Background: an optimization exercise with open tools, aiming at small area and a short achievable clock period. Do not read the settings as production practice.
In this exercise RTL edits were held to simulation tests only and were not proved equivalent to the original.
Not every run is shown, and edits may drop behaviour that the tests do not exercise.
Power figures rest on the tool's default switching activity, not on a simulated workload.

Figure 1. Wiring heat map (run 1).
Bar = 200 um. The die is cut into 33 by 33 equal tiles; white is low, dark blue is high, scaled to the fullest tile. Values are wire area over tile area, all layers added.
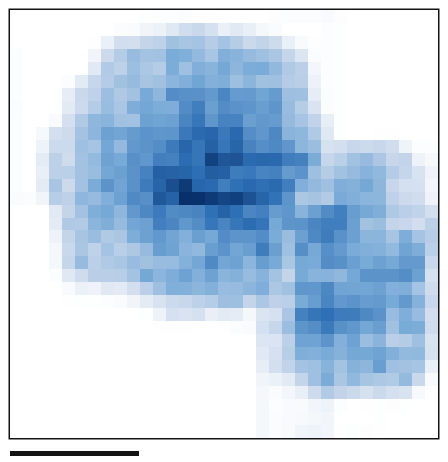
Figure 2. The worst timing path (run 1).
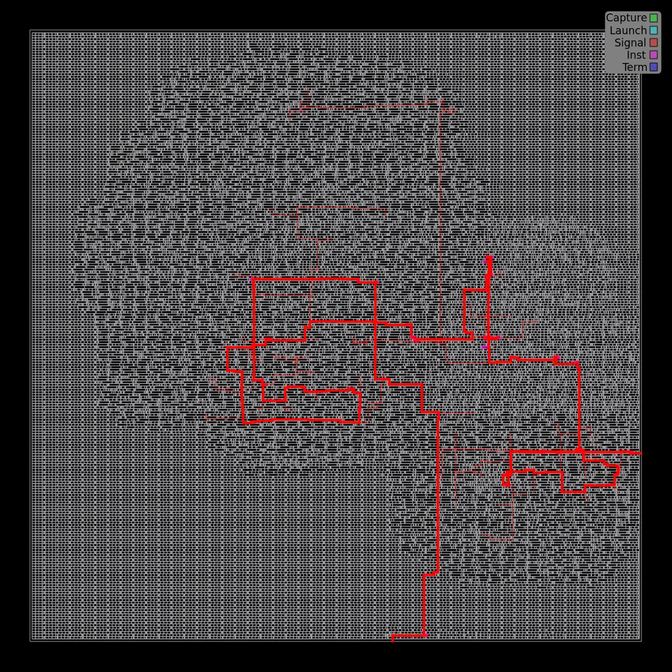
Figure 3. Flops by top-level scope (run 1).
Bar = 200 um.
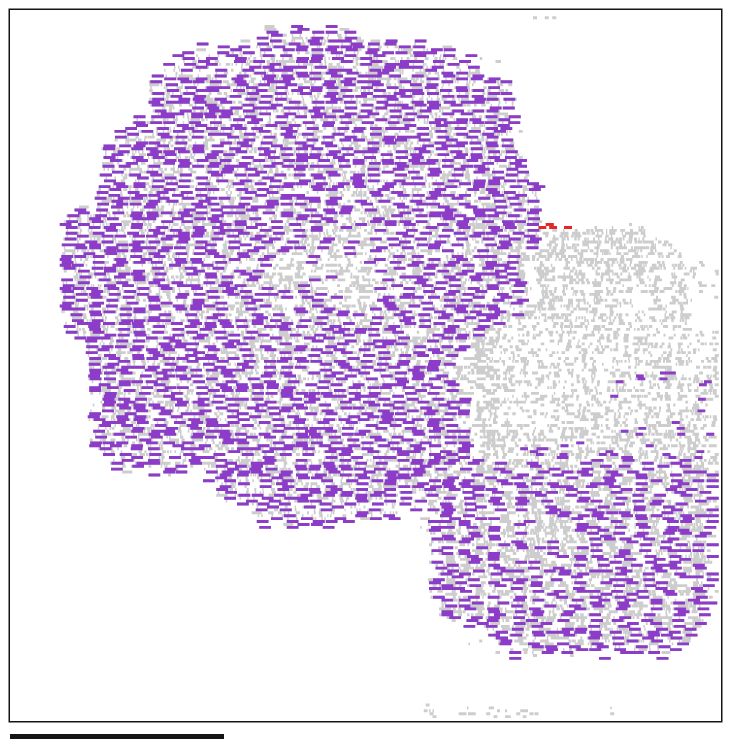
### flow/design.v
module Adder(A, B, Result);
	parameter W = 32;
	input  [W-1:0] A, B;
	output [W-1:0] Result;
	assign Result = A + B;
endmodule
module Mux2x1(In0, In1, Select, Out);
	parameter W = 32;
	output reg[W-1:0] Out;
	input [W-1:0] In0, In1;
	input Select;
	always @(In0 or In1 or Select)
		Out = (Select) ? In1 : In0;
endmodule
module PC(clock, reset, PC_in, PC_out);
	parameter Addr_W = 32;
	input clock, reset;
	input [Addr_W-1:0] PC_in;
	output reg [Addr_W-1:0] PC_out;
	always @ (posedge clock) begin
		if(reset==1'b1)
			PC_out<=0;
		else
			PC_out<=PC_in;
	end
endmodule
module RF(clock, reset, write_enable, write_data, read_addr1, 
		   read_addr2, pc, write_addr, read_data1, read_data2);
	parameter Addr_W = 16; 
	parameter Data_W = 32;
	input  clock, reset ,write_enable;
	input  [3:0]write_addr;
	input  [3:0]read_addr1;
	input  [3:0]read_addr2;
	input  [Data_W-1:0]write_data;
	input  [Data_W-1:0]pc;
	output reg [Data_W-1:0]read_data1;
	output reg [Data_W-1:0]read_data2;
	integer k;
	reg [Data_W-1:0] register_file [Addr_W-1:0];
	always@(*) begin 
		if (read_addr1 == 4'hf) begin 
			read_data1 = pc;
		end else begin 
			read_data1 = register_file[read_addr1];
		end 
		if (read_addr2 == 4'hf) begin 
			read_data2 = pc;
		end else begin 
			read_data2 = register_file[read_addr2];
		end 	
	end 
	always@(posedge clock) begin 
		if (reset==1'b1) begin 
			for (k=0; k<16; k=k+1) begin
				register_file[k] <= 32'b0;
			end
		end else if (write_enable==1'b1) begin
			register_file[write_addr] <= write_data;
		end
	end
endmodule
module SignExtender (In, Out, ExtType);
	input [11:0] In;
	input ExtType;
	output [31:0] Out;
	wire [31:0] Ext12;
	wire [31:0] Ext8;
	assign Ext12 = {{20{1'b0}},In[11:0]};
	assign Ext8 =  {{24{1'b0}},In[7:0]};
	assign Out = (ExtType==1'b1) ? Ext12 : Ext8;  
endmodule 
module Shifter(In, ShiftType, ShiftAmount, Out);
	input  [31:0] In;
	input  ShiftType;
	input  [4:0]ShiftAmount;
	output [31:0] Out;
	assign Out = (ShiftType == 1'b1) ? (In >> ShiftAmount) : (In << ShiftAmount);
endmodule   
module ALU(A, B, ALU_Control, ALU_Out, CO, OVF, N, Z);
    parameter W = 16;
    input [W-1:0] A,B;   
    input [2:0] ALU_Control; 
    output [W-1:0] ALU_Out;  
    output CO;   
    output OVF;  
    output N;    
    output Z;    
	reg [W-1:0] ALU_Result;
	assign ALU_Out = ALU_Result;  
	reg [W:0]Carry_Out;  
	reg Overflow;  
	assign CO = Carry_Out[W];  
	assign OVF = Overflow;
	assign N = ALU_Result[W-1];
	assign Z = ~(|ALU_Result);
    always @(*)
    begin
        case(ALU_Control)
        3'b000: begin 
			ALU_Result = A + B ; 
			Overflow  = ((~A[W-1])&(~B[W-1])&ALU_Result[W-1])|(A[W-1]&B[W-1]&(~ALU_Result[W-1]));
			Carry_Out = {1'b0, A} + {1'b0, B};
			end 
        3'b001: begin 
			ALU_Result = A - B ;
			Overflow  = ((~A[W-1])&B[W-1]&ALU_Result[W-1])|((A[W-1])&(~B[W-1])&(~ALU_Result[W-1]));
			Carry_Out = ~({1'b0, A} + {1'b0, (-B)});
			end
        3'b010: begin  
			ALU_Result = B - A;
			Overflow  = ((~A[W-1])&B[W-1]&(~ALU_Result[W-1]))|((A[W-1])&(~B[W-1])&ALU_Result[W-1]);
			Carry_Out = ~({1'b0, (-A)} + {1'b0, B});
			end 
        3'b011: begin  
			ALU_Result = A & (~B); 
			Overflow = 1'b0;
			Carry_Out = {W{1'b0}};
			end 
        3'b100: begin  
			ALU_Result = A & B;
			Overflow = 1'b0;
			Carry_Out = {W{1'b0}};
			end
        3'b101: begin  
			ALU_Result = A | B;
			Overflow = 1'b0;
			Carry_Out = {W{1'b0}};
			end
        3'b110: begin  
            ALU_Result = A ^ B;
			Overflow = 1'b0;
			Carry_Out = {W{1'b0}};
			end
        3'b111: begin  
            ALU_Result = ~(A ^ B);
			Overflow = 1'b0;
			Carry_Out = {W{1'b0}};
			end
        default: begin ALU_Result = A + B ; 
		   	Overflow = 1'b0;
			Carry_Out = {W{1'b0}};
			end
        endcase
    end
endmodule
module DM(clock, reset, write_enable, write_data, addr, read_data);
	parameter Addr_W = 64; 
	parameter Data_W = 32;
	input  clock;
	input  reset;
	input  write_enable;
	input  [31:0]addr;
	input  [Data_W-1:0]write_data;
	output [Data_W-1:0]read_data;
	integer k;
	reg [Data_W-1:0] memory [Addr_W-1:0];
	assign read_data=memory[addr[7:2]];
	always@(posedge clock) begin 
		if (reset== 1'b1) begin 
			for (k=0; k<64; k=k+1) begin
				memory[k] <= 32'b0;
			end
		end else if (write_enable==1'b1) begin
			memory[addr[7:2]] <= write_data;
		end
	end 
endmodule
module Datapath(Clock, Reset, PCSrc, MemtoReg, MemWrite, ALUSrc,
				ALUControl, ImmSrc, RegWrite, Shift, RegSrc,
				Cond, Op, Funct, Rd, Flags, Result_Out,
				Inst, InstAddr);
	parameter Data_W = 32;
	parameter Addr_W = 6;
	input  Clock,Reset,MemtoReg,PCSrc, ALUSrc;  
	input  MemWrite, ImmSrc, RegWrite, Shift,RegSrc;
	input  [2:0] ALUControl;
	output [3:0] Cond;
	output [1:0] Op;
	output [5:0] Funct;
	output [3:0] Rd;
	output [3:0] Flags;
	output [31:0] Result_Out;
	input  [31:0] Inst;
	output [31:0] InstAddr;
	wire [31:0] PC_in;
	wire [31:0] PCPlus4;
	wire [31:0] PCPlus8;
	wire [31:0] Result;
	wire [31:0] PC;
	wire [3:0] RA2;
	wire [31:0] RD1;
	wire [31:0] RD2;
	wire [31:0] SRD2;
	wire [31:0] ExtImm;
	wire [31:0] ALUResult;
	wire [31:0] ALUResultS;
	wire [31:0] ReadData;
	wire [31:0] SrcB;
	assign Cond  = Inst[31:28];
	assign Op	 = Inst[27:26];
	assign Funct = Inst[25:20];
	assign Rd 	 = Inst[15:12];
	assign Result_Out = Result;
	assign InstAddr = PC;
	Mux2x1 #(.W(Data_W)) PCMux (.In0(PCPlus4), .In1(Result), .Select(PCSrc), .Out(PC_in));
	PC #(.Addr_W(32)) ProgramCounter (.clock(Clock), .reset(Reset), .PC_in(PC_in), .PC_out(PC));
	Adder #(.W(Data_W)) PC4 (.A(PC), .B(32'h4), .Result(PCPlus4));
	Adder #(.W(Data_W)) PC8 (.A(PCPlus4), .B(32'h4), .Result(PCPlus8));
	Mux2x1 #(.W(4)) RA2Mux (.In0(Inst[3:0]), .In1(Inst[15:12]), .Select(RegSrc), .Out(RA2));
	RF #(.Addr_W(16), .Data_W(Data_W)) RegisterFile ( .clock(Clock), .reset(Reset), 
								  .write_enable(RegWrite), .write_data(Result), 
								  .read_addr1(Inst[19:16]), .read_addr2(RA2), .pc(PCPlus8), 
								  .write_addr(Inst[15:12]), .read_data1(RD1), .read_data2(RD2));
	SignExtender SE1 (.In(Inst[11:0]), .Out(ExtImm), .ExtType(ImmSrc));
	Shifter SH1 (.In(RD2),.ShiftType(Inst[5]),.ShiftAmount(Inst[11:7]),.Out(SRD2));
	Mux2x1 #(.W(Data_W)) SrcBMux (.In0(SRD2), .In1(ExtImm), .Select(ALUSrc), .Out(SrcB));
	ALU #(.W(Data_W)) ALU1 (.A(RD1), .B(SrcB), .ALU_Control(ALUControl), 
							.ALU_Out(ALUResult), .CO(Flags[1]), .OVF(Flags[0]), 
							.N(Flags[3]), .Z(Flags[2]));
	Mux2x1 #(.W(Data_W)) SHMux (.In0(ALUResult), .In1(SrcB), .Select(Shift), .Out(ALUResultS));
	DM #(.Addr_W(64), .Data_W(Data_W)) DataMemory (.clock(Clock), .reset(Reset), .write_enable(MemWrite), 
													.write_data(RD2), .addr(ALUResultS), .read_data(ReadData));
	Mux2x1 #(.W(Data_W)) ResultMux (.In0(ALUResultS), .In1(ReadData), .Select(MemtoReg), .Out(Result));												
endmodule 
module Controller(Clock, Reset, Cond, Op, Funct, Rd, Flags,
				  PCSrc, MemtoReg, MemWrite, ALUSrc,
				  ImmSrc, RegWrite, Shift, RegSrc,
				  ALUControl, FlagReg);
	input  Clock;
	input  Reset;
	input [3:0] Cond;
	input [1:0] Op;
	input [5:0] Funct;
	input [3:0] Rd;
	input [3:0] Flags;
	output reg PCSrc, MemtoReg,ALUSrc;  
	output reg MemWrite, ImmSrc, RegWrite, Shift,RegSrc;
	output reg [2:0] ALUControl;
	output reg[3:0] FlagReg;
	reg ALUOp;
	reg [1:0]FlagW;
	reg NoWrite;
	always@(Op, Funct, NoWrite,Rd) begin 
		PCSrc	 = (Rd == 4'hF); 
		MemtoReg = 0; 
		ALUSrc   = 0;  
		MemWrite = 0; 
		ImmSrc 	 = 0;
		RegWrite = 0;
		RegSrc	 = 0;
		ALUOp 	 = 0;
		if (Op == 2'b00) begin 
			MemtoReg = 0;
			MemWrite = 0;
			RegWrite = ~NoWrite;
			ALUOp 	 = 1;
			if (Funct[5] == 1) begin 
				ALUSrc = 1;
				ImmSrc = 0;
			end else begin 
				RegSrc = 0;
				ALUSrc = 0;
			end 
		end else if (Op == 2'b01) begin 
			MemtoReg = 1;
			RegSrc   = 1;
			ALUOp 	 = 0;
			ALUSrc   = 1;  
			ImmSrc 	 = 1;
			if (Funct[0]==1) begin 
				MemWrite = 0;
				RegWrite = 1;
			end else begin 
				MemWrite = 1;
				RegWrite = 0;
			end
		end 
	end 
	always@(Funct, ALUOp) begin 
		ALUControl = 3'b000;
		FlagW = 2'b00;
		if (ALUOp == 0) begin 
			ALUControl = 3'b000;
			FlagW = 2'b00;
			NoWrite = 0;
			Shift = 0;
		end else begin 
			case(Funct[4:1])
				4'h0: begin  
					ALUControl = 3'b100;
					FlagW = Funct[0] ? 2'b10 : 2'b00;
					NoWrite = 0;
					Shift = 0;
				end 
				4'h2: begin  
					ALUControl = 3'b001;
					FlagW = Funct[0] ? 2'b11 : 2'b00;
					NoWrite = 0;
					Shift = 0;
				end 
				4'h4: begin  
					ALUControl = 3'b000;
					FlagW = Funct[0] ? 2'b11 : 2'b00;
					NoWrite = 0;
					Shift = 0;
				end 
				4'hA: begin  
					ALUControl = 3'b001;
					FlagW = 2'b11;
					NoWrite = 1;
					Shift = 0;
				end 
				4'hC: begin  
					ALUControl = 3'b101;
					FlagW = Funct[0] ? 2'b10 : 2'b00;
					NoWrite = 0;
					Shift = 0;
				end
				4'hD: begin 
					Shift = 1;
					NoWrite = 0;
				end
				default: begin
					ALUControl = 3'b000;
					FlagW = 2'b00;
					Shift = 0;
					NoWrite = 0;
				end 
			endcase 
		end 
	end 
	always@(posedge Clock) begin 
		if (Reset == 1'b1) begin 
			FlagReg <= 4'b0000;
		end else begin 
			if (FlagW[0] == 1'b1) begin 
				FlagReg[1:0] <= Flags[1:0];
			end 
			if (FlagW[1] == 1'b1) begin 
				FlagReg[3:2] <= Flags[3:2];
			end 
		end 
	end 
endmodule 
module SCP(Clock,Reset,Inst,InstAddr,FlagReg,Result_Out);
	input Clock,Reset;
	input [31:0] Inst;
	output [31:0] InstAddr;
	output [3:0] FlagReg;
	output [31:0] Result_Out;
	wire  Clock;
	wire  [3:0] Cond;
	wire  [1:0] Op;
	wire  [5:0] Funct;
	wire  [3:0] Rd;
	wire  [3:0] Flags;
	wire  MemtoReg,PCSrc, ALUSrc, MemWrite;  
	wire  ImmSrc, RegWrite, Shift,RegSrc;
	wire [2:0] ALUControl;
	Datapath m_Datapath(.Clock(Clock), .Reset(Reset), .PCSrc(PCSrc), .MemtoReg(MemtoReg), .MemWrite(MemWrite), 
				.ALUSrc(ALUSrc), .ALUControl(ALUControl), .ImmSrc(ImmSrc), .RegWrite(RegWrite), .Shift(Shift), 
				.RegSrc(RegSrc), .Cond(Cond), .Op(Op), .Funct(Funct), .Rd(Rd), .Flags(Flags), .Result_Out(Result_Out),
				.Inst(Inst), .InstAddr(InstAddr));
	Controller m_Controller (.Clock(Clock), .Reset(Reset), .Cond(Cond), .Op(Op), .Funct(Funct), .Rd(Rd), .Flags(Flags),
				  .PCSrc(PCSrc), .MemtoReg(MemtoReg), .MemWrite(MemWrite), .ALUSrc(ALUSrc), .Shift(Shift), 
				  .RegSrc(RegSrc), .ImmSrc(ImmSrc), .RegWrite(RegWrite),.ALUControl(ALUControl), .FlagReg(FlagReg));
endmodule	  
### flow/run.sh
#!/bin/bash
# synth_recipe.tcl (not shown) runs the flow's synth.tcl, then flattens the netlist and writes it again
# the make line also repeats each setting of config.mk as NAME=value (left out here)
make -C /OpenROAD-flow-scripts/flow DESIGN_CONFIG=/design/flow/config.mk WORK_HOME=/design/flow/orfs CLKGATE_MAP_FILE= SYNTH_SCRIPT=/design/flow/synth_recipe.tcl finish
### flow/config.mk
export PLATFORM = sky130hd
export DESIGN_NAME = SCP
export DESIGN_NICKNAME = SCP
export VERILOG_FILES = /design/flow/design.v
export SDC_FILE = /design/flow/constraint.sdc
export NUM_CORES = 4
export LEC_CHECK = 0
export CAP_MARGIN = 20
export CORE_MARGIN = 2
export CORE_UTILIZATION = 30
export SLEW_MARGIN = 20
### flow/constraint.sdc
create_clock -name core_clock -period 22.0 [get_ports {Clock}]
set_input_delay 4.4000 -clock core_clock [delete_from_list [all_inputs] [get_ports {Clock}]]
set_output_delay 4.4000 -clock core_clock [all_outputs]
set_load 0.01 [all_outputs]
==> impl_metrics.json, run 1 <==
{
  "routabilityCongestion": 1.04,
  "cts_max_path_buffers": 4,
  "yosysTopAreaCell": "edfxtp_1",
  "dr.pass1.iters": 9,
  "htreeDepth": 5,
  "p_switching_w": 0.00620,
  "start_util_pct": 30.1,
  "cts_tree": "built",
  "min_period_ns": 21.90,
  "required_ns": 17.60,
  "outcome": "complete, no violations",
  "relSlewSlack_pct": 10.1,
  "synth-seq-area-share_pct": 58.8,
  "syn_to_final_growth_pct": 14.4,
  "cts.repair.resized": 0,
  "fin_crit_sh_pct": 99.5,
  "synthCells": 11800,
  "setup_viol": 0,
  "worstPathArrival_ns": 17.50,
  "place_area_um2": 141000,
  "finalSetupTns_ns": 0,
  "netSwitchingFraction_pct": 39.4,
  "clock_skew_ns": 0.104,
  "ys.flop_type": "edfxtp_1",
  "ys_top_cells_by_count": "nor2_1, edfxtp_1, nand2_1",
  "power_density_nw_per_um2": 105,
  "synth_top_area_share_pct": 58.3,
  "portBuffers": 97,
  "yosysUniqueCellTypes": 124,
  "via_per_inst": 6.09,
  "cts_setup_buffers": 0,
  "antenna_left": 0,
  "synthTopCellsByArea": "edfxtp_1, nor2_1, mux4_2",
  "slew_violations": 0,
  "path_class": "in -> out",
  "syn_nets": 12000,
  "path_clk_slew_ns": 0.06,
  "async_flop_share_pct": 0,
  "synth_edf_count": 2538,
  "hold_viol": 0,
  "fillers": 43000,
  "drc_errors": 0,
  "critPathSlowestCell": "nor4bb_1",
  "clock_latency_ns": 0.97,
  "worst_pin_slew_ns": 1.34,
  "rows": 242,
  "place_inst": 17100,
  "numCtsBuffers": 289,
  "drt_iter0_drc": 19000,
  "drive_gt1_share_pct": 14.6,
  "ir_worst_vdd_v": 0.0000955,
  "fmax_ghz": 0.0457,
  "pwr-share-comb_pct": 34.6,
  "grt_pass1_wl_um": 819000,
  "finalNetCount": 11900,
  "maxCapViolations": 0,
  "cp_max_fo": 25,
  "antenna_found_initial": 44,
  "die_x_um": 664,
  "overflow": 0,
  "cts_root_buffer": "clkbuf_16",
  "seqPwrFrac_pct": 35.8,
  "yosysMostFrequentCell": "nor2_1",
  "p_int_w": 0.00952,
  "die_h_um": 664,
  "clock_power_share_pct": 29.6,
  "r2r_slack_ns": 8.70,
  "syn-mean-instance-area_um2": 11.1,
  "ys_seq_elements": 2574,
  "numClockSinks": 2574,
  "hold_path.class": "reg -> reg",
  "design_area_um2": 150000,
  "startpoint_type": "input port",
  "grt_max_degree": 86,
  "end_kind": "output pin",
  "cpPeakStageDelay_ns": 1.08,
  "hpwl_um": 385000,
  "pin_count": 102,
  "hold_buffers": 0,
  "yosysWarnings": 7,
  "core_um2": 434000,
  "netlist_area_um2": 131000,
  "grt_pass1_vias": 98400,
  "rsz0062_at_grt": "no",
  "power_leakage_nw": 53.8
}
-- Figure 1 (at the start) --
mean over tiles: 0.25
fullest tile: 0.96
densest ninth of the die: middle
GRT Util Overall: 26.2%
WL per Instance: 33.9 um
Vias: 108,000
WL final: 600,000 um

-- Figure 2 (at the start) --
fin worst setup slack: 0.105 ns
Non-Filler Instances: 17,700

-- Figure 3 (at the start) --
legend:
  m_Datapath:
    color: purple
    sequential_cells: 2,570
    where: all over the die
  m_Controller:
    color: red
    sequential_cells: 4
die area: 441,000 um2
Util after Layout: 34.5%

run 1: layer usage:
layer	track usage [%]	up-vias	part of all wire, %
met3	9.30	1833	15
li1	-	43300	-
met1	33.5	53700	36
met2	36.9	8840	41
met4	17.4	40	8.2
met5	0.499	-	0.10
run 1: cells in the final DEF, fill, tap and decap left out, types with 44 or more instances in the layout:
cell,instances
nor2_1,2682
edfxtp_1,2538
nand2_1,1116
buf_4,610
a21oi_1,367
nand3_1,336
clkbuf_16,293
mux2i_1,269
o21ai_0,245
mux4_2,216
mux2_2,205
a22oi_1,174
a221oi_1,140
and2_1,136
inv_1,131
ha_1,131
nor3_1,125
a31oi_1,104
a211oi_1,102
o22ai_1,101
a32oi_1,97
nand4_1,94
clkdlybuf4s50_1,89
clkbuf_1,76
xnor2_1,72
nand2_2,72
o211ai_1,68
clkinv_1,68
and3_1,59
buf_12,54
a311oi_1,49
a22o_1,45
o31ai_1,44
o211a_1,44
run 1: final cells by class:
class | instances | area [um2] | share of cell area [%]
clock inverters | 141 | 1090 | 0.726
multi-input cells | 7940 | 49500 | 33.1
flip-flops and latches | 2574 | 76900 | 51.4
inverters | 138 | 523 | 0.350
repair buffers | 764 | 6660 | 4.45
diodes | 22 | 55.1 | 0.0368
clock buffers | 371 | 7640 | 5.11
well taps | 5734 | 7170 | 4.80
run 1: kinds of logic (layout without fill, tap and decap cells):
kind of cell	Yosys count	in the layout	synth area share, %
xor+xnor	88	88	0.595
simple gates	4918	4918	15.8
buf+inv	1273	1414	4.06
fa+ha+maj	133	133	1.28
flops	2574	2574	58.8
other cells	0	22	0
mux	697	697	7.62
compound gates	2104	2104	11.8
run 1: flip-flops by register name, summed over array words and instances, names as in the netlist:
register,cells
m_Controller.FlagReg,4
m_Datapath.DataMemory.memory,2048
m_Datapath.RegisterFile.register_file,490
m_Datapath.ProgramCounter.PC_out,32
run 1: critical path, delay by kind of cell:
family	cells	cell delay, ns
mux	5	1.96
fa+ha+maj	2	0.84
simple gates	9	5.11
compound gates	9	2.40
buf+inv	6	2.58
run 1: worst paths after layout:
path                                                     startpoint                                  end  cells after the start
worst max-delay path                                       Inst[27]                        Result_Out[0]                     31
worst max register to register  m_Datapath.ProgramCounter.PC_out[2]  m_Datapath.DataMemory.memory[52][0]                     27
worst min register to register              m_Controller.FlagReg[0]              m_Controller.FlagReg[0]                      2
worst min-delay path                        m_Controller.FlagReg[0]              m_Controller.FlagReg[0]                      2
run 1: metrics by stage:
stage / setup slack (ns) / hold WS, ns / power (W)
final: 0.105 / 0.521 / 0.0157
after detailed placement: 1.02 / 0.507 / 0.0108
after global placement: 1.05 / 0.481 / 0.0108
after CTS: 0.983 / 0.520 / 0.0154
after global routing: 0.147 / 0.585 / 0.0158
after floorplan: 4.70 / 0.489 / 0.00811
run 1: power by group through the flow:
stage	clock network [W]	registers (W)	logic, W
floorplan	0	0.00571	0.00240
global placement	0	0.00572	0.00509
detailed placement	0	0.00573	0.00509
CTS	0.00464	0.00563	0.00511
global route	0.00482	0.00564	0.00538
finish	0.00466	0.00563	0.00543
Figure 4. Ports around the boundary (run 1).
Pins as bars across the die edge, other pins in gray.
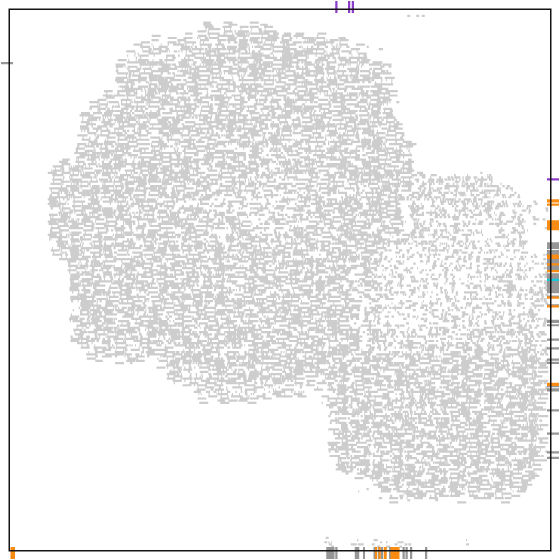

==> run 1 -> run 2 <==
==> flow/design.v (replaced) <==
module SCP(Clock,Reset,Inst,InstAddr,FlagReg,Result_Out);
	input Clock,Reset;
	input [31:0] Inst;
	output [31:0] InstAddr;
	output reg [3:0] FlagReg;
	output [31:0] Result_Out;
	wire [1:0] Op  = Inst[27:26];
	wire       I   = Inst[25];
	wire [3:0] cmd = Inst[24:21];
	wire       S   = Inst[20];
	wire [3:0] Rn  = Inst[19:16];
	wire [3:0] Rd  = Inst[15:12];
	wire [3:0] Rm  = Inst[3:0];
	reg  [31:0] PC;
	reg  [32*15-1:0] rf;    
	reg  [32*64-1:0] dm;    
	assign InstAddr = PC;
	wire [29:0] pc_hi4 = PC[31:2] + 30'd1;
	wire [29:0] pc_hi8 = PC[31:2] + 30'd2;
	wire [31:0] PCPlus4 = {pc_hi4, PC[1:0]};
	wire [31:0] PCPlus8 = {pc_hi8, PC[1:0]};
	wire        is_mem = (Op == 2'b01);
	wire [3:0]  ra2    = is_mem ? Rd : Rm;
	wire [15:0] oh1    = 16'd1 << Rn;
	wire [15:0] oh2    = 16'd1 << ra2;
	reg [31:0] RD1, RD2;
	integer k;
	always @(*) begin
		RD1 = PCPlus8 & {32{oh1[15]}};
		RD2 = PCPlus8 & {32{oh2[15]}};
		for (k = 0; k < 15; k = k + 1) begin
			RD1 = RD1 | (rf[32*k +: 32] & {32{oh1[k]}});
			RD2 = RD2 | (rf[32*k +: 32] & {32{oh2[k]}});
		end
	end
	wire [7:0]  addr8 = RD1[7:0] + Inst[7:0];
	wire [5:0]  widx  = addr8[7:2];
	wire [63:0] ohm   = 64'd1 << widx;
	reg  [31:0] ReadData;
	always @(*) begin
		ReadData = 32'd0;
		for (k = 0; k < 64; k = k + 1)
			ReadData = ReadData | (dm[32*k +: 32] & {32{ohm[k]}});
	end
	wire [31:0] SRD2 = Inst[5] ? (RD2 >> Inst[11:7]) : (RD2 << Inst[11:7]);
	wire        dp   = (Op == 2'b00);
	wire [31:0] B    = (dp & I) ? {24'd0, Inst[7:0]} : SRD2;
	wire        sub  = dp & ((cmd == 4'h2) | (cmd == 4'hA));
	wire [31:0] Bx   = B ^ {32{sub}};
	wire [32:0] sum  = {1'b0, RD1} + {1'b0, Bx} + {32'd0, sub};
	reg [31:0] alu;
	always @(*) begin
		if (dp && cmd == 4'h0)      alu = RD1 & B;
		else if (dp && cmd == 4'hC) alu = RD1 | B;
		else if (dp && cmd == 4'hD) alu = B;
		else                        alu = sum[31:0];
	end
	wire [31:0] Result = is_mem ? ReadData : alu;
	assign Result_Out = Result;
	wire logic_op = (cmd == 4'h0) | (cmd == 4'hC);
	wire arith_op = (cmd == 4'h2) | (cmd == 4'h4);
	wire we_nz = dp & ((S & (logic_op | arith_op)) | (cmd == 4'hA));
	wire we_cv = dp & ((S & arith_op) | (cmd == 4'hA));
	wire fN = alu[31];
	wire fZ = ~(|alu);
	wire fC = sub ? (~sum[32] | ~(|B)) : sum[32];
	wire fV = (RD1[31] == Bx[31]) & (sum[31] != RD1[31]);
	always @(posedge Clock) begin
		if (Reset) FlagReg <= 4'd0;
		else begin
			if (we_nz) FlagReg[3:2] <= {fN, fZ};
			if (we_cv) FlagReg[1:0] <= {fC, fV};
		end
	end
	wire pc_wr  = (Rd == 4'hF);
	always @(posedge Clock) begin
		if (Reset) PC <= 32'd0;
		else       PC <= pc_wr ? Result : PCPlus4;
	end
	wire reg_we = (dp & (cmd != 4'hA)) | (is_mem & S);
	wire mem_we = is_mem & ~S;
	wire [15:0] ohd = 16'd1 << Rd;
	wire [31:0] rf_wd = Reset ? 32'd0 : Result;
	wire [31:0] dm_wd = Reset ? 32'd0 : RD2;
	genvar g;
	generate
		for (g = 0; g < 15; g = g + 1) begin : regs
			always @(posedge Clock)
				if (Reset | (reg_we & ohd[g])) rf[32*g +: 32] <= rf_wd;
		end
		for (g = 0; g < 64; g = g + 1) begin : mem
			always @(posedge Clock)
				if (Reset | (mem_we & ohm[g])) dm[32*g +: 32] <= dm_wd;
		end
	endgenerate
endmodule
--- a/flow/config.mk
+++ b/flow/config.mk
@@ -7,5 +7,7 @@
 export LEC_CHECK = 0
+export ABC_AREA = 1
 export CAP_MARGIN = 20
 export CORE_MARGIN = 2
-export CORE_UTILIZATION = 30
+export CORE_UTILIZATION = 55
+export SETUP_SLACK_MARGIN = 5
 export SLEW_MARGIN = 20
Figure 5. Ports around the boundary (run 2).
Pins as bars across the die edge, other pins in gray.
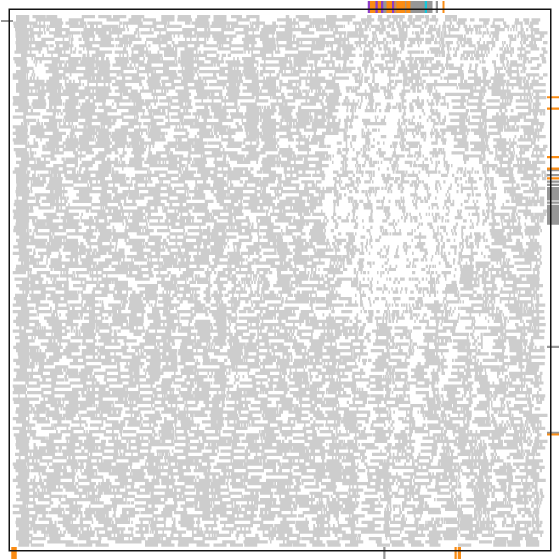
legend:
  Reset:
    color: cyan
    pins: 1
    direction: input
    edge: top
  FlagReg:
    color: purple
    pins: 4
    direction: output
    edge: top
  Inst:
    color: orange
    pins: 32
    direction: input
    edge: 19 top, 7 bottom, 6 right
all pins by edge: 60 top, 33 right, 8 bottom, 1 left
Die Span Y: 453 um
chip width: 453 um

Figure 6. Wiring heat map (run 2).
Bar = 100 um. The die is cut into 23 by 23 equal tiles; white is low, dark blue is high, scaled to the fullest tile. Values are wire area over tile area, all layers added.
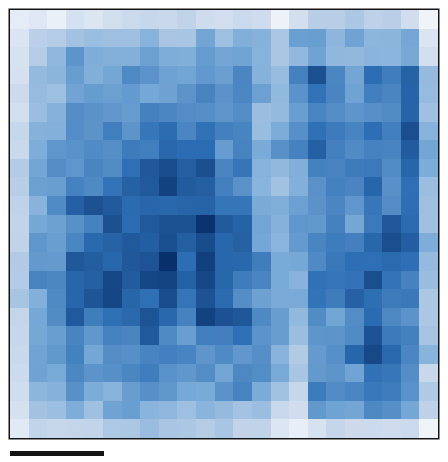
fullest tile: 0.86
emptiest ninth of the die: top left
tiles over half the peak: 66%
WL per Instance: 41.1 um
WL final: 527,000 um
Vias: 89,300
GRT Util Overall: 50.6%

==> impl_metrics.json, run 2 <==
{
  "numClockSinks": 2564,
  "synthTopCellsByArea": "edfxtp_1, nand2_1, nand4_1",
  "cts_root_buffer": "clkbuf_16",
  "drc_errors": 0,
  "maxCapViolations": 0,
  "clock_skew_ns": 0.0747,
  "p_int_w": 0.00964,
  "seqPwrFrac_pct": 45.7,
  "slew_violations": 0,
  "ir_worst_vdd_v": 0.0000996,
  "reg.largest.list": "dm: 2048 flops, rf: 480 flops, PC: 32 flops",
  "synth_top_area_share_pct": 68.5,
  "numCtsBuffers": 283,
  "syn_to_final_growth_pct": 14.6,
  "hpwl_um": 322000,
  "synthCells": 9601,
  "power_density_nw_per_um2": 114,
  "overflow": 0,
  "yosysWarnings": 1,
  "async_flop_share_pct": 0,
  "pwr-share-comb_pct": 23.0,
  "rows": 164,
  "rsz0062_at_grt": "yes",
  "power_w": 0.0144,
  "netSwitchingFraction_pct": 33.3,
  "cp_max_fo": 27,
  "finalSetupTns_ns": 0,
  "routabilityCongestion": 1.06,
  "synth-seq-area-share_pct": 69.1,
  "netlist_area_um2": 111000,
  "pin_count": 102,
  "fmax_ghz": 0.0581,
  "min_period_ns": 17.22,
  "outcome": "complete, no violations",
  "hold_viol": 0,
  "startpoint_type": "input port",
  "critPathSlowestCell": "clkdlybuf4s50_1",
  "yosysTopAreaCell": "edfxtp_1",
  "end_kind": "output pin",
  "clock_power_share_pct": 31.3,
  "crit_family": "simple AND/OR/NAND/NOR gates",
  "worst_pin_slew_ns": 1.27,
  "portBuffers": 97,
  "antenna_left": 0,
  "path_class": "in -> out",
  "yosysMostFrequentCell": "edfxtp_1",
  "start_util_pct": 55.4,
  "clock_latency_ns": 0.96,
  "relSlewSlack_pct": 15.1,
  "htreeDepth": 5,
  "dr.pass1.iters": 9,
  "grt_max_degree": 69,
  "cpPeakStageDelay_ns": 0.73,
  "largest_register": "dm",
  "crit_buf_inv": 9,
  "cts_max_path_buffers": 4,
  "required_ns": 17.60,
  "largest_reg_flops": 2048,
  "yosysUniqueCellTypes": 74,
  "antenna_found_initial": 42,
  "grt_pass1_wl_um": 694000,
  "worstPathArrival_ns": 12.82,
  "power_leakage_nw": 48.4,
  "syn-mean-instance-area_um2": 11.5,
  "drt_iter0_drc": 18000,
  "fin_crit_sh_pct": 78.3,
  "layout_common_cells": "edfxtp_1, nand2_1, nor2_1, inv_1, nand4_1",
  "syn_nets": 9675,
  "finalNetCount": 10000,
  "ys_top_cells_by_count": "edfxtp_1, nand2_1, nor2_1"
}
==> run 2: cell count changes after synthesis, moves of 156 or more <==
cell and change:
clkbuf_1 -635, inv_1 +556, mux2_2 -205, mux2i_1 -267, mux4_2 -216, nand2_1 +1194
nand3_1 +156, nand4_1 +400, nor2_1 -1915
==> run 2: kinds of logic (layout without fill, tap and decap cells) <==
logic type	after synthesis	count (layout)	synth area share, %
simple gates	4378	4379	17.3
flops	2564	2564	69.1
compound gates	1337	1337	7.77
buf+inv	1200	1738	4.65
xor+xnor	78	78	0.674
fa+ha+maj	40	40	0.458
mux	4	4	0.0372
other cells	0	18	0
==> run 2: per-stage QoR <==
stage / cells / util [%] / worst slack, ns / area, um2 / hold slack (ns)
final: 12800 / 63.5 / 4.78 / 127000 / 0.471
after global routing: 12800 / 63.5 / 4.93 / 127000 / 0.507
after CTS: 12800 / 63.1 / 4.91 / 126000 / 0.476
after detailed placement: 12300 / 58.4 / 3.05 / 117000 / 0.467
after global placement: 12300 / 58.3 / 3.13 / 117000 / 0.472
after floorplan: 9601 / - / 8.59 / 111000 / 0.488
==> run 2: routing by layer <==
| layer | global-route usage, % | vias to the layer above | share of wire, % |
|---|---|---|---|
| met1 | 60.7 | 43000 | 31 |
| met2 | 73.3 | 8566 | 42 |
| met5 | 0 | - | 0.046 |
| met3 | 16.6 | 2457 | 15 |
| met4 | 44.3 | 32 | 11 |
| li1 | - | 35200 | - |
==> run 2: worst reg2reg max path, delay by kind of cell, from the launching register on <==
family	cells	cell delay [ns]
and+or+nand+nor	31	4.04
AOI/OAI and AO/OA	11	2.09
xor gates and xnor gates	2	1.14
adders and majority gates	2	0.55
DFF	1	0.46
buffers and inverters	3	0.43
==> run 2: repair_timing <==
| action | CTS | global route |
|---|---|---|
| hold endpoints to repair | 0 | 0 |
| setup endpoints to repair | 32 | 31 |
| resized for setup | 175 | 102 |
| pin swaps | 6 | 19 |
| buffers inserted | 14 | 35 |
| hold buffers | 0 | 0 |
| gates cloned | 5 | 4 |
==> run 2: power groups by stage <==
stage          Combinational, W  Sequential [W]  Clock (W)
6_report                0.00333         0.00660    0.00452
5_1_grt                 0.00333         0.00666    0.00466
4_1_cts                 0.00308         0.00659    0.00448
3_5_place_dp            0.00301         0.00669          0
3_3_place_gp            0.00299         0.00666          0
2_1_floorplan           0.00140         0.00664          0
==> run 2: layout make-up <==
cell class                 count  area, um2
sequential                  2564      76600
fill                       15700      73000
multi-input combinational   5838      30900
clock buffer                 341       7460
timing repair buffer         486       4530
tap                         2656       3320
inverter                     784       3210
clock inverter               127       1020
antenna                       18       45.0
==> run 2: worst paths after layout <==
path | start | endpoint | slack, ns | depth (start not counted)
setup / recovery | Inst[18] | Result_Out[2] | 4.78 | 30
hold / removal | FlagReg[1] | FlagReg[1] | 0.47 | 2
setup reg to reg | PC[4] | FlagReg[2] | 13.23 | 49
hold reg to reg | FlagReg[1] | FlagReg[1] | 0.47 | 2
Figure 7. Local utilization (run 2).
Bar = 100 um. The die is cut into 23 by 23 equal tiles; white is low, dark blue is high, 0 to 100% covered.
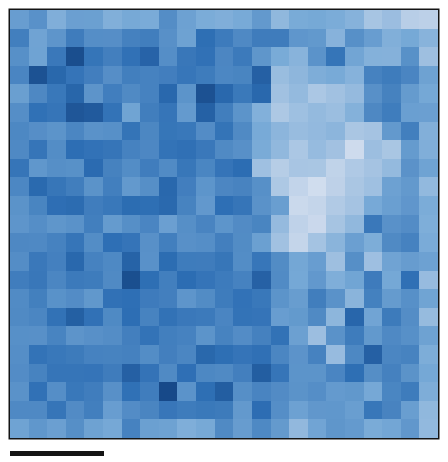

==> run 2 -> run 3 <==
--- a/flow/config.mk
+++ b/flow/config.mk
@@ -7,7 +7,5 @@
 export LEC_CHECK = 0
-export ABC_AREA = 1
 export CAP_MARGIN = 20
 export CORE_MARGIN = 2
-export CORE_UTILIZATION = 55
-export SETUP_SLACK_MARGIN = 5
+export CORE_UTILIZATION = 30
 export SLEW_MARGIN = 20
Figure 8. Local utilization (run 3).
Bar = 200 um. The die is cut into 30 by 30 equal tiles; white is low, dark blue is high, 0 to 100% covered.
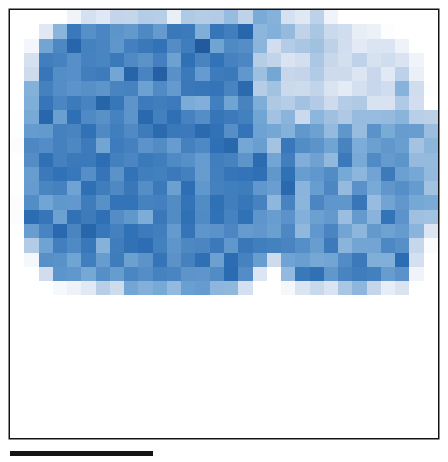
nearly empty tiles: 39%
fullest tile: 83%
mean over tiles: 33%
tiles over 75% full: 2.4%
core outline area: 355,000 um2
Initial Utilization: 30.1%
Util after Layout: 34.7%

Figure 9. Ports around the boundary (run 3).
Pins as bars across the die edge, other pins in gray.
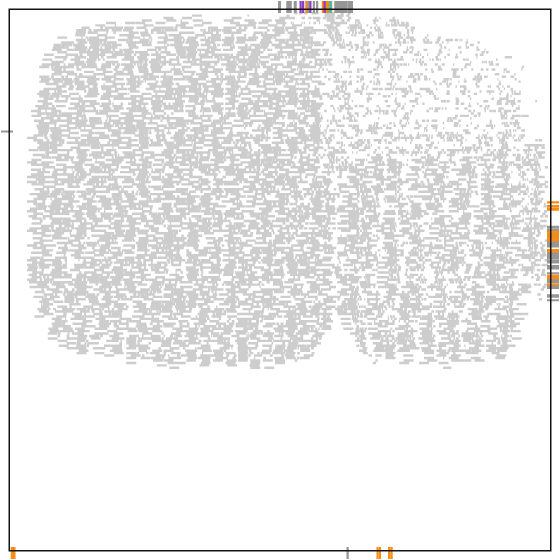
legend:
  Inst:
    color: orange
    pins: 32
    direction: input
    edge: 15 right, 9 top, 8 bottom
  Reset:
    color: cyan
    pins: 1
    direction: input
    edge: top
  FlagReg:
    color: purple
    pins: 4
    direction: output
    edge: top
all pins by edge: 47 right, 45 top, 9 bottom, 1 left
Buffers on Ports: 97
Die Span Y: 601 um
chip width: 601 um

==> impl_metrics.json, run 3 <==
{
  "ys_seq_elements": 2564,
  "maxCapViolations": 0,
  "syn-mean-instance-area_um2": 15.1,
  "cts_setup_buffers": 0,
  "rsz0062_at_grt": "no",
  "worst_pin_slew_ns": 1.31,
  "cts_root_buffer": "clkbuf_16",
  "yosysWarnings": 1,
  "path_clk_slew_ns": 0.05,
  "outcome": "complete, no violations",
  "synthMuxAreaShare_pct": 1.34,
  "overflow": 0,
  "power_density_nw_per_um2": 113,
  "largest_reg_flops": 2048,
  "drt_iter0_drc": 17300,
  "ys_top_cells_by_count": "edfxtp_1, a22oi_1, clkbuf_1",
  "wl_met2_um": 206000,
  "slew_violations": 0,
  "numCtsBuffers": 236,
  "hold_path.class": "reg -> reg",
  "ir_worst_vdd_v": 0.0000833,
  "final_common_cell": "edfxtp_1",
  "topRoutingLayerUsed": "met5",
  "rows": 219,
  "synthTopCellsByArea": "edfxtp_1, a22oi_1, a221oi_1",
  "htreeDepth": 4,
  "cts_max_path_buffers": 4,
  "m1WireLength_um": 169000,
  "track_usage_pct": 25.6,
  "clock_latency_ns": 0.94,
  "syn_to_final_growth_pct": 15.5,
  "whs_path_depth": 2,
  "dr.pass1.iters": 9,
  "antenna_left": 0,
  "yosysUniqueCellTypes": 112,
  "pin_count": 102,
  "relSlewSlack_pct": 12.1,
  "routabilityCongestion": 0.983,
  "fillers": 33800,
  "netlist_area_um2": 107000,
  "drc_errors": 0,
  "end_kind": "output pin",
  "finalSetupTns_ns": 0,
  "min_period_ns": 20.39,
  "grt_pass1_wl_um": 643000,
  "via_per_inst": 6.47,
  "power_leakage_nw": 40.9,
  "hold_buffers": 0,
  "startpoint_type": "input port",
  "cts_tree": "built",
  "antenna_found_initial": 30,
  "synth_top_family_by_area": "compound AO/OA/AOI/OAI gates",
  "synthCells": 7075,
  "yosysMostFrequentCell": "edfxtp_1",
  "cp_max_fo": 29,
  "routedWlPerCell_um": 39.6,
  "required_ns": 17.60,
  "largest_register": "dm",
  "yosysTopAreaCell": "edfxtp_1",
  "synth_edf_count": 2528,
  "numClockSinks": 2564,
  "post_synth_fa_ha_maj_area_fraction_pct": 0.476,
  "vias": 79200,
  "cts.repair.resized": 0,
  "design_area_um2": 123000,
  "worstPathArrival_ns": 15.99,
  "hpwl_um": 293000,
  "grt_pass1_vias": 73200,
  "ys.flop_type": "edfxtp_1",
  "async_flop_share_pct": 0,
  "critPathSlowestCell": "clkdlybuf4s50_1",
  "met3_length_um": 74300,
  "wirelength_um": 484000,
  "syn_nets": 7149,
  "place_area_um2": 116000,
  "reg.largest.list": "dm: 2048 flops, rf: 480 flops, PC: 32 flops",
  "synth_compound_area_share_pct": 16.4,
  "finalNetCount": 7368,
  "fin_crit_sh_pct": 92.7,
  "drive_gt1_share_pct": 14.1,
  "synthXorXnorAreaFrac_pct": 0.850,
  "fmax_ghz": 0.0490,
  "rr_worst_depth": 29,
  "design.die.area_um2": 361000
}
## run 3: cells by family (layout without fill, tap and decap cells)
group           Yosys count  count (layout)
compound gates         2270            2270
other cells               0              10
fa+ha+maj                40              40
flops                  2564            2564
simple gates           1446            1446
buf+inv                 543             939
xor+xnor                102             102
mux                     110             110
## run 3: final cells by class
| class | instances | area, um2 | share of cell area, % |
|---|---|---|---|
| Multi-Input combinational cell | 3968 | 29500 | 23.9 |
| Inverter | 57 | 214 | 0.173 |
| Tap cell | 4751 | 5940 | 4.82 |
| Antenna cell | 10 | 25.0 | 0.0203 |
| Clock inverter | 113 | 1040 | 0.847 |
| Clock buffer | 302 | 6230 | 5.05 |
| Timing Repair Buffer | 467 | 3750 | 3.04 |
| Sequential cell | 2564 | 76600 | 62.1 |
## run 3: per-layer routing
layer	global-route usage, %	up-vias
li1	-	30100
met2	37.9	7350
met1	32.9	40300
met5	0	-
met3	8.21	1489
met4	14.9	12
## run 3: report_power, final
group	internal (W)	switching, W	total, W
clock network	0.00221	0.00183	0.00404
registers	0.00633	0.000258	0.00658
logic	0.000787	0.00254	0.00333
total	0.00932	0.00464	0.0140
## run 3: worst paths after layout
| check | from | to | slack [ns] |
|---|---|---|---|
| setup / recovery | Inst[27] | Result_Out[24] | 1.61 |
| hold / removal | FlagReg[1] | FlagReg[1] | 0.48 |
| setup reg to reg | PC[4] | rf[370] | 10.44 |
| hold reg to reg | FlagReg[1] | FlagReg[1] | 0.48 |
## run 3: through the flow
| step | setup WS, ns | total power (W) | util [%] | hold slack, ns | std cells |
|---|---|---|---|---|---|
| floorplan | 7.06 | 0.00793 | - | 0.476 | 7075 |
| global placement | 2.28 | 0.00975 | 32.7 | 0.464 | 11800 |
| detailed placement | 2.24 | 0.00981 | 32.7 | 0.459 | 11800 |
| CTS | 2.22 | 0.0137 | 34.7 | 0.474 | 12200 |
| global route | 1.72 | 0.0142 | 34.7 | 0.502 | 12200 |
| finish | 1.61 | 0.0140 | 34.7 | 0.477 | 12200 |
## run 3: critical path, delay by kind of cell
| kind | cells | cell delay, ns |
|---|---|---|
| multiplexers | 1 | 0.60 |
| buffers and inverters | 4 | 2.35 |
| AO/OA/AOI/OAI | 17 | 4.74 |
| AND/OR/NAND/NOR | 7 | 2.95 |
| XOR/XNOR | 2 | 0.37 |
| adder cells (fa/ha/maj) | 1 | 0.47 |
Figure 10. The worst timing path (run 3).
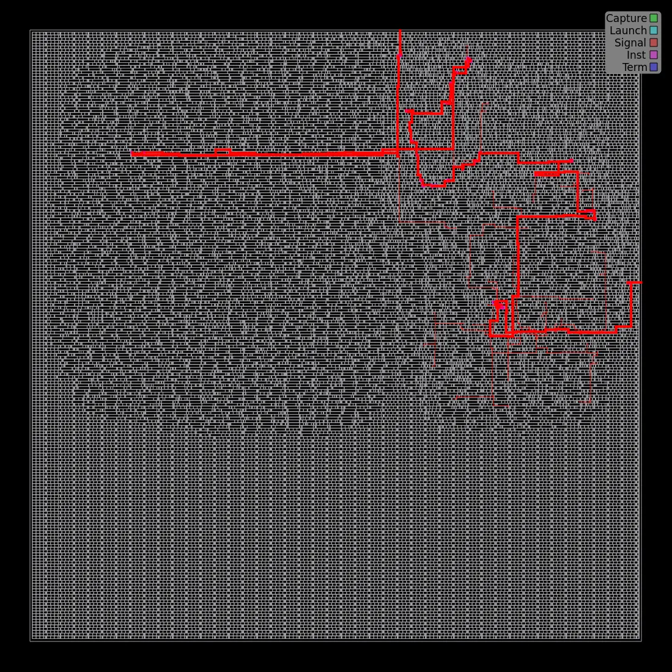

==> run 3 -> run 4 <==
--- a/flow/design.v
+++ b/flow/design.v
@@ -25,12 +25,15 @@
 	wire [15:0] oh2    = 16'd1 << ra2;
-	reg [31:0] RD1, RD2;
-	integer k;
-	always @(*) begin
-		RD1 = PCPlus8 & {32{oh1[15]}};
-		RD2 = PCPlus8 & {32{oh2[15]}};
-		for (k = 0; k < 15; k = k + 1) begin
-			RD1 = RD1 | (rf[32*k +: 32] & {32{oh1[k]}});
-			RD2 = RD2 | (rf[32*k +: 32] & {32{oh2[k]}});
+	wire [31:0] RD1, RD2;
+	genvar b, w;
+	generate
+		for (b = 0; b < 32; b = b + 1) begin : rdp
+			wire [15:0] col;
+			for (w = 0; w < 15; w = w + 1) begin : c
+				assign col[w] = rf[32*w + b];
+			end
+			assign col[15] = PCPlus8[b];
+			assign RD1[b] = |(col & oh1);
+			assign RD2[b] = |(col & oh2);
 		end
-	end
+	endgenerate
 	wire [7:0]  addr8 = RD1[7:0] + Inst[7:0];
@@ -38,8 +41,12 @@
 	wire [63:0] ohm   = 64'd1 << widx;
-	reg  [31:0] ReadData;
-	always @(*) begin
-		ReadData = 32'd0;
-		for (k = 0; k < 64; k = k + 1)
-			ReadData = ReadData | (dm[32*k +: 32] & {32{ohm[k]}});
-	end
+	wire [31:0] ReadData;
+	generate
+		for (b = 0; b < 32; b = b + 1) begin : rdm
+			wire [63:0] col;
+			for (w = 0; w < 64; w = w + 1) begin : c
+				assign col[w] = dm[32*w + b];
+			end
+			assign ReadData[b] = |(col & ohm);
+		end
+	endgenerate
 	wire [31:0] SRD2 = Inst[5] ? (RD2 >> Inst[11:7]) : (RD2 << Inst[11:7]);
==> flow/flow/run.sh (new file) <==
#!/bin/bash
# Standard ORFS layout, with timing repair aimed well below the clock period.
set -euo pipefail
bash standard.sh SETUP_SLACK_MARGIN=7 finish > standard_flow.log 2>&1
==> flow/standard.sh (new file) <==
#!/bin/bash
# synth_recipe.tcl (not shown) runs the flow's synth.tcl, then flattens the netlist and writes it again
# the make line also repeats each setting of config.mk as NAME=value (left out here)
make -C /OpenROAD-flow-scripts/flow DESIGN_CONFIG=/design/flow/config.mk WORK_HOME=/design/flow/orfs CLKGATE_MAP_FILE= SYNTH_SCRIPT=/design/flow/synth_recipe.tcl "${@:-finish}"
--- a/flow/config.mk
+++ b/flow/config.mk
@@ -7,5 +7,7 @@
 export LEC_CHECK = 0
+export ABC_AREA = 1
 export CAP_MARGIN = 20
 export CORE_MARGIN = 2
-export CORE_UTILIZATION = 30
+export CORE_UTILIZATION = 45
+export CTS_BUF_LIST = sky130_fd_sc_hd__clkbuf_4 sky130_fd_sc_hd__clkbuf_8
 export SLEW_MARGIN = 20
removed: flow/run.sh
Figure 11. The worst timing path (run 4).
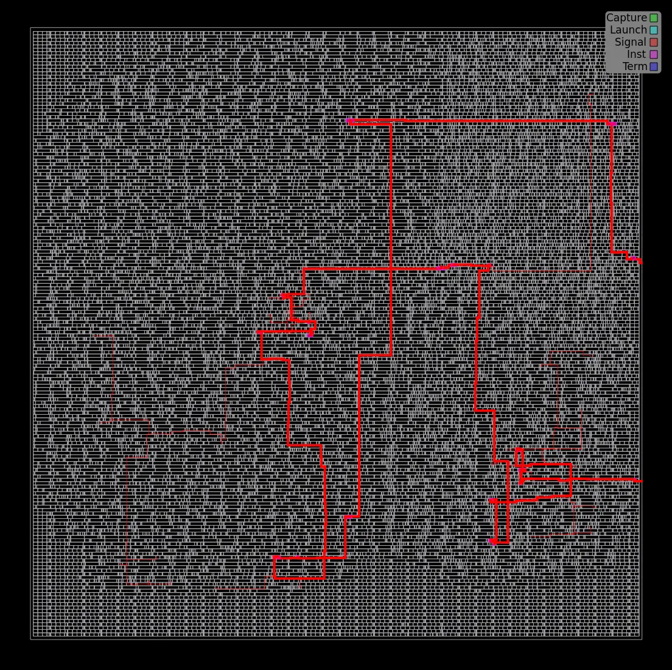
Util after Layout: 54.4%
Period minus WS final: 15.06 ns

Figure 12. Wiring heat map (run 4).
Bar = 100 um. The die is cut into 25 by 25 equal tiles; white is low, dark blue is high, scaled to the fullest tile. Values are wire area over tile area, all layers added.
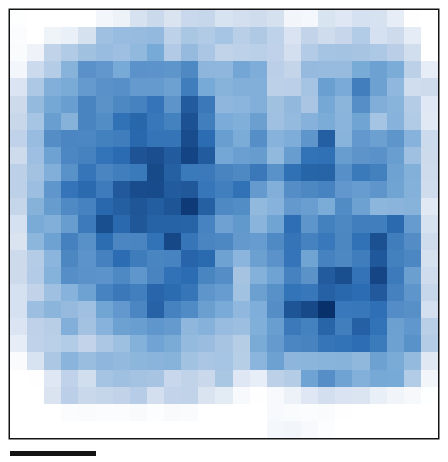
tiles over half the peak: 45%
densest ninth of the die: middle
fullest tile: 0.84
mean over tiles: 0.37
nearly empty tiles: 9.0%
emptiest ninth of the die: bottom left
WL per Instance: 37.1 um
GRT Util Overall: 39.6%

==> impl_metrics.json, run 4 <==
{
  "synth_edf_count": 2528,
  "power_density_nw_per_um2": 112,
  "slew_violations": 0,
  "grt_pass1_vias": 79300,
  "fin_crit_sh_pct": 68.5,
  "post_synth_fa_ha_maj_area_fraction_pct": 0.467,
  "path_clk_slew_ns": 0.09,
  "clock_latency_ns": 1.17,
  "required_ns": 17.60,
  "synthCells": 9159,
  "setup_viol": 0,
  "rsz0062_at_grt": "yes",
  "design_area_um2": 131000,
  "numClockSinks": 2564,
  "synth-seq-area-share_pct": 70.5,
  "power_leakage_nw": 49.1,
  "final_common_cell": "edfxtp_1",
  "rr_startpoint": "PC[3]",
  "outcome": "complete, no violations",
  "antenna_left": 0,
  "end_kind": "output pin",
  "drive_gt1_share_pct": 20.3,
  "grt_max_degree": 71,
  "dr.pass1.iters": 12,
  "path_class": "in -> out",
  "grt_pass1_wl_um": 660000,
  "syn_nets": 9233,
  "routabilityCongestion": 0.986,
  "hp-start": "FlagReg[0]",
  "hpwl_um": 299000,
  "reg.largest.list": "dm: 2048 flops, rf: 480 flops, PC: 32 flops",
  "netlist_area_um2": 109000,
  "cts_max_path_buffers": 4,
  "wirelength_um": 496000,
  "die_x_um": 495,
  "pin_count": 102,
  "hold_viol": 0,
  "syn_to_final_growth_pct": 20.3,
  "portBuffers": 97,
  "yosys.area_share.simple_pct": 16.5,
  "power_w": 0.0147,
  "die_h_um": 495,
  "overflow": 0,
  "drc_errors": 0,
  "yosysWarnings": 1,
  "ys.flop_type": "edfxtp_1",
  "start_util_pct": 45.2,
  "drt_iter0_drc": 14800,
  "largest_reg_flops": 2048,
  "ys_seq_elements": 2564,
  "via_per_inst": 6.45,
  "core_um2": 240000,
  "yosysUniqueCellTypes": 71,
  "ir_worst_vdd_v": 0.0000751,
  "synth_top_area_share_pct": 69.8,
  "worst_pin_slew_ns": 1.23,
  "hold_path.class": "reg -> reg",
  "design.die.area_um2": 245000,
  "hold_buffers": 0,
  "synth_compound_area_share_pct": 8.16,
  "synthXorXnorAreaFrac_pct": 0.650,
  "layout_common_cells": "edfxtp_1, nand2_1, buf_4, nor2_1, inv_1",
  "yosysMostFrequentCell": "edfxtp_1",
  "finalSetupTns_ns": 0,
  "place_area_um2": 116000
}
run 4: path summary, 6_finish.rpt:
check                                       to  slack, ns  depth (start not counted)
worst max-delay path            Result_Out[10]       6.94                         26
worst min-delay path                FlagReg[0]       0.47                          2
worst max register to register         rf[382]      13.55                         42
worst min register to register      FlagReg[0]       0.47                          2
run 4: logic make-up after synthesis:
logic type      count (synthesis)
compound gates               1321
xor+xnor                       79
fa+ha+maj                      40
buf+inv                       960
flops                        2564
mux                             2
simple gates                 4193
run 4: per-stage QoR:
stage / std cells / hold slack, ns / setup slack [ns] / utilization [%]
2_1_floorplan: 9159 / 0.488 / 8.37 / -
4_1_cts: 13300 / 0.471 / 6.84 / 53.7
3_3_place_gp: 12300 / 0.458 / 2.81 / 48.2
5_1_grt: 13400 / 0.496 / 6.80 / 54.4
6_report: 13400 / 0.472 / 6.94 / 54.4
3_5_place_dp: 12300 / 0.458 / 2.78 / 48.2
run 4: area by class of cell:
cell class | count | area (um2)
repair buffers | 762 | 7890
repair inverters | 3 | 36.3
well taps | 3185 | 3990
inverters | 508 | 2030
flip-flops and latches | 2564 | 76600
clock inverters | 118 | 628
clock buffers | 586 | 7100
multi-input cells | 5641 | 32400
diodes | 28 | 70.1
fillers | 20100 | 110000
run 4: worst max-delay path, cell delays in order:
cell             delay (ns)
buf_2                  0.17
inv_2                  0.09
nor2_2                 0.06
nand3_1                0.21
inv_1                  0.09
buf_4                  0.25
a221oi_1               0.45
nand4_1                0.17
nor2_2                 0.48
inv_1                  0.44
ha_1                   0.43
or2_1                  0.27
nand2_4                0.20
inv_4                  0.16
nand2_2                0.19
nor2_4                 0.06
buf_6                  0.23
nand2_1                0.10
nand2_1                0.05
a21oi_1                0.14
nand4_1                0.24
nor3_4                 0.70
nand3_4                0.32
nand2_8                0.18
inv_1                  0.05
clkdlybuf4s50_1        0.47
run 4: what timing repair did:
item	4_1_cts	5_1_grt
setup endpoints to repair	32	32
resized for setup	776	285
buffers inserted	230	84
cloned	27	3
pin swaps	164	124
run 4: where the power goes:
group          internal (W)  switching [W]  total (W)
sequential          0.00642       0.000244    0.00666
combinational       0.00101        0.00300    0.00401
clock               0.00210        0.00192    0.00402
total               0.00953        0.00516     0.0147
run 4: layer usage:
metal  global-route usage (%)  wire length (um)  vias to the layer above
met3                     12.1             71100                     1833
met1                     50.1            171000                    42100
li1                         -                 -                    34900
met2                     57.5            209000                     7492
met4                     29.1             45400                       16
met5                        0               198                        -
Figure 13. Wires at chosen ports, followed through buffers (run 4).
Bar = 100 um.
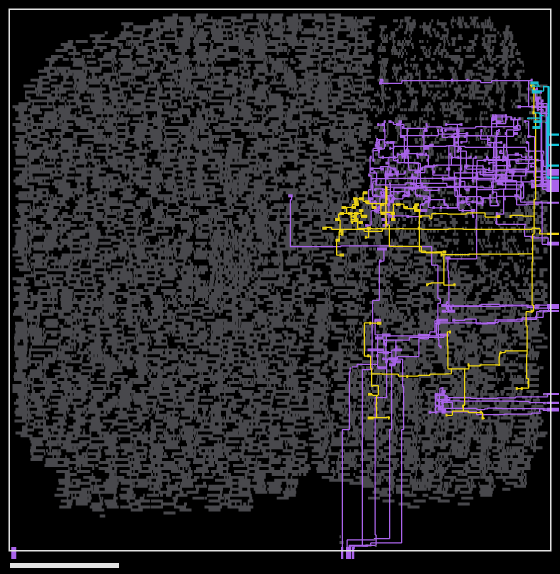

==> run 4 -> run 5 <==
==> flow/flow/run.sh (replaced) <==
#!/bin/bash
# Standard ORFS layout, with timing repair aimed well below the clock period.
set -euo pipefail
bash standard.sh SETUP_SLACK_MARGIN=9 finish > standard_flow.log 2>&1
Figure 14. Wires at chosen ports, followed through buffers (run 5).
Bar = 100 um.
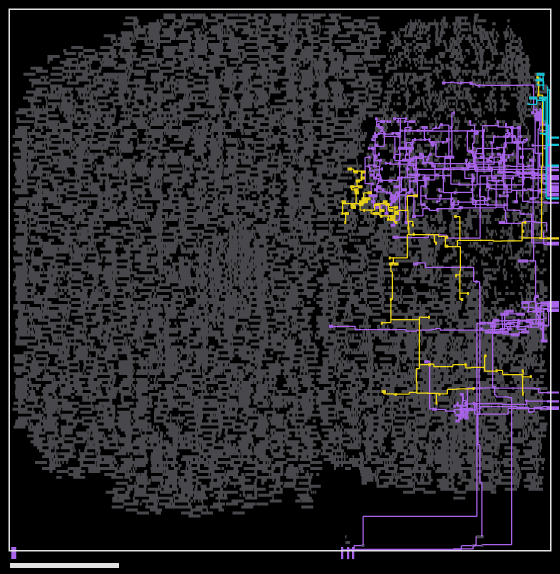
legend:
  Reset:
    color: yellow
    bits: 1
    direction: input
    end_cells: 69
    buffers: 2
    wire: 1,200 um
  Inst:
    color: purple
    bits: 32
    direction: input
    end_cells: 322
    buffers: 39
    wire: 6,950 um
  FlagReg:
    color: cyan
    bits: 4
    direction: output
    end_cells: 4
    buffers: 4
    wire: 324 um
io pins: 102

Figure 15. Ports around the boundary (run 5).
Pins as bars across the die edge, other pins in gray.
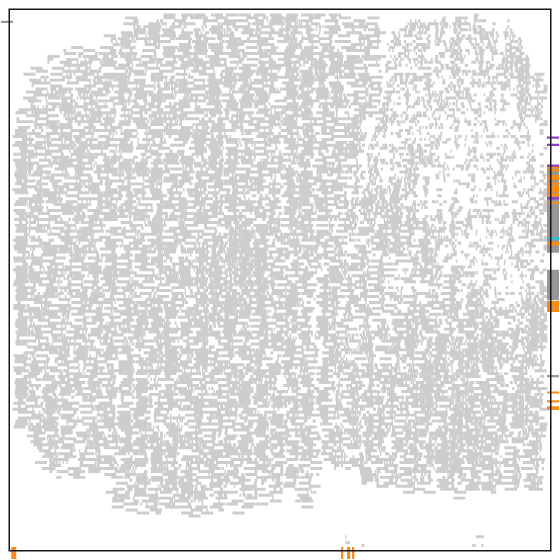
legend:
  Inst:
    color: orange
    pins: 32
    direction: input
    edge: 25 right, 7 bottom
  Reset:
    color: cyan
    pins: 1
    direction: input
    edge: right
  FlagReg:
    color: purple
    pins: 4
    direction: output
    edge: right
chip width: 495 um
Die Span Y: 495 um

==> impl_metrics.json, run 5 <==
{
  "grt_use_met3_pct": 11.1,
  "fin_crit_sh_pct": 67.7,
  "rr_worst_depth": 46,
  "relSlewSlack_pct": 15.5,
  "via_per_inst": 6.43,
  "antenna_found_initial": 20,
  "place_inst": 12300,
  "antenna_left": 0,
  "min_period_ns": 14.89,
  "hold_viol": 0,
  "hp-start": "FlagReg[0]",
  "cp_max_fo": 23,
  "maxCapViolations": 0,
  "clock_latency_ns": 1.16,
  "synth-seq-area-share_pct": 70.5,
  "async_flop_share_pct": 0,
  "cts_root_buffer": "clkbuf_8",
  "drc_errors": 0,
  "outcome": "complete, no violations",
  "routabilityCongestion": 0.986,
  "rows": 180,
  "setup_viol": 0,
  "power_leakage_nw": 50.9,
  "core_um2": 240000,
  "synth_edf_count": 2528,
  "synth_top_family_by_area": "simple AND/OR/NAND/NOR gates",
  "synthTopCellsByArea": "edfxtp_1, nand2_1, a22oi_1",
  "post_synth_fa_ha_maj_area_fraction_pct": 0.467,
  "path_clk_slew_ns": 0.05,
  "fmax_ghz": 0.0672,
  "final_common_cell": "edfxtp_1",
  "cpPeakStageDelay_ns": 0.35,
  "start_util_pct": 45.2,
  "startpoint_type": "input port",
  "yosys.area_share.simple_pct": 16.5,
  "overflow": 0,
  "hold_path.class": "reg -> reg",
  "grt_use_met2_pct": 58.0,
  "rr_startpoint": "PC[3]",
  "yosysMostFrequentCell": "edfxtp_1",
  "met1_usage_pct": 50.0,
  "end_kind": "output pin",
  "hold_ws_ns": 0.466,
  "synth_top_area_share_pct": 69.8,
  "power_density_nw_per_um2": 112,
  "finalNetCount": 10200,
  "dr.pass1.iters": 9,
  "busiest_layer": "met2",
  "numClockSinks": 2564,
  "synthCells": 9159,
  "yosysTopAreaCell": "edfxtp_1",
  "worst_pin_slew_ns": 1.26,
  "portBuffers": 97,
  "slew_violations": 0,
  "cts_max_path_buffers": 4,
  "power_w": 0.0151,
  "drive_gt1_share_pct": 24.2,
  "largest_register": "dm",
  "syn_nets": 9233,
  "track_usage_pct": 39.4,
  "numCtsBuffers": 425,
  "clock_skew_ns": 0.136,
  "netlist_area_um2": 109000,
  "cts_tree": "built",
  "synthXorXnorAreaFrac_pct": 0.650,
  "path_class": "in -> out",
  "yosysWarnings": 1,
  "hpwl_um": 290000,
  "grt_max_degree": 65,
  "ys_seq_elements": 2564,
  "min_to": "FlagReg[0]",
  "cpMostUsedCell": "nand2_1",
  "grt_pass1_wl_um": 661000,
  "required_ns": 17.60,
  "reg.largest.list": "dm: 2048 flops, rf: 480 flops, PC: 32 flops",
  "stdcell_count": 13600,
  "htreeDepth": 5,
  "syn-mean-instance-area_um2": 11.9,
  "design.die.area_um2": 245000,
  "ys.flop_type": "edfxtp_1",
  "routedWlPerCell_um": 36.3,
  "post-route-util_pct": 56.1,
  "yosysUniqueCellTypes": 71,
  "layout_common_cells": "edfxtp_1, nand2_1, buf_4, nor2_1, nand4_1",
  "rsz0062_at_grt": "yes",
  "r2r_slack_ns": 13.62,
  "critPathSlowestCell": "ha_4",
  "largest_reg_flops": 2048,
  "synth_compound_area_share_pct": 8.16,
  "finalSetupTns_ns": 0
}
run 5: timing repair:
action,4_1_cts,5_1_grt
pin swaps,280,213
hold buffers,0,0
hold endpoints to repair,0,0
resized for setup,1199,374
buffers inserted,404,101
gates cloned,40,4
setup endpoints to repair,503,32
run 5: power by group:
part,switching [W],internal (W)
logic,0.00317,0.00124
clock network,0.00193,0.00210
registers,0.000247,0.00642
total,0.00535,0.00976
run 5: worst max-delay path by stage:
stage / endpoint / slack [ns] / cells past startpoint
after floorplan: Result_Out[24] / 8.74 / 43
after global placement: Result_Out[15] / 2.94 / 34
after detailed placement: Result_Out[15] / 2.97 / 34
after CTS: Result_Out[28] / 7.16 / 45
after global routing: Result_Out[17] / 6.91 / 39
final: Result_Out[28] / 7.11 / 45
run 5: logic make-up (layout without fill, tap and decap cells):
group           count (synthesis)  after routing
compound gates               1321           1321
xor+xnor                       79             79
fa+ha+maj                      40             40
buf+inv                       960           2222
flops                        2564           2564
mux                             2              2
other cells                     0             15
simple gates                 4193           4200
run 5: metal layers:
metal	part of all wire, %	vias to the layer above
met5	0.023	-
met3	14	1732
met2	43	7443
met1	34	43100
met4	9.0	10
li1	-	35300
run 5: cell type report:
cell class | instances | area [um2]
Fill cell | 19800 | 105000
Sequential cell | 2564 | 76600
Multi-Input combinational cell | 5642 | 33900
Timing Repair Buffer | 969 | 10400
Clock buffer | 565 | 6940
Tap cell | 3185 | 3990
Inverter | 508 | 2050
Clock inverter | 177 | 910
Antenna cell | 15 | 37.5
Timing Repair inverter | 3 | 28.8
run 5: worst max-delay path: cells and delay by family:
| kind | cells | cell delay, ns |
|---|---|---|
| AO/OA/AOI/OAI | 12 | 1.71 |
| XOR/XNOR | 1 | 0.14 |
| adder cells (fa/ha/maj) | 1 | 0.35 |
| buffers and inverters | 11 | 1.50 |
| AND/OR/NAND/NOR | 20 | 2.31 |
run 5: stage by stage:
step | area, um2 | setup WS, ns
floorplan | 109000 | 8.74
global placement | 116000 | 2.94
detailed placement | 116000 | 2.97
CTS | 133000 | 7.16
global route | 135000 | 6.91
finish | 135000 | 7.11
Figure 16. Wiring heat map (run 5).
Bar = 100 um. The die is cut into 25 by 25 equal tiles; white is low, dark blue is high, scaled to the fullest tile. Values are wire area over tile area, all layers added.
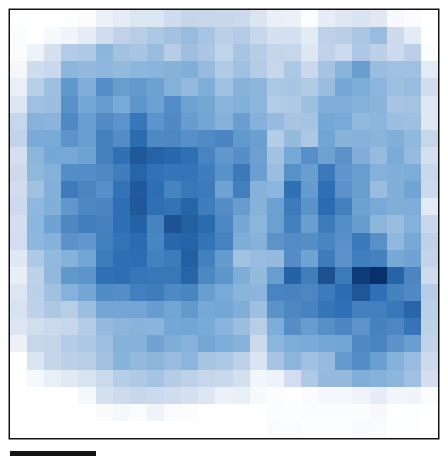

==> run 5 -> run 6 <==
--- a/flow/design.v
+++ b/flow/design.v
@@ -22,7 +22,7 @@
 	wire        is_mem = (Op == 2'b01);
-	wire [3:0]  ra2    = is_mem ? Rd : Rm;
 	wire [15:0] oh1    = 16'd1 << Rn;
-	wire [15:0] oh2    = 16'd1 << ra2;
-	wire [31:0] RD1, RD2;
-	genvar b, w;
+	wire [15:0] oh2    = 16'd1 << Rm;
+	wire [15:0] ohd    = 16'd1 << Rd;
+	wire [31:0] RD1, RD2, RD3;
+	genvar b, w, k2;
 	generate
@@ -36,2 +36,3 @@
 			assign RD2[b] = |(col & oh2);
+			assign RD3[b] = |(col & ohd);
 		end
@@ -41,2 +42,4 @@
 	wire [63:0] ohm   = 64'd1 << widx;
+	wire [7:0]  ohl   = 8'd1 << widx[2:0];
+	wire [7:0]  ohh   = 8'd1 << widx[5:3];
 	wire [31:0] ReadData;
@@ -44,7 +47,11 @@
 		for (b = 0; b < 32; b = b + 1) begin : rdm
-			wire [63:0] col;
-			for (w = 0; w < 64; w = w + 1) begin : c
-				assign col[w] = dm[32*w + b];
+			wire [7:0] grp;
+			for (w = 0; w < 8; w = w + 1) begin : g
+				wire [7:0] col;
+				for (k2 = 0; k2 < 8; k2 = k2 + 1) begin : c
+					assign col[k2] = dm[32*(8*w + k2) + b];
+				end
+				assign grp[w] = |(col & ohl);
 			end
-			assign ReadData[b] = |(col & ohm);
+			assign ReadData[b] = |(grp & ohh);
 		end
@@ -88,5 +95,4 @@
 	wire mem_we = is_mem & ~S;
-	wire [15:0] ohd = 16'd1 << Rd;
 	wire [31:0] rf_wd = Reset ? 32'd0 : Result;
-	wire [31:0] dm_wd = Reset ? 32'd0 : RD2;
+	wire [31:0] dm_wd = Reset ? 32'd0 : RD3;
 	genvar g;
==> flow/flow/run.sh (replaced) <==
#!/bin/bash
# Standard ORFS layout, with timing repair aimed well below the clock period.
set -euo pipefail
bash standard.sh SETUP_SLACK_MARGIN=8 finish > standard_flow.log 2>&1
Figure 17. Wiring heat map (run 6).
Bar = 200 um. The die is cut into 25 by 25 equal tiles; white is low, dark blue is high, scaled to the fullest tile. Values are wire area over tile area, all layers added.
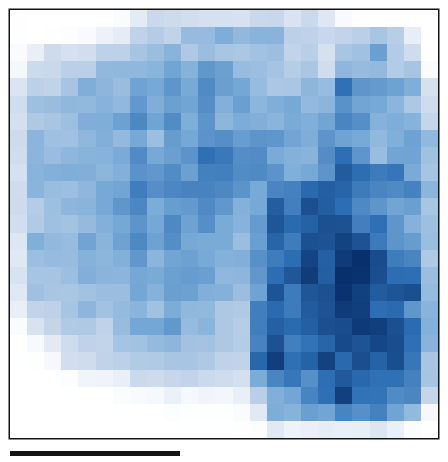
tiles over half the peak: 39%
nearly empty tiles: 9.8%
mean over tiles: 0.36
GRT Util Overall: 38.3%
WL per Instance: 35.6 um
WL final: 502,000 um
Vias: 91,300

Figure 18. Wires at chosen ports, followed through buffers (run 6).
Bar = 200 um.
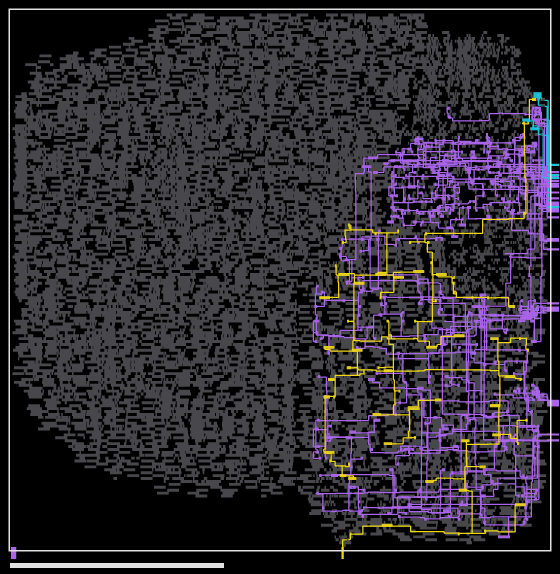
legend:
  FlagReg:
    color: cyan
    bits: 4
    direction: output
    end_cells: 4
    buffers: 4
    wire: 314 um
  Reset:
    color: yellow
    bits: 1
    direction: input
    end_cells: 71
    buffers: 3
    wire: 2,210 um
  Inst:
    color: purple
    bits: 32
    direction: input
    end_cells: 523
    buffers: 66
    wire: 13,100 um

==> impl_metrics.json, run 6 <==
{
  "overflow": 0,
  "synthTopCellsByArea": "edfxtp_1, nand2_1, nand4_1",
  "cp_max_fo": 40,
  "syn-mean-instance-area_um2": 11.6,
  "largest_reg_flops": 2048,
  "power_leakage_nw": 51.3,
  "syn_nets": 9769,
  "rr_worst_depth": 39,
  "clock_power_share_pct": 25.3,
  "timing.rr.end": "FlagReg[2]",
  "synth-seq-area-share_pct": 68.2,
  "whs_path_depth": 2,
  "cts_root_buffer": "clkbuf_8",
  "htreeDepth": 5,
  "m1WireLength_um": 177000,
  "startpoint_type": "input port",
  "power_density_nw_per_um2": 116,
  "outcome": "complete, no violations",
  "synth_edf_count": 2528,
  "start_util_pct": 45.2,
  "finalNetCount": 10500,
  "ys.flop_type": "edfxtp_1",
  "rows": 183,
  "yosysTopAreaCell": "edfxtp_1",
  "clock_latency_ns": 1.16,
  "worstPathArrival_ns": 9.97,
  "end_kind": "output pin",
  "portBuffers": 97,
  "rsz0062_at_grt": "yes",
  "path_class": "in -> out",
  "p_switching_w": 0.00598,
  "yosysUniqueCellTypes": 77,
  "layout_common_cells": "edfxtp_1, nand2_1, nand4_1, buf_4, inv_1",
  "worst_pin_slew_ns": 1.31,
  "hold_buffers": 0,
  "netSwitchingFraction_pct": 37.5,
  "die_x_um": 504,
  "numClockSinks": 2564,
  "topRoutingLayerUsed": "met5",
  "cts_max_path_buffers": 4,
  "ys_top_cells_by_count": "nand2_1, edfxtp_1, nand4_1",
  "via_per_inst": 6.47,
  "netlist_area_um2": 112000,
  "cpPeakStageDelay_ns": 0.39,
  "setup_viol": 0,
  "dr.pass1.iters": 10,
  "rr_startpoint": "PC[3]",
  "async_flop_share_pct": 0,
  "ir_worst_vdd_v": 0.0000637,
  "drive_gt1_share_pct": 21.9,
  "final_common_cell": "edfxtp_1",
  "r2r_slack_ns": 13.99,
  "synth_top_area_share_pct": 67.5,
  "relSlewSlack_pct": 12.7,
  "grt_pass1_vias": 84100,
  "routabilityCongestion": 1.02,
  "ys_seq_elements": 2564,
  "syn_to_final_growth_pct": 22.5,
  "pin_count": 102,
  "path_clk_slew_ns": 0.05,
  "finalSetupTns_ns": 0,
  "hold_ws_ns": 0.464,
  "reg.largest.list": "dm: 2048 flops, rf: 480 flops, PC: 32 flops",
  "hp-start": "FlagReg[1]",
  "grt_max_degree": 66,
  "yosysWarnings": 1,
  "yosysMostFrequentCell": "nand2_1",
  "fmax_ghz": 0.0696,
  "hold_path.class": "reg -> reg",
  "met3_length_um": 69900,
  "slew_violations": 0,
  "drt_iter0_drc": 15600,
  "min_period_ns": 14.37,
  "wl_met2_um": 212000,
  "antenna_left": 0,
  "die_h_um": 504,
  "antenna_found_initial": 26,
  "p_int_w": 0.00997,
  "fillers": 20500,
  "largest_register": "dm",
  "synthCells": 9695,
  "required_ns": 17.60,
  "clock_skew_ns": 0.152,
  "fin_crit_sh_pct": 65.3,
  "design.die.area_um2": 254000,
  "numCtsBuffers": 426,
  "min_to": "FlagReg[1]",
  "grt_pass1_wl_um": 679000,
  "seqPwrFrac_pct": 40.6,
  "drc_errors": 0,
  "hpwl_um": 275000,
  "multi_input_area_um2": 36600,
  "critPathSlowestCell": "nor2_4",
  "hold_viol": 0,
  "core_um2": 248000,
  "cts_tree": "built",
  "regArea_um2": 76600,
  "pwr-share-comb_pct": 34.1,
  "maxCapViolations": 0
}
-- run 6: cell types whose count changed after synthesis, moves of 96 or more --
cell and change:
a21oi_1 +122, a221oi_1 +201, a22o_1 +185, a22oi_1 -435, nand2_1 +180, nand4_1 +96, nor2_1 -217, o21ai_0 +177
o22ai_1 +122
-- run 6: worst max-delay path: cells and delay by family --
family | cells | cell delay (ns)
buffers and inverters | 12 | 1.63
adder cells (fa/ha/maj) | 1 | 0.26
AND/OR/NAND/NOR | 16 | 2.72
AO/OA/AOI/OAI | 3 | 0.69
-- run 6: power groups by stage --
stage          registers, W  logic (W)  clock network (W)
2_1_floorplan       0.00652    0.00195                  0
3_3_place_gp        0.00653    0.00382                  0
3_5_place_dp        0.00656    0.00384                  0
4_1_cts             0.00646    0.00505            0.00404
5_1_grt             0.00653    0.00553            0.00426
6_report            0.00648    0.00544            0.00404
-- run 6: repair_timing --
item | CTS | global route
gates resized for setup | 1342 | 264
setup buffers | 295 | 76
pin swaps | 258 | 132
endpoints found under the setup margin | 32 | 32
cloned | 63 | 9
-- run 6: worst max-delay path by stage --
stage          startpoint              to  slack, ns  cells after the start
2_1_floorplan     Inst[0]  Result_Out[22]       8.99                     34
3_3_place_gp     Inst[19]   Result_Out[2]       3.91                     30
3_5_place_dp     Inst[19]   Result_Out[2]       3.83                     30
4_1_cts           Inst[0]  Result_Out[26]       7.91                     41
5_1_grt           Inst[0]  Result_Out[28]       7.55                     42
6_report         Inst[16]  Result_Out[21]       7.63                     32
-- run 6: logic make-up after synthesis --
family          Yosys count  synth area share [%]
compound gates         1754                  10.4
mux                       2                0.0178
fa+ha+maj                40                 0.452
xor+xnor                 65                 0.530
simple gates           4162                  16.1
buf+inv                1108                  4.37
flops                  2564                  68.2
-- run 6: cell type report --
cell class | instances | share of cell area [%]
Sequential cell | 2564 | 55.7
Multi-Input combinational cell | 6026 | 26.6
Timing Repair Buffer | 842 | 7.16
Clock buffer | 560 | 5.02
Tap cell | 3330 | 3.03
Inverter | 555 | 1.72
Clock inverter | 177 | 0.696
Timing Repair inverter | 19 | 0.128
Antenna cell | 22 | 0.0400
-- run 6: metal layers --
metal  vias to the layer above  global-route usage (%)
met5                         -                       0
met4                        18                    27.0
met3                      1705                    11.8
met2                      7305                    55.4
met1                     44900                    49.1
li1                      37300                       -
-- run 6: stage by stage --
step	instance area (um2)	utilization, %	setup slack [ns]	instances	total power, W
after floorplan	112000	-	8.99	9695	0.00847
after global placement	119000	47.8	3.91	12900	0.0104
after detailed placement	119000	47.9	3.83	12900	0.0104
after CTS	136000	54.6	7.91	14000	0.0156
after global routing	138000	55.4	7.55	14100	0.0163
final	138000	55.4	7.63	14100	0.0160
Figure 19. Ports around the boundary (run 6).
Pins as bars across the die edge, other pins in gray.
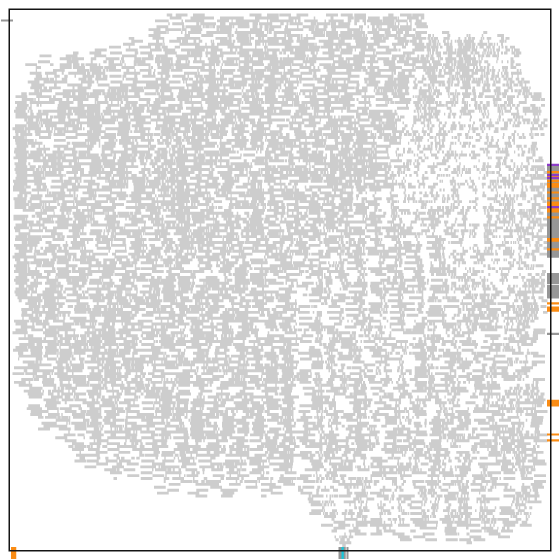

==> run 6 -> run 7 <==
==> flow/flow/run.sh (replaced) <==
#!/bin/bash
# Standard ORFS layout, with timing repair aimed well below the clock period
# and plain buffers (not delay cells) on the ports.
set -euo pipefail
bash standard.sh SETUP_SLACK_MARGIN=8 \
  "BUFFER_PORTS_ARGS=-inputs -outputs -buffer_cell sky130_fd_sc_hd__buf_4" \
  finish > standard_flow.log 2>&1
Figure 20. Ports around the boundary (run 7).
Pins as bars across the die edge, other pins in gray.
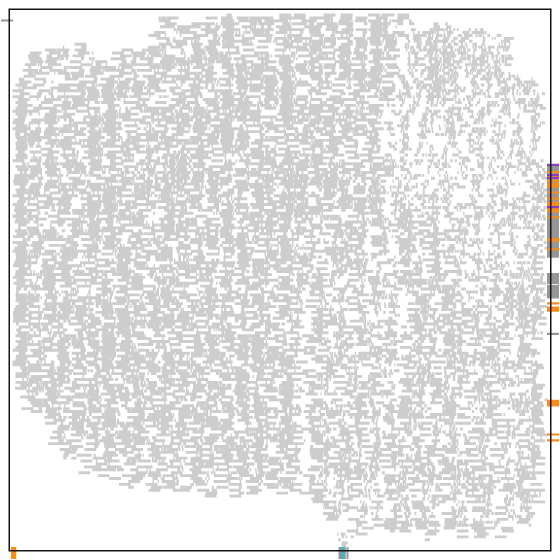
legend:
  FlagReg:
    color: purple
    pins: 4
    direction: output
    edge: right
  Reset:
    color: cyan
    pins: 1
    direction: input
    edge: bottom
  Inst:
    color: orange
    pins: 32
    direction: input
    edge: 28 right, 4 bottom
Die Span Y: 504 um
chip width: 504 um

Figure 21. Local utilization (run 7).
Bar = 200 um. The die is cut into 25 by 25 equal tiles; white is low, dark blue is high, 0 to 100% covered.
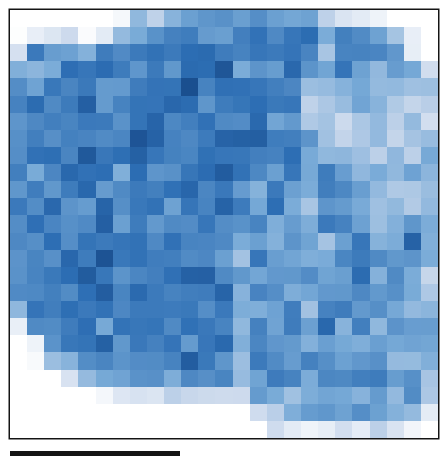
fullest tile: 88%
tiles over 75% full: 7.8%
emptiest ninth of the die: bottom left
mean over tiles: 52%
Initial Utilization: 45.2%
Util after Layout: 55.0%

==> impl_metrics.json, run 7 <==
{
  "outcome": "complete, no violations",
  "power_leakage_nw": 51.0,
  "path_class": "in -> out",
  "end_kind": "output pin",
  "worstPathArrival_ns": 9.81,
  "cts_root_buffer": "clkbuf_8",
  "path_clk_slew_ns": 0.06,
  "worst_pin_slew_ns": 1.37,
  "ys_seq_elements": 2564,
  "clock_skew_ns": 0.152,
  "min_period_ns": 14.21,
  "drc_errors": 0,
  "hold_ws_ns": 0.467,
  "hpwl_um": 271000,
  "antenna_left": 0,
  "hold_viol": 0,
  "relSlewSlack_pct": 8.66,
  "largest_register": "dm",
  "largest_reg_flops": 2048,
  "drt_iter0_drc": 15800,
  "overflow": 0,
  "cp_max_fo": 45,
  "synthTopCellsByArea": "edfxtp_1, nand2_1, nand4_1",
  "core_um2": 248000,
  "grt_max_degree": 80,
  "pin_count": 102,
  "layout_common_cells": "edfxtp_1, nand2_1, nand4_1, buf_4, inv_1",
  "via_per_inst": 6.49,
  "fmax_ghz": 0.0704,
  "maxCapViolations": 0,
  "numClockSinks": 2564,
  "required_ns": 17.60,
  "wirelength_um": 504000,
  "numCtsBuffers": 424,
  "rsz0062_at_grt": "yes",
  "synth_top_area_share_pct": 67.5,
  "hold_path.class": "reg -> reg",
  "track_usage_pct": 38.3,
  "startpoint_type": "input port",
  "fin_crit_sh_pct": 64.6,
  "routedWlPerCell_um": 35.9,
  "fillers": 20800,
  "design_area_um2": 137000,
  "synthCells": 9695,
  "synth_edf_count": 2528,
  "setup_ws_ns": 7.79,
  "portBuffers": 97,
  "finalNetCount": 10400,
  "syn-mean-instance-area_um2": 11.6,
  "drive_gt1_share_pct": 21.1,
  "yosysMostFrequentCell": "nand2_1",
  "clock_latency_ns": 1.12,
  "regArea_um2": 76600,
  "syn_to_final_growth_pct": 21.6,
  "dr.pass1.iters": 10,
  "vias": 91200,
  "place_area_um2": 119000,
  "reg.largest.list": "dm: 2048 flops, rf: 480 flops, PC: 32 flops",
  "final_common_cell": "edfxtp_1",
  "cts_max_path_buffers": 4,
  "ys.flop_type": "edfxtp_1",
  "yosysTopAreaCell": "edfxtp_1",
  "setup_viol": 0,
  "ir_worst_vdd_v": 0.0000827
}
==> run 7: cell counts after synthesis <==
Identical to the previous run, type by type.
==> run 7: worst paths after layout <==
kind | endpoint | cells past startpoint | slack, ns | start
worst min register to register | FlagReg[1] | 2 | 0.47 | FlagReg[1]
worst max register to register | rf[306] | 35 | 14.48 | PC[3]
worst max-delay path | Result_Out[21] | 28 | 7.79 | Inst[16]
worst min-delay path | FlagReg[1] | 2 | 0.47 | FlagReg[1]
==> run 7: layout make-up <==
cell class              count  area share, %
flip-flops and latches   2564           56.0
multi-input cells        6027           26.3
repair buffers            774           6.83
clock buffers             572           5.09
well taps                3330           3.05
inverters                 555           1.75
clock inverters           173          0.781
repair inverters           17          0.114
diodes                     27         0.0494
==> run 7: power by group <==
group | switching (W) | internal (W)
registers | 0.000240 | 0.00623
logic | 0.00373 | 0.00151
clock network | 0.00192 | 0.00218
==> run 7: logic make-up after synthesis <==
family	share of synthesized area [%]
buf+inv	4.37
mux	0.0178
simple gates	16.1
compound gates	10.4
fa+ha+maj	0.452
flops	68.2
xor+xnor	0.530
==> run 7: layer usage <==
metal  up-vias  wire length, um  track usage, %
met3      1795            69000            11.6
met5         -              126               0
met2      7382           213000            55.7
met1     44800           177000            48.7
li1      37200                -               -
met4        20            44500            27.7
==> run 7: metrics by stage <==
step                      std cells  util, %  power (W)
after floorplan                9695        -    0.00847
after global placement        12900     47.7     0.0103
after detailed placement      12900     47.7     0.0104
after CTS                     13900     54.0     0.0154
after global routing          14000     55.0     0.0161
final                         14000     55.0     0.0158
==> run 7: critical path: stages <==
cell,delay (ns)
buf_6,0.11
inv_4,0.07
nor3_1,0.06
nand2_1,0.06
buf_4,0.38
o22ai_1,0.16
or4_4,0.46
nor2_4,0.29
inv_2,0.10
ha_4,0.22
a31o_4,0.26
nand2_4,0.09
nand2_4,0.05
or2_4,0.25
nand2_4,0.11
nor2_4,0.09
nand2_8,0.15
inv_16,0.15
buf_16,0.22
nand2_1,0.07
nand4_1,0.15
o21ai_4,0.27
nand4_1,0.41
nor2_2,0.31
nand4_1,0.38
nand2_8,0.27
inv_4,0.04
buf_6,0.11
==> run 7: timing repair <==
action	CTS	global route
pin swaps	158	180
gates cloned	76	8
buffers inserted	244	72
endpoints found under the hold margin	0	0
hold buffers	0	0
gates resized for setup	853	403
setup endpoints to repair	32	32
Figure 22. Wires at chosen ports, followed through buffers (run 7).
Bar = 200 um.
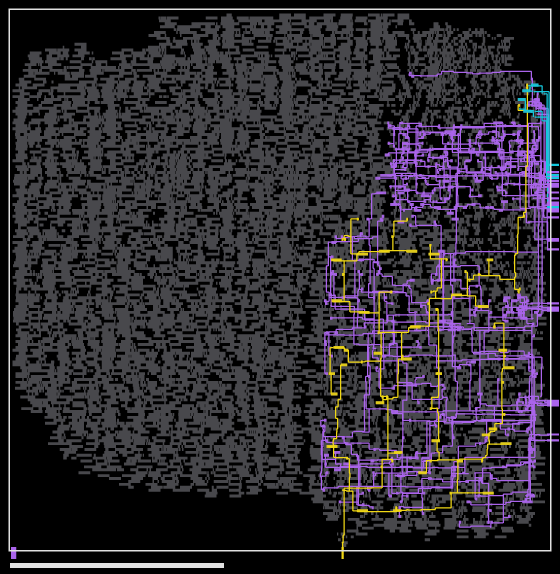

==> run 7 -> run 8 <==
--- a/flow/config.mk
+++ b/flow/config.mk
@@ -10,3 +10,3 @@
 export CORE_MARGIN = 2
-export CORE_UTILIZATION = 45
+export CORE_UTILIZATION = 55
 export CTS_BUF_LIST = sky130_fd_sc_hd__clkbuf_4 sky130_fd_sc_hd__clkbuf_8
Figure 23. Wires at chosen ports, followed through buffers (run 8).
Bar = 100 um.
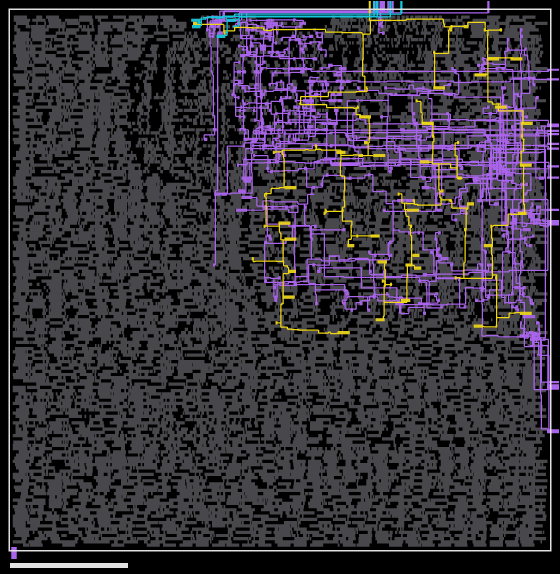
legend:
  Inst:
    color: purple
    bits: 32
    direction: input
    end_cells: 521
    buffers: 68
    wire: 14,600 um
  FlagReg:
    color: cyan
    bits: 4
    direction: output
    end_cells: 4
    buffers: 4
    wire: 643 um
  Reset:
    color: yellow
    bits: 1
    direction: input
    end_cells: 71
    buffers: 3
    wire: 2,070 um

==> impl_metrics.json, run 8 <==
{
  "outcome": "complete, no violations",
  "setup_ws_ns": 7.74,
  "startpoint_type": "input port",
  "antenna_left": 0,
  "overflow": 0,
  "final_common_cell": "edfxtp_1",
  "place_inst": 12200,
  "synth_top_area_share_pct": 67.5,
  "preCtsSetupSlack_ns": 4.61,
  "htreeDepth": 5,
  "end_kind": "output pin",
  "synth-seq-area-share_pct": 68.2,
  "numCtsBuffers": 418,
  "async_flop_share_pct": 0,
  "drt_iter0_drc": 17400,
  "rsz0062_at_grt": "yes",
  "hp-start": "FlagReg[0]",
  "relSlewSlack_pct": 6.51,
  "vias": 92000,
  "via_per_inst": 6.90,
  "drive_gt1_share_pct": 20.1,
  "syn_to_final_growth_pct": 19.8,
  "netlist_area_um2": 112000,
  "ys.flop_type": "edfxtp_1",
  "stdcell_count": 13300,
  "die_x_um": 456,
  "reg.largest.list": "dm: 2048 flops, rf: 480 flops, PC: 32 flops",
  "synthTopCellsByArea": "edfxtp_1, nand2_1, nand4_1",
  "wirelength_um": 490000,
  "hpwl_um": 267000,
  "layout_common_cells": "edfxtp_1, nand2_1, nand4_1, buf_4, inv_1",
  "fmax_ghz": 0.0701,
  "maxCapViolations": 0,
  "antenna_found_initial": 46,
  "slew_violations": 0,
  "grt_max_degree": 97,
  "setup_viol": 0,
  "cts_root_buffer": "clkbuf_8",
  "grt_pass1_wl_um": 658000,
  "power_leakage_nw": 50.7,
  "largest_reg_flops": 2048,
  "power_density_nw_per_um2": 115,
  "rr_startpoint": "PC[3]",
  "portBuffers": 97,
  "clock_skew_ns": 0.0922,
  "synthCells": 9695,
  "worstPathArrival_ns": 9.86,
  "power_w": 0.0155,
  "design.die.area_um2": 208000,
  "ir_worst_vdd_v": 0.0000811,
  "hold_viol": 0,
  "rows": 165,
  "ys_top_cells_by_count": "nand2_1, edfxtp_1, nand4_1",
  "die_h_um": 456,
  "syn_nets": 9769,
  "cp_max_fo": 20,
  "yosysMostFrequentCell": "nand2_1",
  "syn-mean-instance-area_um2": 11.6,
  "required_ns": 17.60,
  "routabilityCongestion": 1.04,
  "fillers": 15100,
  "dr.pass1.iters": 13,
  "path_clk_slew_ns": 0.06,
  "ys_seq_elements": 2564,
  "min_period_ns": 14.26,
  "finalNetCount": 10400,
  "pin_count": 102,
  "track_usage_pct": 45.6,
  "clock_latency_ns": 1.14,
  "finalSetupTns_ns": 0,
  "drc_errors": 0,
  "routedWlPerCell_um": 36.7,
  "yosysWarnings": 1,
  "worst_pin_slew_ns": 1.39,
  "crit_path_start": "Inst[18]",
  "fin_crit_sh_pct": 64.8,
  "numClockSinks": 2564,
  "synth_edf_count": 2528,
  "cts_tree": "built",
  "yosysUniqueCellTypes": 77,
  "cts_max_path_buffers": 4,
  "path_class": "in -> out",
  "yosysTopAreaCell": "edfxtp_1",
  "grt_pass1_vias": 83200,
  "largest_register": "dm",
  "hold_path.class": "reg -> reg"
}
Figure 24. Local utilization (run 8).
Bar = 100 um. The die is cut into 23 by 23 equal tiles; white is low, dark blue is high, 0 to 100% covered.
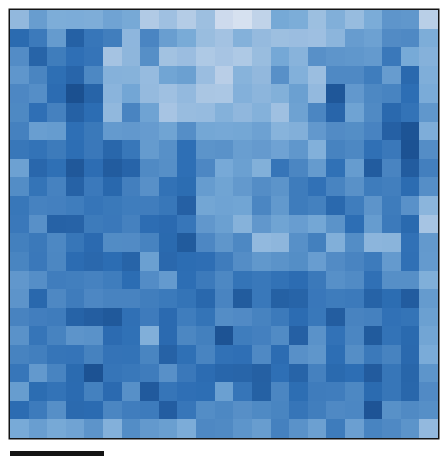
tiles over 75% full: 18%
fullest tile: 87%
mean over tiles: 63%
emptiest ninth of the die: top middle
Initial Utilization: 55.4%
Util after Layout: 66.4%
core outline area: 203,000 um2

[run 8: cell counts after synthesis]
Identical to the previous run, type by type.
[run 8: cell families after synthesis]
logic type | after synthesis | synth area share (%)
flip-flops | 2564 | 68.2
buffers and inverters | 1108 | 4.37
AND/OR/NAND/NOR | 4162 | 16.1
AO/OA/AOI/OAI | 1754 | 10.4
XOR/XNOR | 65 | 0.530
multiplexers | 2 | 0.0178
adder cells (fa/ha/maj) | 40 | 0.452
[run 8: final timing paths]
path                         end  slack [ns]  cells after the start
setup / recovery  Result_Out[10]        7.74                     27
hold / removal        FlagReg[0]        0.47                      2
setup reg to reg         rf[400]       14.46                     35
hold reg to reg       FlagReg[0]        0.47                      2
[run 8: layout make-up]
class	count	area [um2]	area share, %
Antenna cell	28	70.1	0.0520
Clock buffer	577	6980	5.18
Clock inverter	148	783	0.582
Inverter	555	2370	1.76
Multi-Input combinational cell	6027	35200	26.2
Sequential cell	2564	76600	56.9
Tap cell	2672	3340	2.48
Timing Repair Buffer	761	9120	6.77
Timing Repair inverter	13	116	0.0864
[run 8: per-layer routing]
layer,vias to the layer above,wire [um],GRT usage [%]
met5,-,497,0.276
met4,36,40800,29.8
met3,2124,75400,17.0
met2,8030,203000,64.6
met1,44700,171000,58.9
li1,37100,-,-
[run 8: critical path, stage by stage]
cell,delay [ns]
buf_12,0.11
buf_4,0.15
nand3_2,0.16
buf_8,0.29
inv_1,0.13
buf_4,0.33
a221oi_1,0.37
inv_1,0.11
nor4_4,0.27
buf_4,0.27
inv_1,0.13
ha_2,0.43
nand2_4,0.07
nand2_4,0.08
xor2_4,0.22
buf_12,0.17
nor2_4,0.06
buf_12,0.16
buf_4,0.13
buf_6,0.12
nand2_4,0.07
nand2_4,0.08
nor2_4,0.32
nand3b_1,0.42
o21ai_4,0.54
inv_2,0.06
buf_6,0.13
[run 8: what timing repair did]
item	CTS	global route
pin swaps	153	169
buffers inserted	185	112
hold buffers	0	0
gates resized for setup	782	319
endpoints found under the setup margin	32	32
cloned	67	9
[run 8: where the power goes]
part / total [W] / internal (W) / switching, W
Clock: 0.00399 / 0.00209 / 0.00189
Combinational: 0.00504 / 0.00142 / 0.00362
Sequential: 0.00648 / 0.00623 / 0.000243
Total: 0.0155 / 0.00975 / 0.00575
[run 8: per-stage QoR]
step	hold slack [ns]	cell area [um2]
6_report	0.471	135000
5_1_grt	0.494	135000
4_1_cts	0.471	132000
3_5_place_dp	0.462	118000
3_3_place_gp	0.457	118000
2_1_floorplan	0.488	112000
Figure 25. Ports around the boundary (run 8).
Pins as bars across the die edge, other pins in gray.
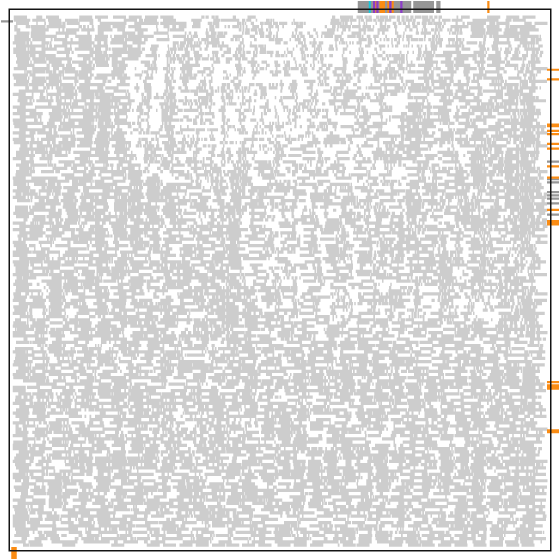

==> run 8 -> run 9 <==
--- a/flow/config.mk
+++ b/flow/config.mk
@@ -10,4 +10,5 @@
 export CORE_MARGIN = 2
-export CORE_UTILIZATION = 55
-export CTS_BUF_LIST = sky130_fd_sc_hd__clkbuf_4 sky130_fd_sc_hd__clkbuf_8
+export CORE_UTILIZATION = 45
+export CTS_CLUSTER_DIAMETER = 60
+export CTS_CLUSTER_SIZE = 24
 export SLEW_MARGIN = 20
Figure 26. Ports around the boundary (run 9).
Pins as bars across the die edge, other pins in gray.
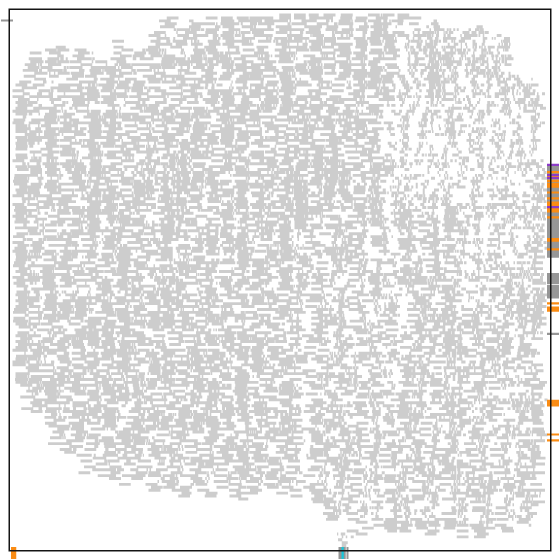
legend:
  Reset:
    color: cyan
    pins: 1
    direction: input
    edge: bottom
  FlagReg:
    color: purple
    pins: 4
    direction: output
    edge: right
  Inst:
    color: orange
    pins: 32
    direction: input
    edge: 28 right, 4 bottom

==> impl_metrics.json, run 9 <==
{
  "outcome": "complete, no violations",
  "whs_path_depth": 2,
  "min_to": "FlagReg[1]",
  "synthMuxAreaShare_pct": 0.0178,
  "worstPathArrival_ns": 9.85,
  "startpoint_type": "input port",
  "core_um2": 248000,
  "synthXorXnorAreaFrac_pct": 0.530,
  "crit_buf_inv": 9,
  "cp_max_fo": 21,
  "critPathSlowestCell": "nand4_1",
  "die_x_um": 504,
  "timing.rr.end": "rf[444]",
  "die_h_um": 504,
  "wl_met2_um": 214000,
  "cts_tree": "built",
  "met3_length_um": 68800,
  "synthTopCellsByArea": "edfxtp_1, nand2_1, nand4_1",
  "rsz0062_at_grt": "yes",
  "yosysTopAreaCell": "edfxtp_1",
  "htreeDepth": 4,
  "synth-seq-area-share_pct": 68.2,
  "m1WireLength_um": 176000,
  "grt_pass1_wl_um": 665000,
  "async_flop_share_pct": 0,
  "cpMostUsedCell": "buf_4",
  "synth_compound_area_share_pct": 10.4,
  "fmax_ghz": 0.0702,
  "hold_ws_ns": 0.468,
  "drc_errors": 0,
  "largest_register": "dm",
  "ys_seq_elements": 2564,
  "synth_top_area_share_pct": 67.5,
  "finalSetupTns_ns": 0,
  "clock_latency_ns": 0.89,
  "topRoutingLayerUsed": "met5",
  "pin_count": 102,
  "grt_max_degree": 89,
  "slew_violations": 0,
  "syn_nets": 9769,
  "fillers": 20800,
  "crit_chain": "buf_4, inv_4, nor3_1, nand2_1, buf_4, inv_1, buf_4, a2111oi_0, nand4_1, ha_1, nand2_1, nor2_4, inv_1, nor4_1, nand2_1, nand3_1, nand3_1, a21oi_2, nand2_1, o21ai_1, buf_4, inv_1, buf_4",
  "design.die.area_um2": 254000,
  "post_synth_fa_ha_maj_area_fraction_pct": 0.452,
  "hpwl_um": 271000,
  "synthCells": 9695,
  "reg.largest.list": "dm: 2048 flops, rf: 480 flops, PC: 32 flops",
  "dr.pass1.iters": 7,
  "power_density_nw_per_um2": 113,
  "via_per_inst": 6.56,
  "end_kind": "output pin",
  "hp-start": "FlagReg[1]",
  "yosysWarnings": 1,
  "numClockSinks": 2564,
  "cts_max_path_buffers": 3,
  "antenna_left": 0,
  "ys_top_cells_by_count": "nand2_1, edfxtp_1, nand4_1",
  "relSlewSlack_pct": 16.7,
  "start_util_pct": 45.2,
  "antenna_found_initial": 38,
  "hold_viol": 0,
  "clock_skew_ns": 0.0860,
  "path_clk_slew_ns": 0.06,
  "maxCapViolations": 0,
  "ys.flop_type": "edfxtp_1",
  "final_common_cell": "edfxtp_1",
  "min_period_ns": 14.25,
  "layout_common_cells": "edfxtp_1, nand2_1, nand4_1, buf_4, inv_1",
  "drive_gt1_share_pct": 18.5,
  "synth_edf_count": 2528,
  "required_ns": 17.60,
  "largest_reg_flops": 2048,
  "worst_pin_slew_ns": 1.24,
  "power_leakage_nw": 49.8,
  "rr_startpoint": "PC[3]",
  "syn_to_final_growth_pct": 19.8,
  "portBuffers": 97,
  "crit_family": "simple AND/OR/NAND/NOR gates",
  "grt_pass1_vias": 80400,
  "overflow": 0,
  "rr_worst_depth": 38,
  "syn-mean-instance-area_um2": 11.6,
  "synth_top_family_by_area": "simple AND/OR/NAND/NOR gates",
  "yosysUniqueCellTypes": 77,
  "yosys.area_share.simple_pct": 16.1,
  "numCtsBuffers": 176,
  "fin_crit_sh_pct": 64.8,
  "routabilityCongestion": 0.995,
  "r2r_slack_ns": 14.16,
  "rows": 183,
  "cpPeakStageDelay_ns": 0.87,
  "netlist_area_um2": 112000,
  "drt_iter0_drc": 15700,
  "ir_worst_vdd_v": 0.000105,
  "cts_root_buffer": "clkbuf_16",
  "setup_viol": 0,
  "hold_path.class": "reg -> reg",
  "finalNetCount": 10200,
  "path_class": "in -> out",
  "yosysMostFrequentCell": "nand2_1"
}
Figure 27. Wiring heat map (run 9).
Bar = 200 um. The die is cut into 25 by 25 equal tiles; white is low, dark blue is high, scaled to the fullest tile. Values are wire area over tile area, all layers added.
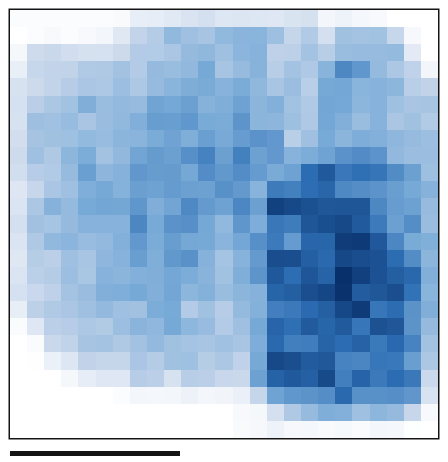
densest ninth of the die: right middle
emptiest ninth of the die: bottom left
mean over tiles: 0.36
tiles over half the peak: 33%
fullest tile: 0.86
nearly empty tiles: 8.8%
Vias: 89,300
WL per Instance: 36.8 um
WL final: 501,000 um
GRT Util Overall: 37.7%

## run 9: cell types whose count changed in the layout (fill, tap and decap cells not counted), moves of 15 or more
cell       change
clkbuf_8     -422
clkbuf_16    +185
clkbuf_4     -154
clkinv_1      -90
nand2_1       -42
inv_6         +23
nand2_2       +23
buf_12        +20
inv_8         +20
clkinv_2      -18
o21ai_0       -16
clkinv_8      +15
nand2_4       +15
## run 9: layer usage
metal	vias up	track usage [%]
met2	7021	55.0
li1	36600	-
met1	44100	48.3
met5	-	0.0375
met3	1585	11.4
met4	30	25.4
## run 9: metrics by stage
stage          total power [W]  std cells  setup WS, ns  area (um2)  utilization [%]
2_1_floorplan          0.00847       9695          8.99      112000                -
3_3_place_gp            0.0103      12900          4.75      119000             47.7
3_5_place_dp            0.0104      12900          4.67      119000             47.7
4_1_cts                 0.0146      13500          7.91      132000             53.0
5_1_grt                 0.0155      13600          7.65      135000             54.2
6_report                0.0152      13600          7.75      135000             54.2
## run 9: power by group
part	internal, W	switching (W)
Sequential	0.00622	0.000240
Clock	0.00168	0.00187
Combinational	0.00149	0.00372
## run 9: cells by family after synthesis
group | Yosys count
muxes | 2
xor gates and xnor gates | 65
adders and majority gates | 40
DFF | 2564
AOI/OAI and AO/OA | 1754
buffers and inverters | 1108
and+or+nand+nor | 4162
## run 9: worst register-to-register path: cells and delay by family, from the launching register on
kind	cells	cell delay (ns)
AND/OR/NAND/NOR	19	3.01
AO/OA/AOI/OAI	9	1.31
buffers and inverters	7	1.12
flip-flops	1	0.67
adder cells (fa/ha/maj)	1	0.36
XOR/XNOR	2	0.99
## run 9: final cells by class
class,count,area (um2),area share (%)
inverters,555,2380,1.77
repair inverters,19,186,0.138
well taps,3330,4170,3.09
flip-flops and latches,2564,76600,56.9
clock buffers,188,4530,3.37
repair buffers,786,9470,7.03
diodes,20,50.0,0.0372
clock inverters,125,1480,1.10
multi-input cells,6026,35800,26.6
## run 9: worst max-delay path by stage
stage,startpoint,end,slack (ns),cells past startpoint
floorplan,Inst[0],Result_Out[22],8.99,34
global route,Inst[1],Result_Out[29],7.65,35
CTS,Inst[1],Result_Out[28],7.91,39
finish,Inst[16],Result_Out[25],7.75,23
detailed placement,Inst[2],Result_Out[22],4.67,34
global placement,Inst[17],Result_Out[24],4.75,32
## run 9: timing repair
action | CTS | global route
buffers inserted | 214 | 113
hold buffers | 0 | 0
pin swaps | 140 | 158
cloned | 64 | 21
gates resized for setup | 816 | 377
setup endpoints to repair | 32 | 32
Figure 28. Wires at chosen ports, followed through buffers (run 9).
Bar = 200 um.
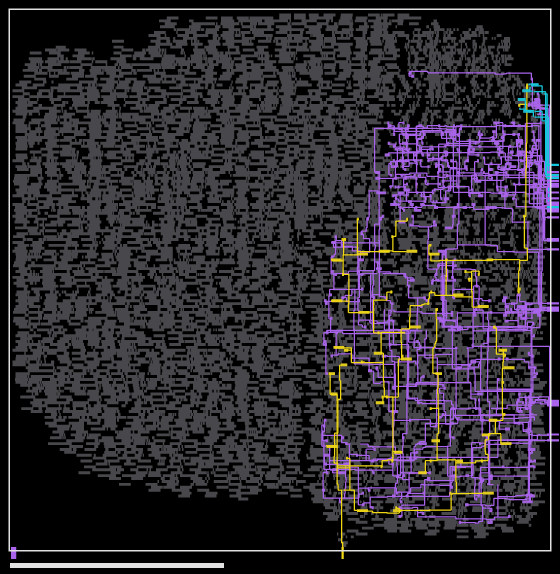

==> run 9 -> run 10 <==
--- a/flow/config.mk
+++ b/flow/config.mk
@@ -10,3 +10,3 @@
 export CORE_MARGIN = 2
-export CORE_UTILIZATION = 45
+export CORE_UTILIZATION = 50
 export CTS_CLUSTER_DIAMETER = 60
Figure 29. Wires at chosen ports, followed through buffers (run 10).
Bar = 100 um.
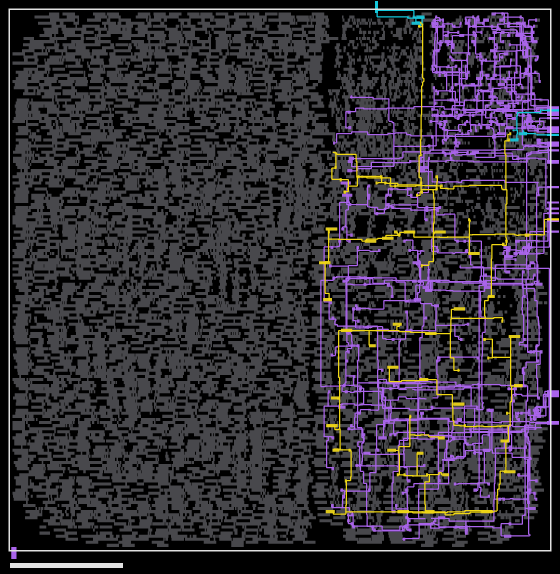
legend:
  FlagReg:
    color: cyan
    bits: 4
    direction: output
    end_cells: 4
    buffers: 4
    wire: 193 um
  Reset:
    color: yellow
    bits: 1
    direction: input
    end_cells: 71
    buffers: 4
    wire: 2,410 um
  Inst:
    color: purple
    bits: 32
    direction: input
    end_cells: 520
    buffers: 56
    wire: 13,000 um

Figure 30. Local utilization (run 10).
Bar = 100 um. The die is cut into 24 by 24 equal tiles; white is low, dark blue is high, 0 to 100% covered.
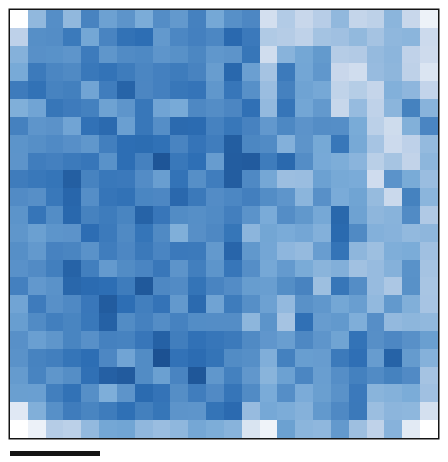
emptiest ninth of the die: top right
nearly empty tiles: 0.50%
fullest tile: 87%
Util after Layout: 59.8%
Initial Utilization: 50.1%
core outline area: 224,000 um2

==> impl_metrics.json, run 10 <==
{
  "outcome": "complete, no violations",
  "syn-mean-instance-area_um2": 11.6,
  "die_x_um": 478,
  "power_density_nw_per_um2": 112,
  "rr_worst_depth": 37,
  "cts_tree": "built",
  "startpoint_type": "input port",
  "worstPathArrival_ns": 9.79,
  "endpoint": "Result_Out[14]",
  "ys_seq_elements": 2564,
  "grt_max_degree": 74,
  "ys.flop_type": "edfxtp_1",
  "largest_reg_flops": 2048,
  "maxCapViolations": 0,
  "htreeDepth": 4,
  "drt_iter0_drc": 15900,
  "ir_worst_vdd_v": 0.0000921,
  "worst_pin_slew_ns": 1.32,
  "r2r_slack_ns": 14.25,
  "pin_count": 102,
  "numCtsBuffers": 174,
  "yosysTopAreaCell": "edfxtp_1",
  "synthCells": 9695,
  "synth_edf_count": 2528,
  "ys_top_cells_by_count": "nand2_1, edfxtp_1, nand4_1",
  "async_flop_share_pct": 0,
  "wirelength_um": 492000,
  "antenna_found_initial": 21,
  "path_clk_slew_ns": 0.07,
  "grt_pass1_wl_um": 659000,
  "path_class": "in -> out",
  "routabilityCongestion": 1.02,
  "via_per_inst": 6.69,
  "routedWlPerCell_um": 37.1,
  "portBuffers": 97,
  "synth-seq-area-share_pct": 68.2,
  "fin_crit_sh_pct": 64.5,
  "dr.pass1.iters": 12,
  "hold_path.class": "reg -> reg",
  "drc_errors": 0,
  "reg.largest.list": "dm: 2048 flops, rf: 480 flops, PC: 32 flops",
  "fmax_ghz": 0.0705,
  "fillers": 18000,
  "hold_viol": 0,
  "antenna_left": 0,
  "design.die.area_um2": 229000,
  "grt_pass1_vias": 80300,
  "rsz0062_at_grt": "yes",
  "rr_startpoint": "PC[3]",
  "power_leakage_nw": 49.6,
  "required_ns": 17.60,
  "cts_root_buffer": "clkbuf_16",
  "final_common_cell": "edfxtp_1",
  "yosysMostFrequentCell": "nand2_1",
  "hpwl_um": 269000,
  "relSlewSlack_pct": 12.2,
  "min_period_ns": 14.19,
  "vias": 88800,
  "track_usage_pct": 41.7,
  "clock_latency_ns": 0.91,
  "rows": 174,
  "yosysWarnings": 1,
  "slew_violations": 0,
  "clock_skew_ns": 0.0462,
  "netlist_area_um2": 112000,
  "cts_max_path_buffers": 3,
  "drive_gt1_share_pct": 18.6,
  "timing.rr.end": "rf[374]",
  "layout_common_cells": "edfxtp_1, nand2_1, nand4_1, buf_4, inv_1",
  "largest_register": "dm",
  "synth_top_area_share_pct": 67.5
}
-- run 10: changes by cell type in the layout (fill, tap and decap cells not counted), sizes merged --
cell | previous run | this run
clkbuf | 203 | 189
diode | 20 | 14
inv | 607 | 612
buf | 736 | 740
bufinv | 9 | 7
clkinv | 64 | 66
clkinvlp | 19 | 21
nor2 | 487 | 485
bufbuf | 35 | 34
-- run 10: how the worst min path moves through the flow --
stage	startpoint	endpoint	depth (start not counted)
floorplan	FlagReg[2]	FlagReg[2]	2
global placement	FlagReg[1]	FlagReg[1]	2
detailed placement	FlagReg[0]	FlagReg[0]	2
CTS	FlagReg[0]	FlagReg[0]	2
global route	FlagReg[0]	FlagReg[0]	2
finish	FlagReg[0]	FlagReg[0]	2
-- run 10: per-layer routing --
| metal | global-route usage (%) | vias to the layer above | share of wire [%] |
|---|---|---|---|
| met5 | 0 | - | 0.0087 |
| met4 | 29.1 | 6 | 8.8 |
| met3 | 10.2 | 1573 | 13 |
| met2 | 61.1 | 6755 | 43 |
| met1 | 54.9 | 43900 | 36 |
| li1 | - | 36600 | - |
-- run 10: cells by family (layout without fill, tap and decap cells) --
group | count (synthesis) | in the layout | share of synthesized area, %
compound gates | 1754 | 1754 | 10.4
xor+xnor | 65 | 65 | 0.530
fa+ha+maj | 40 | 40 | 0.452
buf+inv | 1108 | 1669 | 4.37
flops | 2564 | 2564 | 68.2
mux | 2 | 2 | 0.0178
other cells | 0 | 14 | 0
simple gates | 4162 | 4163 | 16.1
-- run 10: final cells by class --
cell class,count,area [um2],share of cell area (%)
sequential,2564,76600,57.2
multi-input combinational,6024,35800,26.7
timing repair buffer,785,9270,6.91
clock buffer,178,4370,3.26
tap,2992,3740,2.79
inverter,555,2370,1.77
clock inverter,136,1640,1.22
timing repair inverter,15,168,0.125
antenna,14,35.0,0.0261
-- run 10: what timing repair did --
item,in CTS,in global routing
hold buffers,0,0
buffers inserted,231,88
gates cloned,60,14
setup endpoints to repair,32,32
gates resized for setup,848,349
pin swaps,163,189
-- run 10: worst max-delay path, cell delays in order --
cell	delay, ns
buf_4	0.12
nor2_2	0.08
nand3_2	0.07
buf_6	0.33
o22ai_1	0.22
a221oi_4	0.22
nand4_1	0.17
nor2_4	0.27
inv_2	0.08
ha_4	0.22
a31o_4	0.26
nand2_4	0.08
nand2_4	0.07
or2_4	0.28
nand2_4	0.11
a21oi_4	0.08
nand2_8	0.16
inv_16	0.09
buf_16	0.30
nand2_1	0.07
nand4_1	0.14
o21ai_4	0.23
and3_4	0.28
nand4_1	0.51
o21ai_1	0.30
buf_4	0.22
inv_2	0.04
buf_4	0.13
-- run 10: power by group --
group          switching [W]  leakage [nW]  internal, W  total (W)
combinational        0.00356          20.5      0.00145    0.00502
sequential          0.000237          26.2      0.00622    0.00646
clock                0.00190          2.88      0.00163    0.00353
-- run 10: metrics by stage --
step | hold slack [ns] | cell area (um2) | total power (W) | std cells | setup WS (ns)
final | 0.478 | 134000 | 0.0150 | 13300 | 7.81
after CTS | 0.481 | 131000 | 0.0146 | 13100 | 7.99
after global routing | 0.498 | 134000 | 0.0153 | 13300 | 7.82
after detailed placement | 0.467 | 118000 | 0.0103 | 12500 | 4.65
after global placement | 0.462 | 118000 | 0.0103 | 12500 | 4.52
after floorplan | 0.488 | 112000 | 0.00847 | 9695 | 8.99
Figure 31. Ports around the boundary (run 10).
Pins as bars across the die edge, other pins in gray.
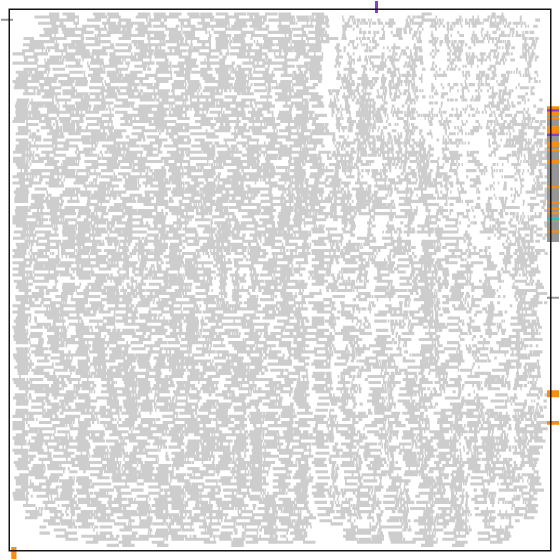

==> run 10 -> run 11 <==
--- a/flow/config.mk
+++ b/flow/config.mk
@@ -11,4 +11,4 @@
 export CORE_UTILIZATION = 50
-export CTS_CLUSTER_DIAMETER = 60
-export CTS_CLUSTER_SIZE = 24
+export CTS_CLUSTER_DIAMETER = 80
+export CTS_CLUSTER_SIZE = 30
 export SLEW_MARGIN = 20
Figure 32. Ports around the boundary (run 11).
Pins as bars across the die edge, other pins in gray.
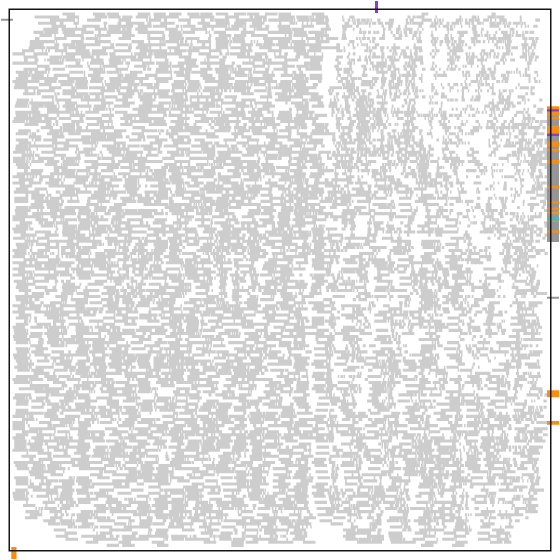
legend:
  FlagReg:
    color: purple
    pins: 4
    direction: output
    edge: 2 top, 2 right
  Reset:
    color: cyan
    pins: 1
    direction: input
    edge: right
  Inst:
    color: orange
    pins: 32
    direction: input
    edge: 28 right, 4 bottom
chip width: 478 um
Die Span Y: 478 um

==> impl_metrics.json, run 11 <==
{
  "finalSetupTns_ns": 0,
  "syn_to_final_growth_pct": 17.1,
  "wirelength_um": 487000,
  "synthCells": 9695,
  "antenna_left": 0,
  "synth-seq-area-share_pct": 68.2,
  "hpwl_um": 269000,
  "largest_reg_flops": 2048,
  "cp_max_fo": 37,
  "drc_errors": 0,
  "fmax_ghz": 0.0707,
  "drt_iter0_drc": 15700,
  "syn_nets": 9769,
  "fillers": 18300,
  "ys_seq_elements": 2564,
  "path_class": "in -> out",
  "routabilityCongestion": 1.02,
  "syn-mean-instance-area_um2": 11.6,
  "clock_skew_ns": 0.0617,
  "relSlewSlack_pct": 18.8,
  "hold_buffers": 0,
  "dr.pass1.iters": 8,
  "yosysTopAreaCell": "edfxtp_1",
  "via_per_inst": 6.73,
  "clock_latency_ns": 0.88,
  "slew_violations": 0,
  "start_util_pct": 50.1,
  "path_clk_slew_ns": 0.05,
  "cts_tree": "built",
  "reg.largest.list": "dm: 2048 flops, rf: 480 flops, PC: 32 flops",
  "cts_root_buffer": "clkbuf_16",
  "min_to": "FlagReg[0]",
  "pin_count": 102,
  "async_flop_share_pct": 0,
  "outcome": "complete, no violations",
  "rr_startpoint": "PC[3]",
  "whs_path_depth": 2,
  "setup_viol": 0,
  "numClockSinks": 2564,
  "finalNetCount": 10100,
  "ys_top_cells_by_count": "nand2_1, edfxtp_1, nand4_1",
  "ir_worst_vdd_v": 0.0000910,
  "design.die.area_um2": 229000,
  "maxCapViolations": 0,
  "grt_pass1_wl_um": 655000,
  "rows": 174,
  "preCtsSetupSlack_ns": 4.65,
  "required_ns": 17.60,
  "fin_crit_sh_pct": 64.3,
  "r2r_slack_ns": 14.21,
  "worstPathArrival_ns": 9.74,
  "htreeDepth": 4,
  "grt_max_degree": 74,
  "yosysMostFrequentCell": "nand2_1",
  "worst_pin_slew_ns": 1.21,
  "yosysWarnings": 1,
  "cts_max_path_buffers": 3,
  "overflow": 0,
  "timing.rr.end": "FlagReg[2]",
  "synth_edf_count": 2528,
  "final_common_cell": "edfxtp_1",
  "netlist_area_um2": 112000,
  "power_leakage_nw": 48.5,
  "power_density_nw_per_um2": 108,
  "hp-start": "FlagReg[0]"
}
Figure 33. The worst timing path (run 11).
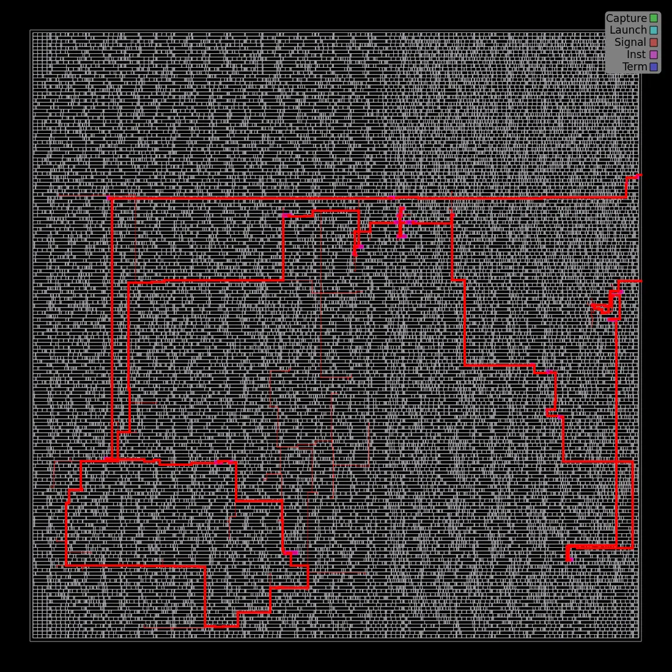
Util after Layout: 58.7%
Period minus WS final: 14.14 ns

-- run 11: cell counts after synthesis --
No cell type changed its count.
-- run 11: per-layer routing --
layer | part of all wire, % | global-route usage, % | vias up | wire (um)
met5 | 0.044 | 0 | - | 212
met4 | 8.7 | 28.6 | 12 | 42500
li1 | - | - | 36300 | -
met2 | 43 | 61.0 | 6613 | 209000
met1 | 36 | 54.5 | 43900 | 175000
met3 | 12 | 10.2 | 1540 | 59400
-- run 11: kinds of logic after synthesis --
family,count (synthesis),synth area share [%]
xor gates and xnor gates,65,0.530
DFF,2564,68.2
AOI/OAI and AO/OA,1754,10.4
adders and majority gates,40,0.452
muxes,2,0.0178
and+or+nand+nor,4162,16.1
buffers and inverters,1108,4.37
-- run 11: worst max-delay path by stage --
stage / from / endpoint / slack (ns)
after floorplan: Inst[0] / Result_Out[22] / 8.99
after global placement: Inst[3] / Result_Out[22] / 4.52
after detailed placement: Inst[3] / Result_Out[22] / 4.65
after CTS: Inst[17] / Result_Out[21] / 8.00
after global routing: Inst[1] / Result_Out[30] / 7.83
final: Inst[19] / Result_Out[14] / 7.86
-- run 11: timing repair --
item | 4_1_cts | 5_1_grt
setup buffers | 197 | 94
gates resized for setup | 795 | 414
pin swaps | 147 | 207
setup endpoints to repair | 32 | 32
cloned | 58 | 9
endpoints found under the hold margin | 0 | 0
-- run 11: layout make-up --
| class | count | share of cell area [%] |
|---|---|---|
| repair buffers | 750 | 6.62 |
| flip-flops and latches | 2564 | 58.2 |
| repair inverters | 17 | 0.139 |
| multi-input cells | 6024 | 27.1 |
| clock buffers | 138 | 2.54 |
| inverters | 555 | 1.80 |
| well taps | 2992 | 2.84 |
| diodes | 18 | 0.0342 |
| clock inverters | 73 | 0.661 |
-- run 11: metrics by stage --
stage                     area (um2)  total power [W]  utilization (%)  instances  hold slack [ns]
after global placement        118000           0.0103             52.7      12500            0.462
after global routing          132000           0.0146             58.7      13100            0.495
after floorplan               112000          0.00847                -       9695            0.488
after CTS                     129000           0.0139             57.5      13000            0.479
final                         132000           0.0143             58.7      13100            0.475
after detailed placement      118000           0.0103             52.7      12500            0.467
-- run 11: critical path: stages --
cell,delay [ns]
buf_6,0.16
inv_4,0.09
nand3_2,0.11
buf_12,0.15
clkinvlp_4,0.25
a221oi_1,0.41
nand2_1,0.15
nor4_2,0.20
buf_4,0.24
inv_1,0.13
ha_4,0.33
nand2_8,0.08
nand2_4,0.08
nand2_4,0.07
nand2_8,0.13
inv_6,0.08
nand2_8,0.16
inv_16,0.10
buf_16,0.29
nand2_1,0.07
nand4_1,0.14
o21ai_4,0.22
and3_4,0.27
nand4_1,0.51
o21ai_1,0.31
buf_4,0.23
inv_2,0.04
buf_4,0.13
-- run 11: where the power goes --
part	internal, W	switching [W]	total [W]
sequential	0.00622	0.000235	0.00645
combinational	0.00142	0.00353	0.00494
clock	0.00122	0.00166	0.00288
total	0.00885	0.00543	0.0143

==> gallery <==
Wires at chosen ports, followed through buffers.
(a)
Bar = 100 um.
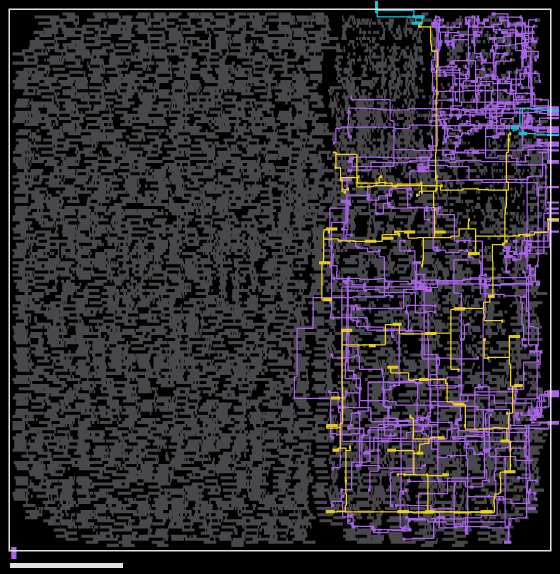
(b)
Bar = 100 um.
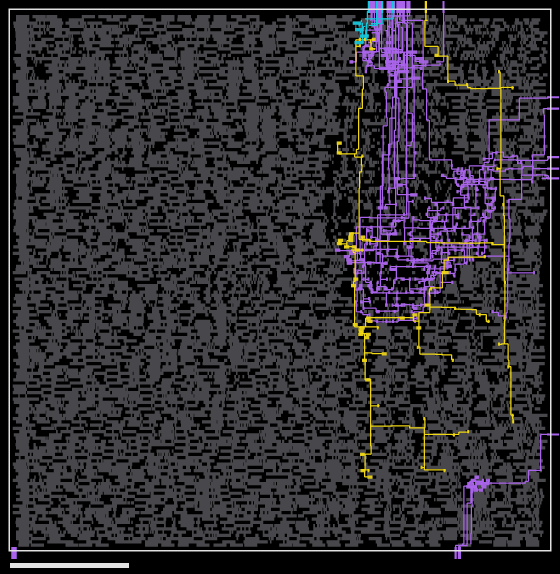
(c)
Bar = 200 um.
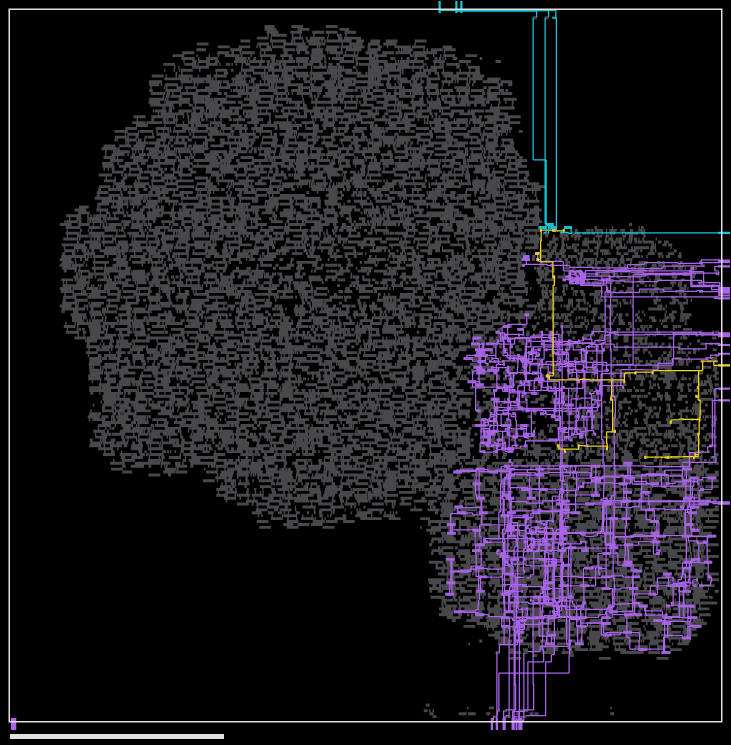
(d)
Bar = 200 um.
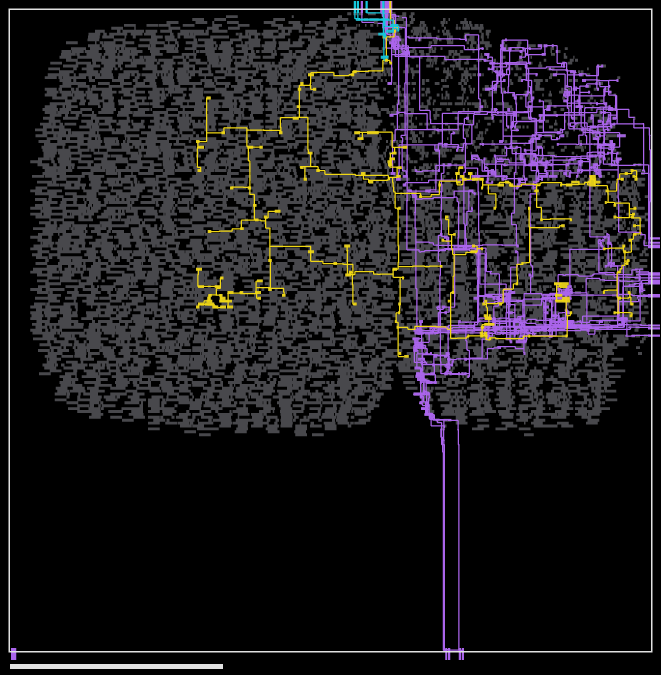
(d) comes from run 3.
(a) comes from run 11.
(c) comes from run 1.
(b) comes from run 2.
The one with the most cells is (c).
The one with the largest die is (c).

Key to (a):
legend:
  Reset:
    color: yellow
    bits: 1
    direction: input
    end_cells: 71
    buffers: 4
    wire: 2,400 um
  FlagReg:
    color: cyan
    bits: 4
    direction: output
    end_cells: 4
    buffers: 4
    wire: 185 um
  Inst:
    color: purple
    bits: 32
    direction: input
    end_cells: 520
    buffers: 49
    wire: 13,500 um


==> notes/layouts.md <==
Pictures saved along the way, in no particular order.

The worst timing path.
panel A
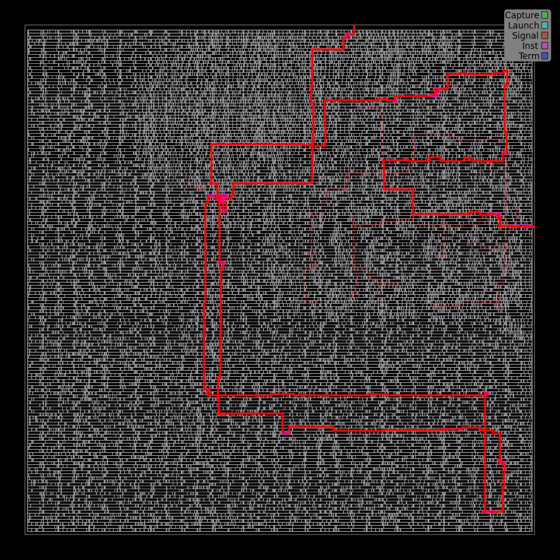
panel B
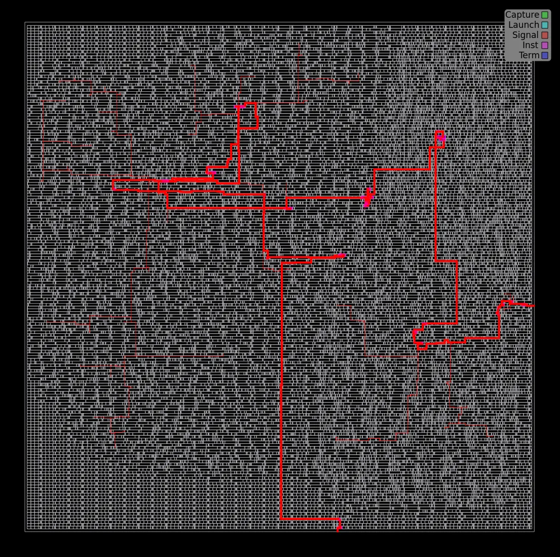
run 7 -> panel B
run 8 -> panel A

## what the ideal ports hide
Ports are ideal in the flow. The routed layouts listed here were re-timed in OpenROAD. Step 1 sets driving cells, clkbuf_16 on the clock port and buf_2 on the other inputs (assumed; they add their load-dependent delay and slew). Step 2 times the ports against the registers' clock, not the clock port: input delays grow and output delays shrink by t, the midpoint of the rising clock arrivals with the driver on. Slacks: ideal ports / drivers / drivers and shift; pairs: ideal ports / drivers.
| run | shift t [ns] | setup slack, ns | pins driven straight from the clock port |
|---|---|---|---|
| run 1 | 1.036 | 0.105 / 0.071 / 0.071 | 1 |
| run 2 | 1.022 | 4.777 / 4.754 / 4.754 | 1 |
| run 3 | 0.982 | 1.609 / 1.579 / 1.579 | 1 |
| run 4 | 1.198 | 6.938 / 6.916 / 6.916 | 1 |
| run 5 | 1.176 | 7.114 / 6.998 / 6.998 | 1 |
| run 6 | 1.180 | 7.630 / 7.486 / 7.486 | 1 |
| run 7 | 1.151 | 7.792 / 7.755 / 7.755 | 1 |
| run 8 | 1.186 | 7.737 / 7.584 / 7.584 | 1 |
| run 9 | 0.958 | 7.753 / 7.653 / 7.653 | 1 |
| run 10 | 0.992 | 7.811 / 7.656 / 7.656 | 1 |
| run 11 | 0.932 | 7.855 / 7.700 / 7.700 | 1 |
After both steps setup and hold are still met in every run listed.
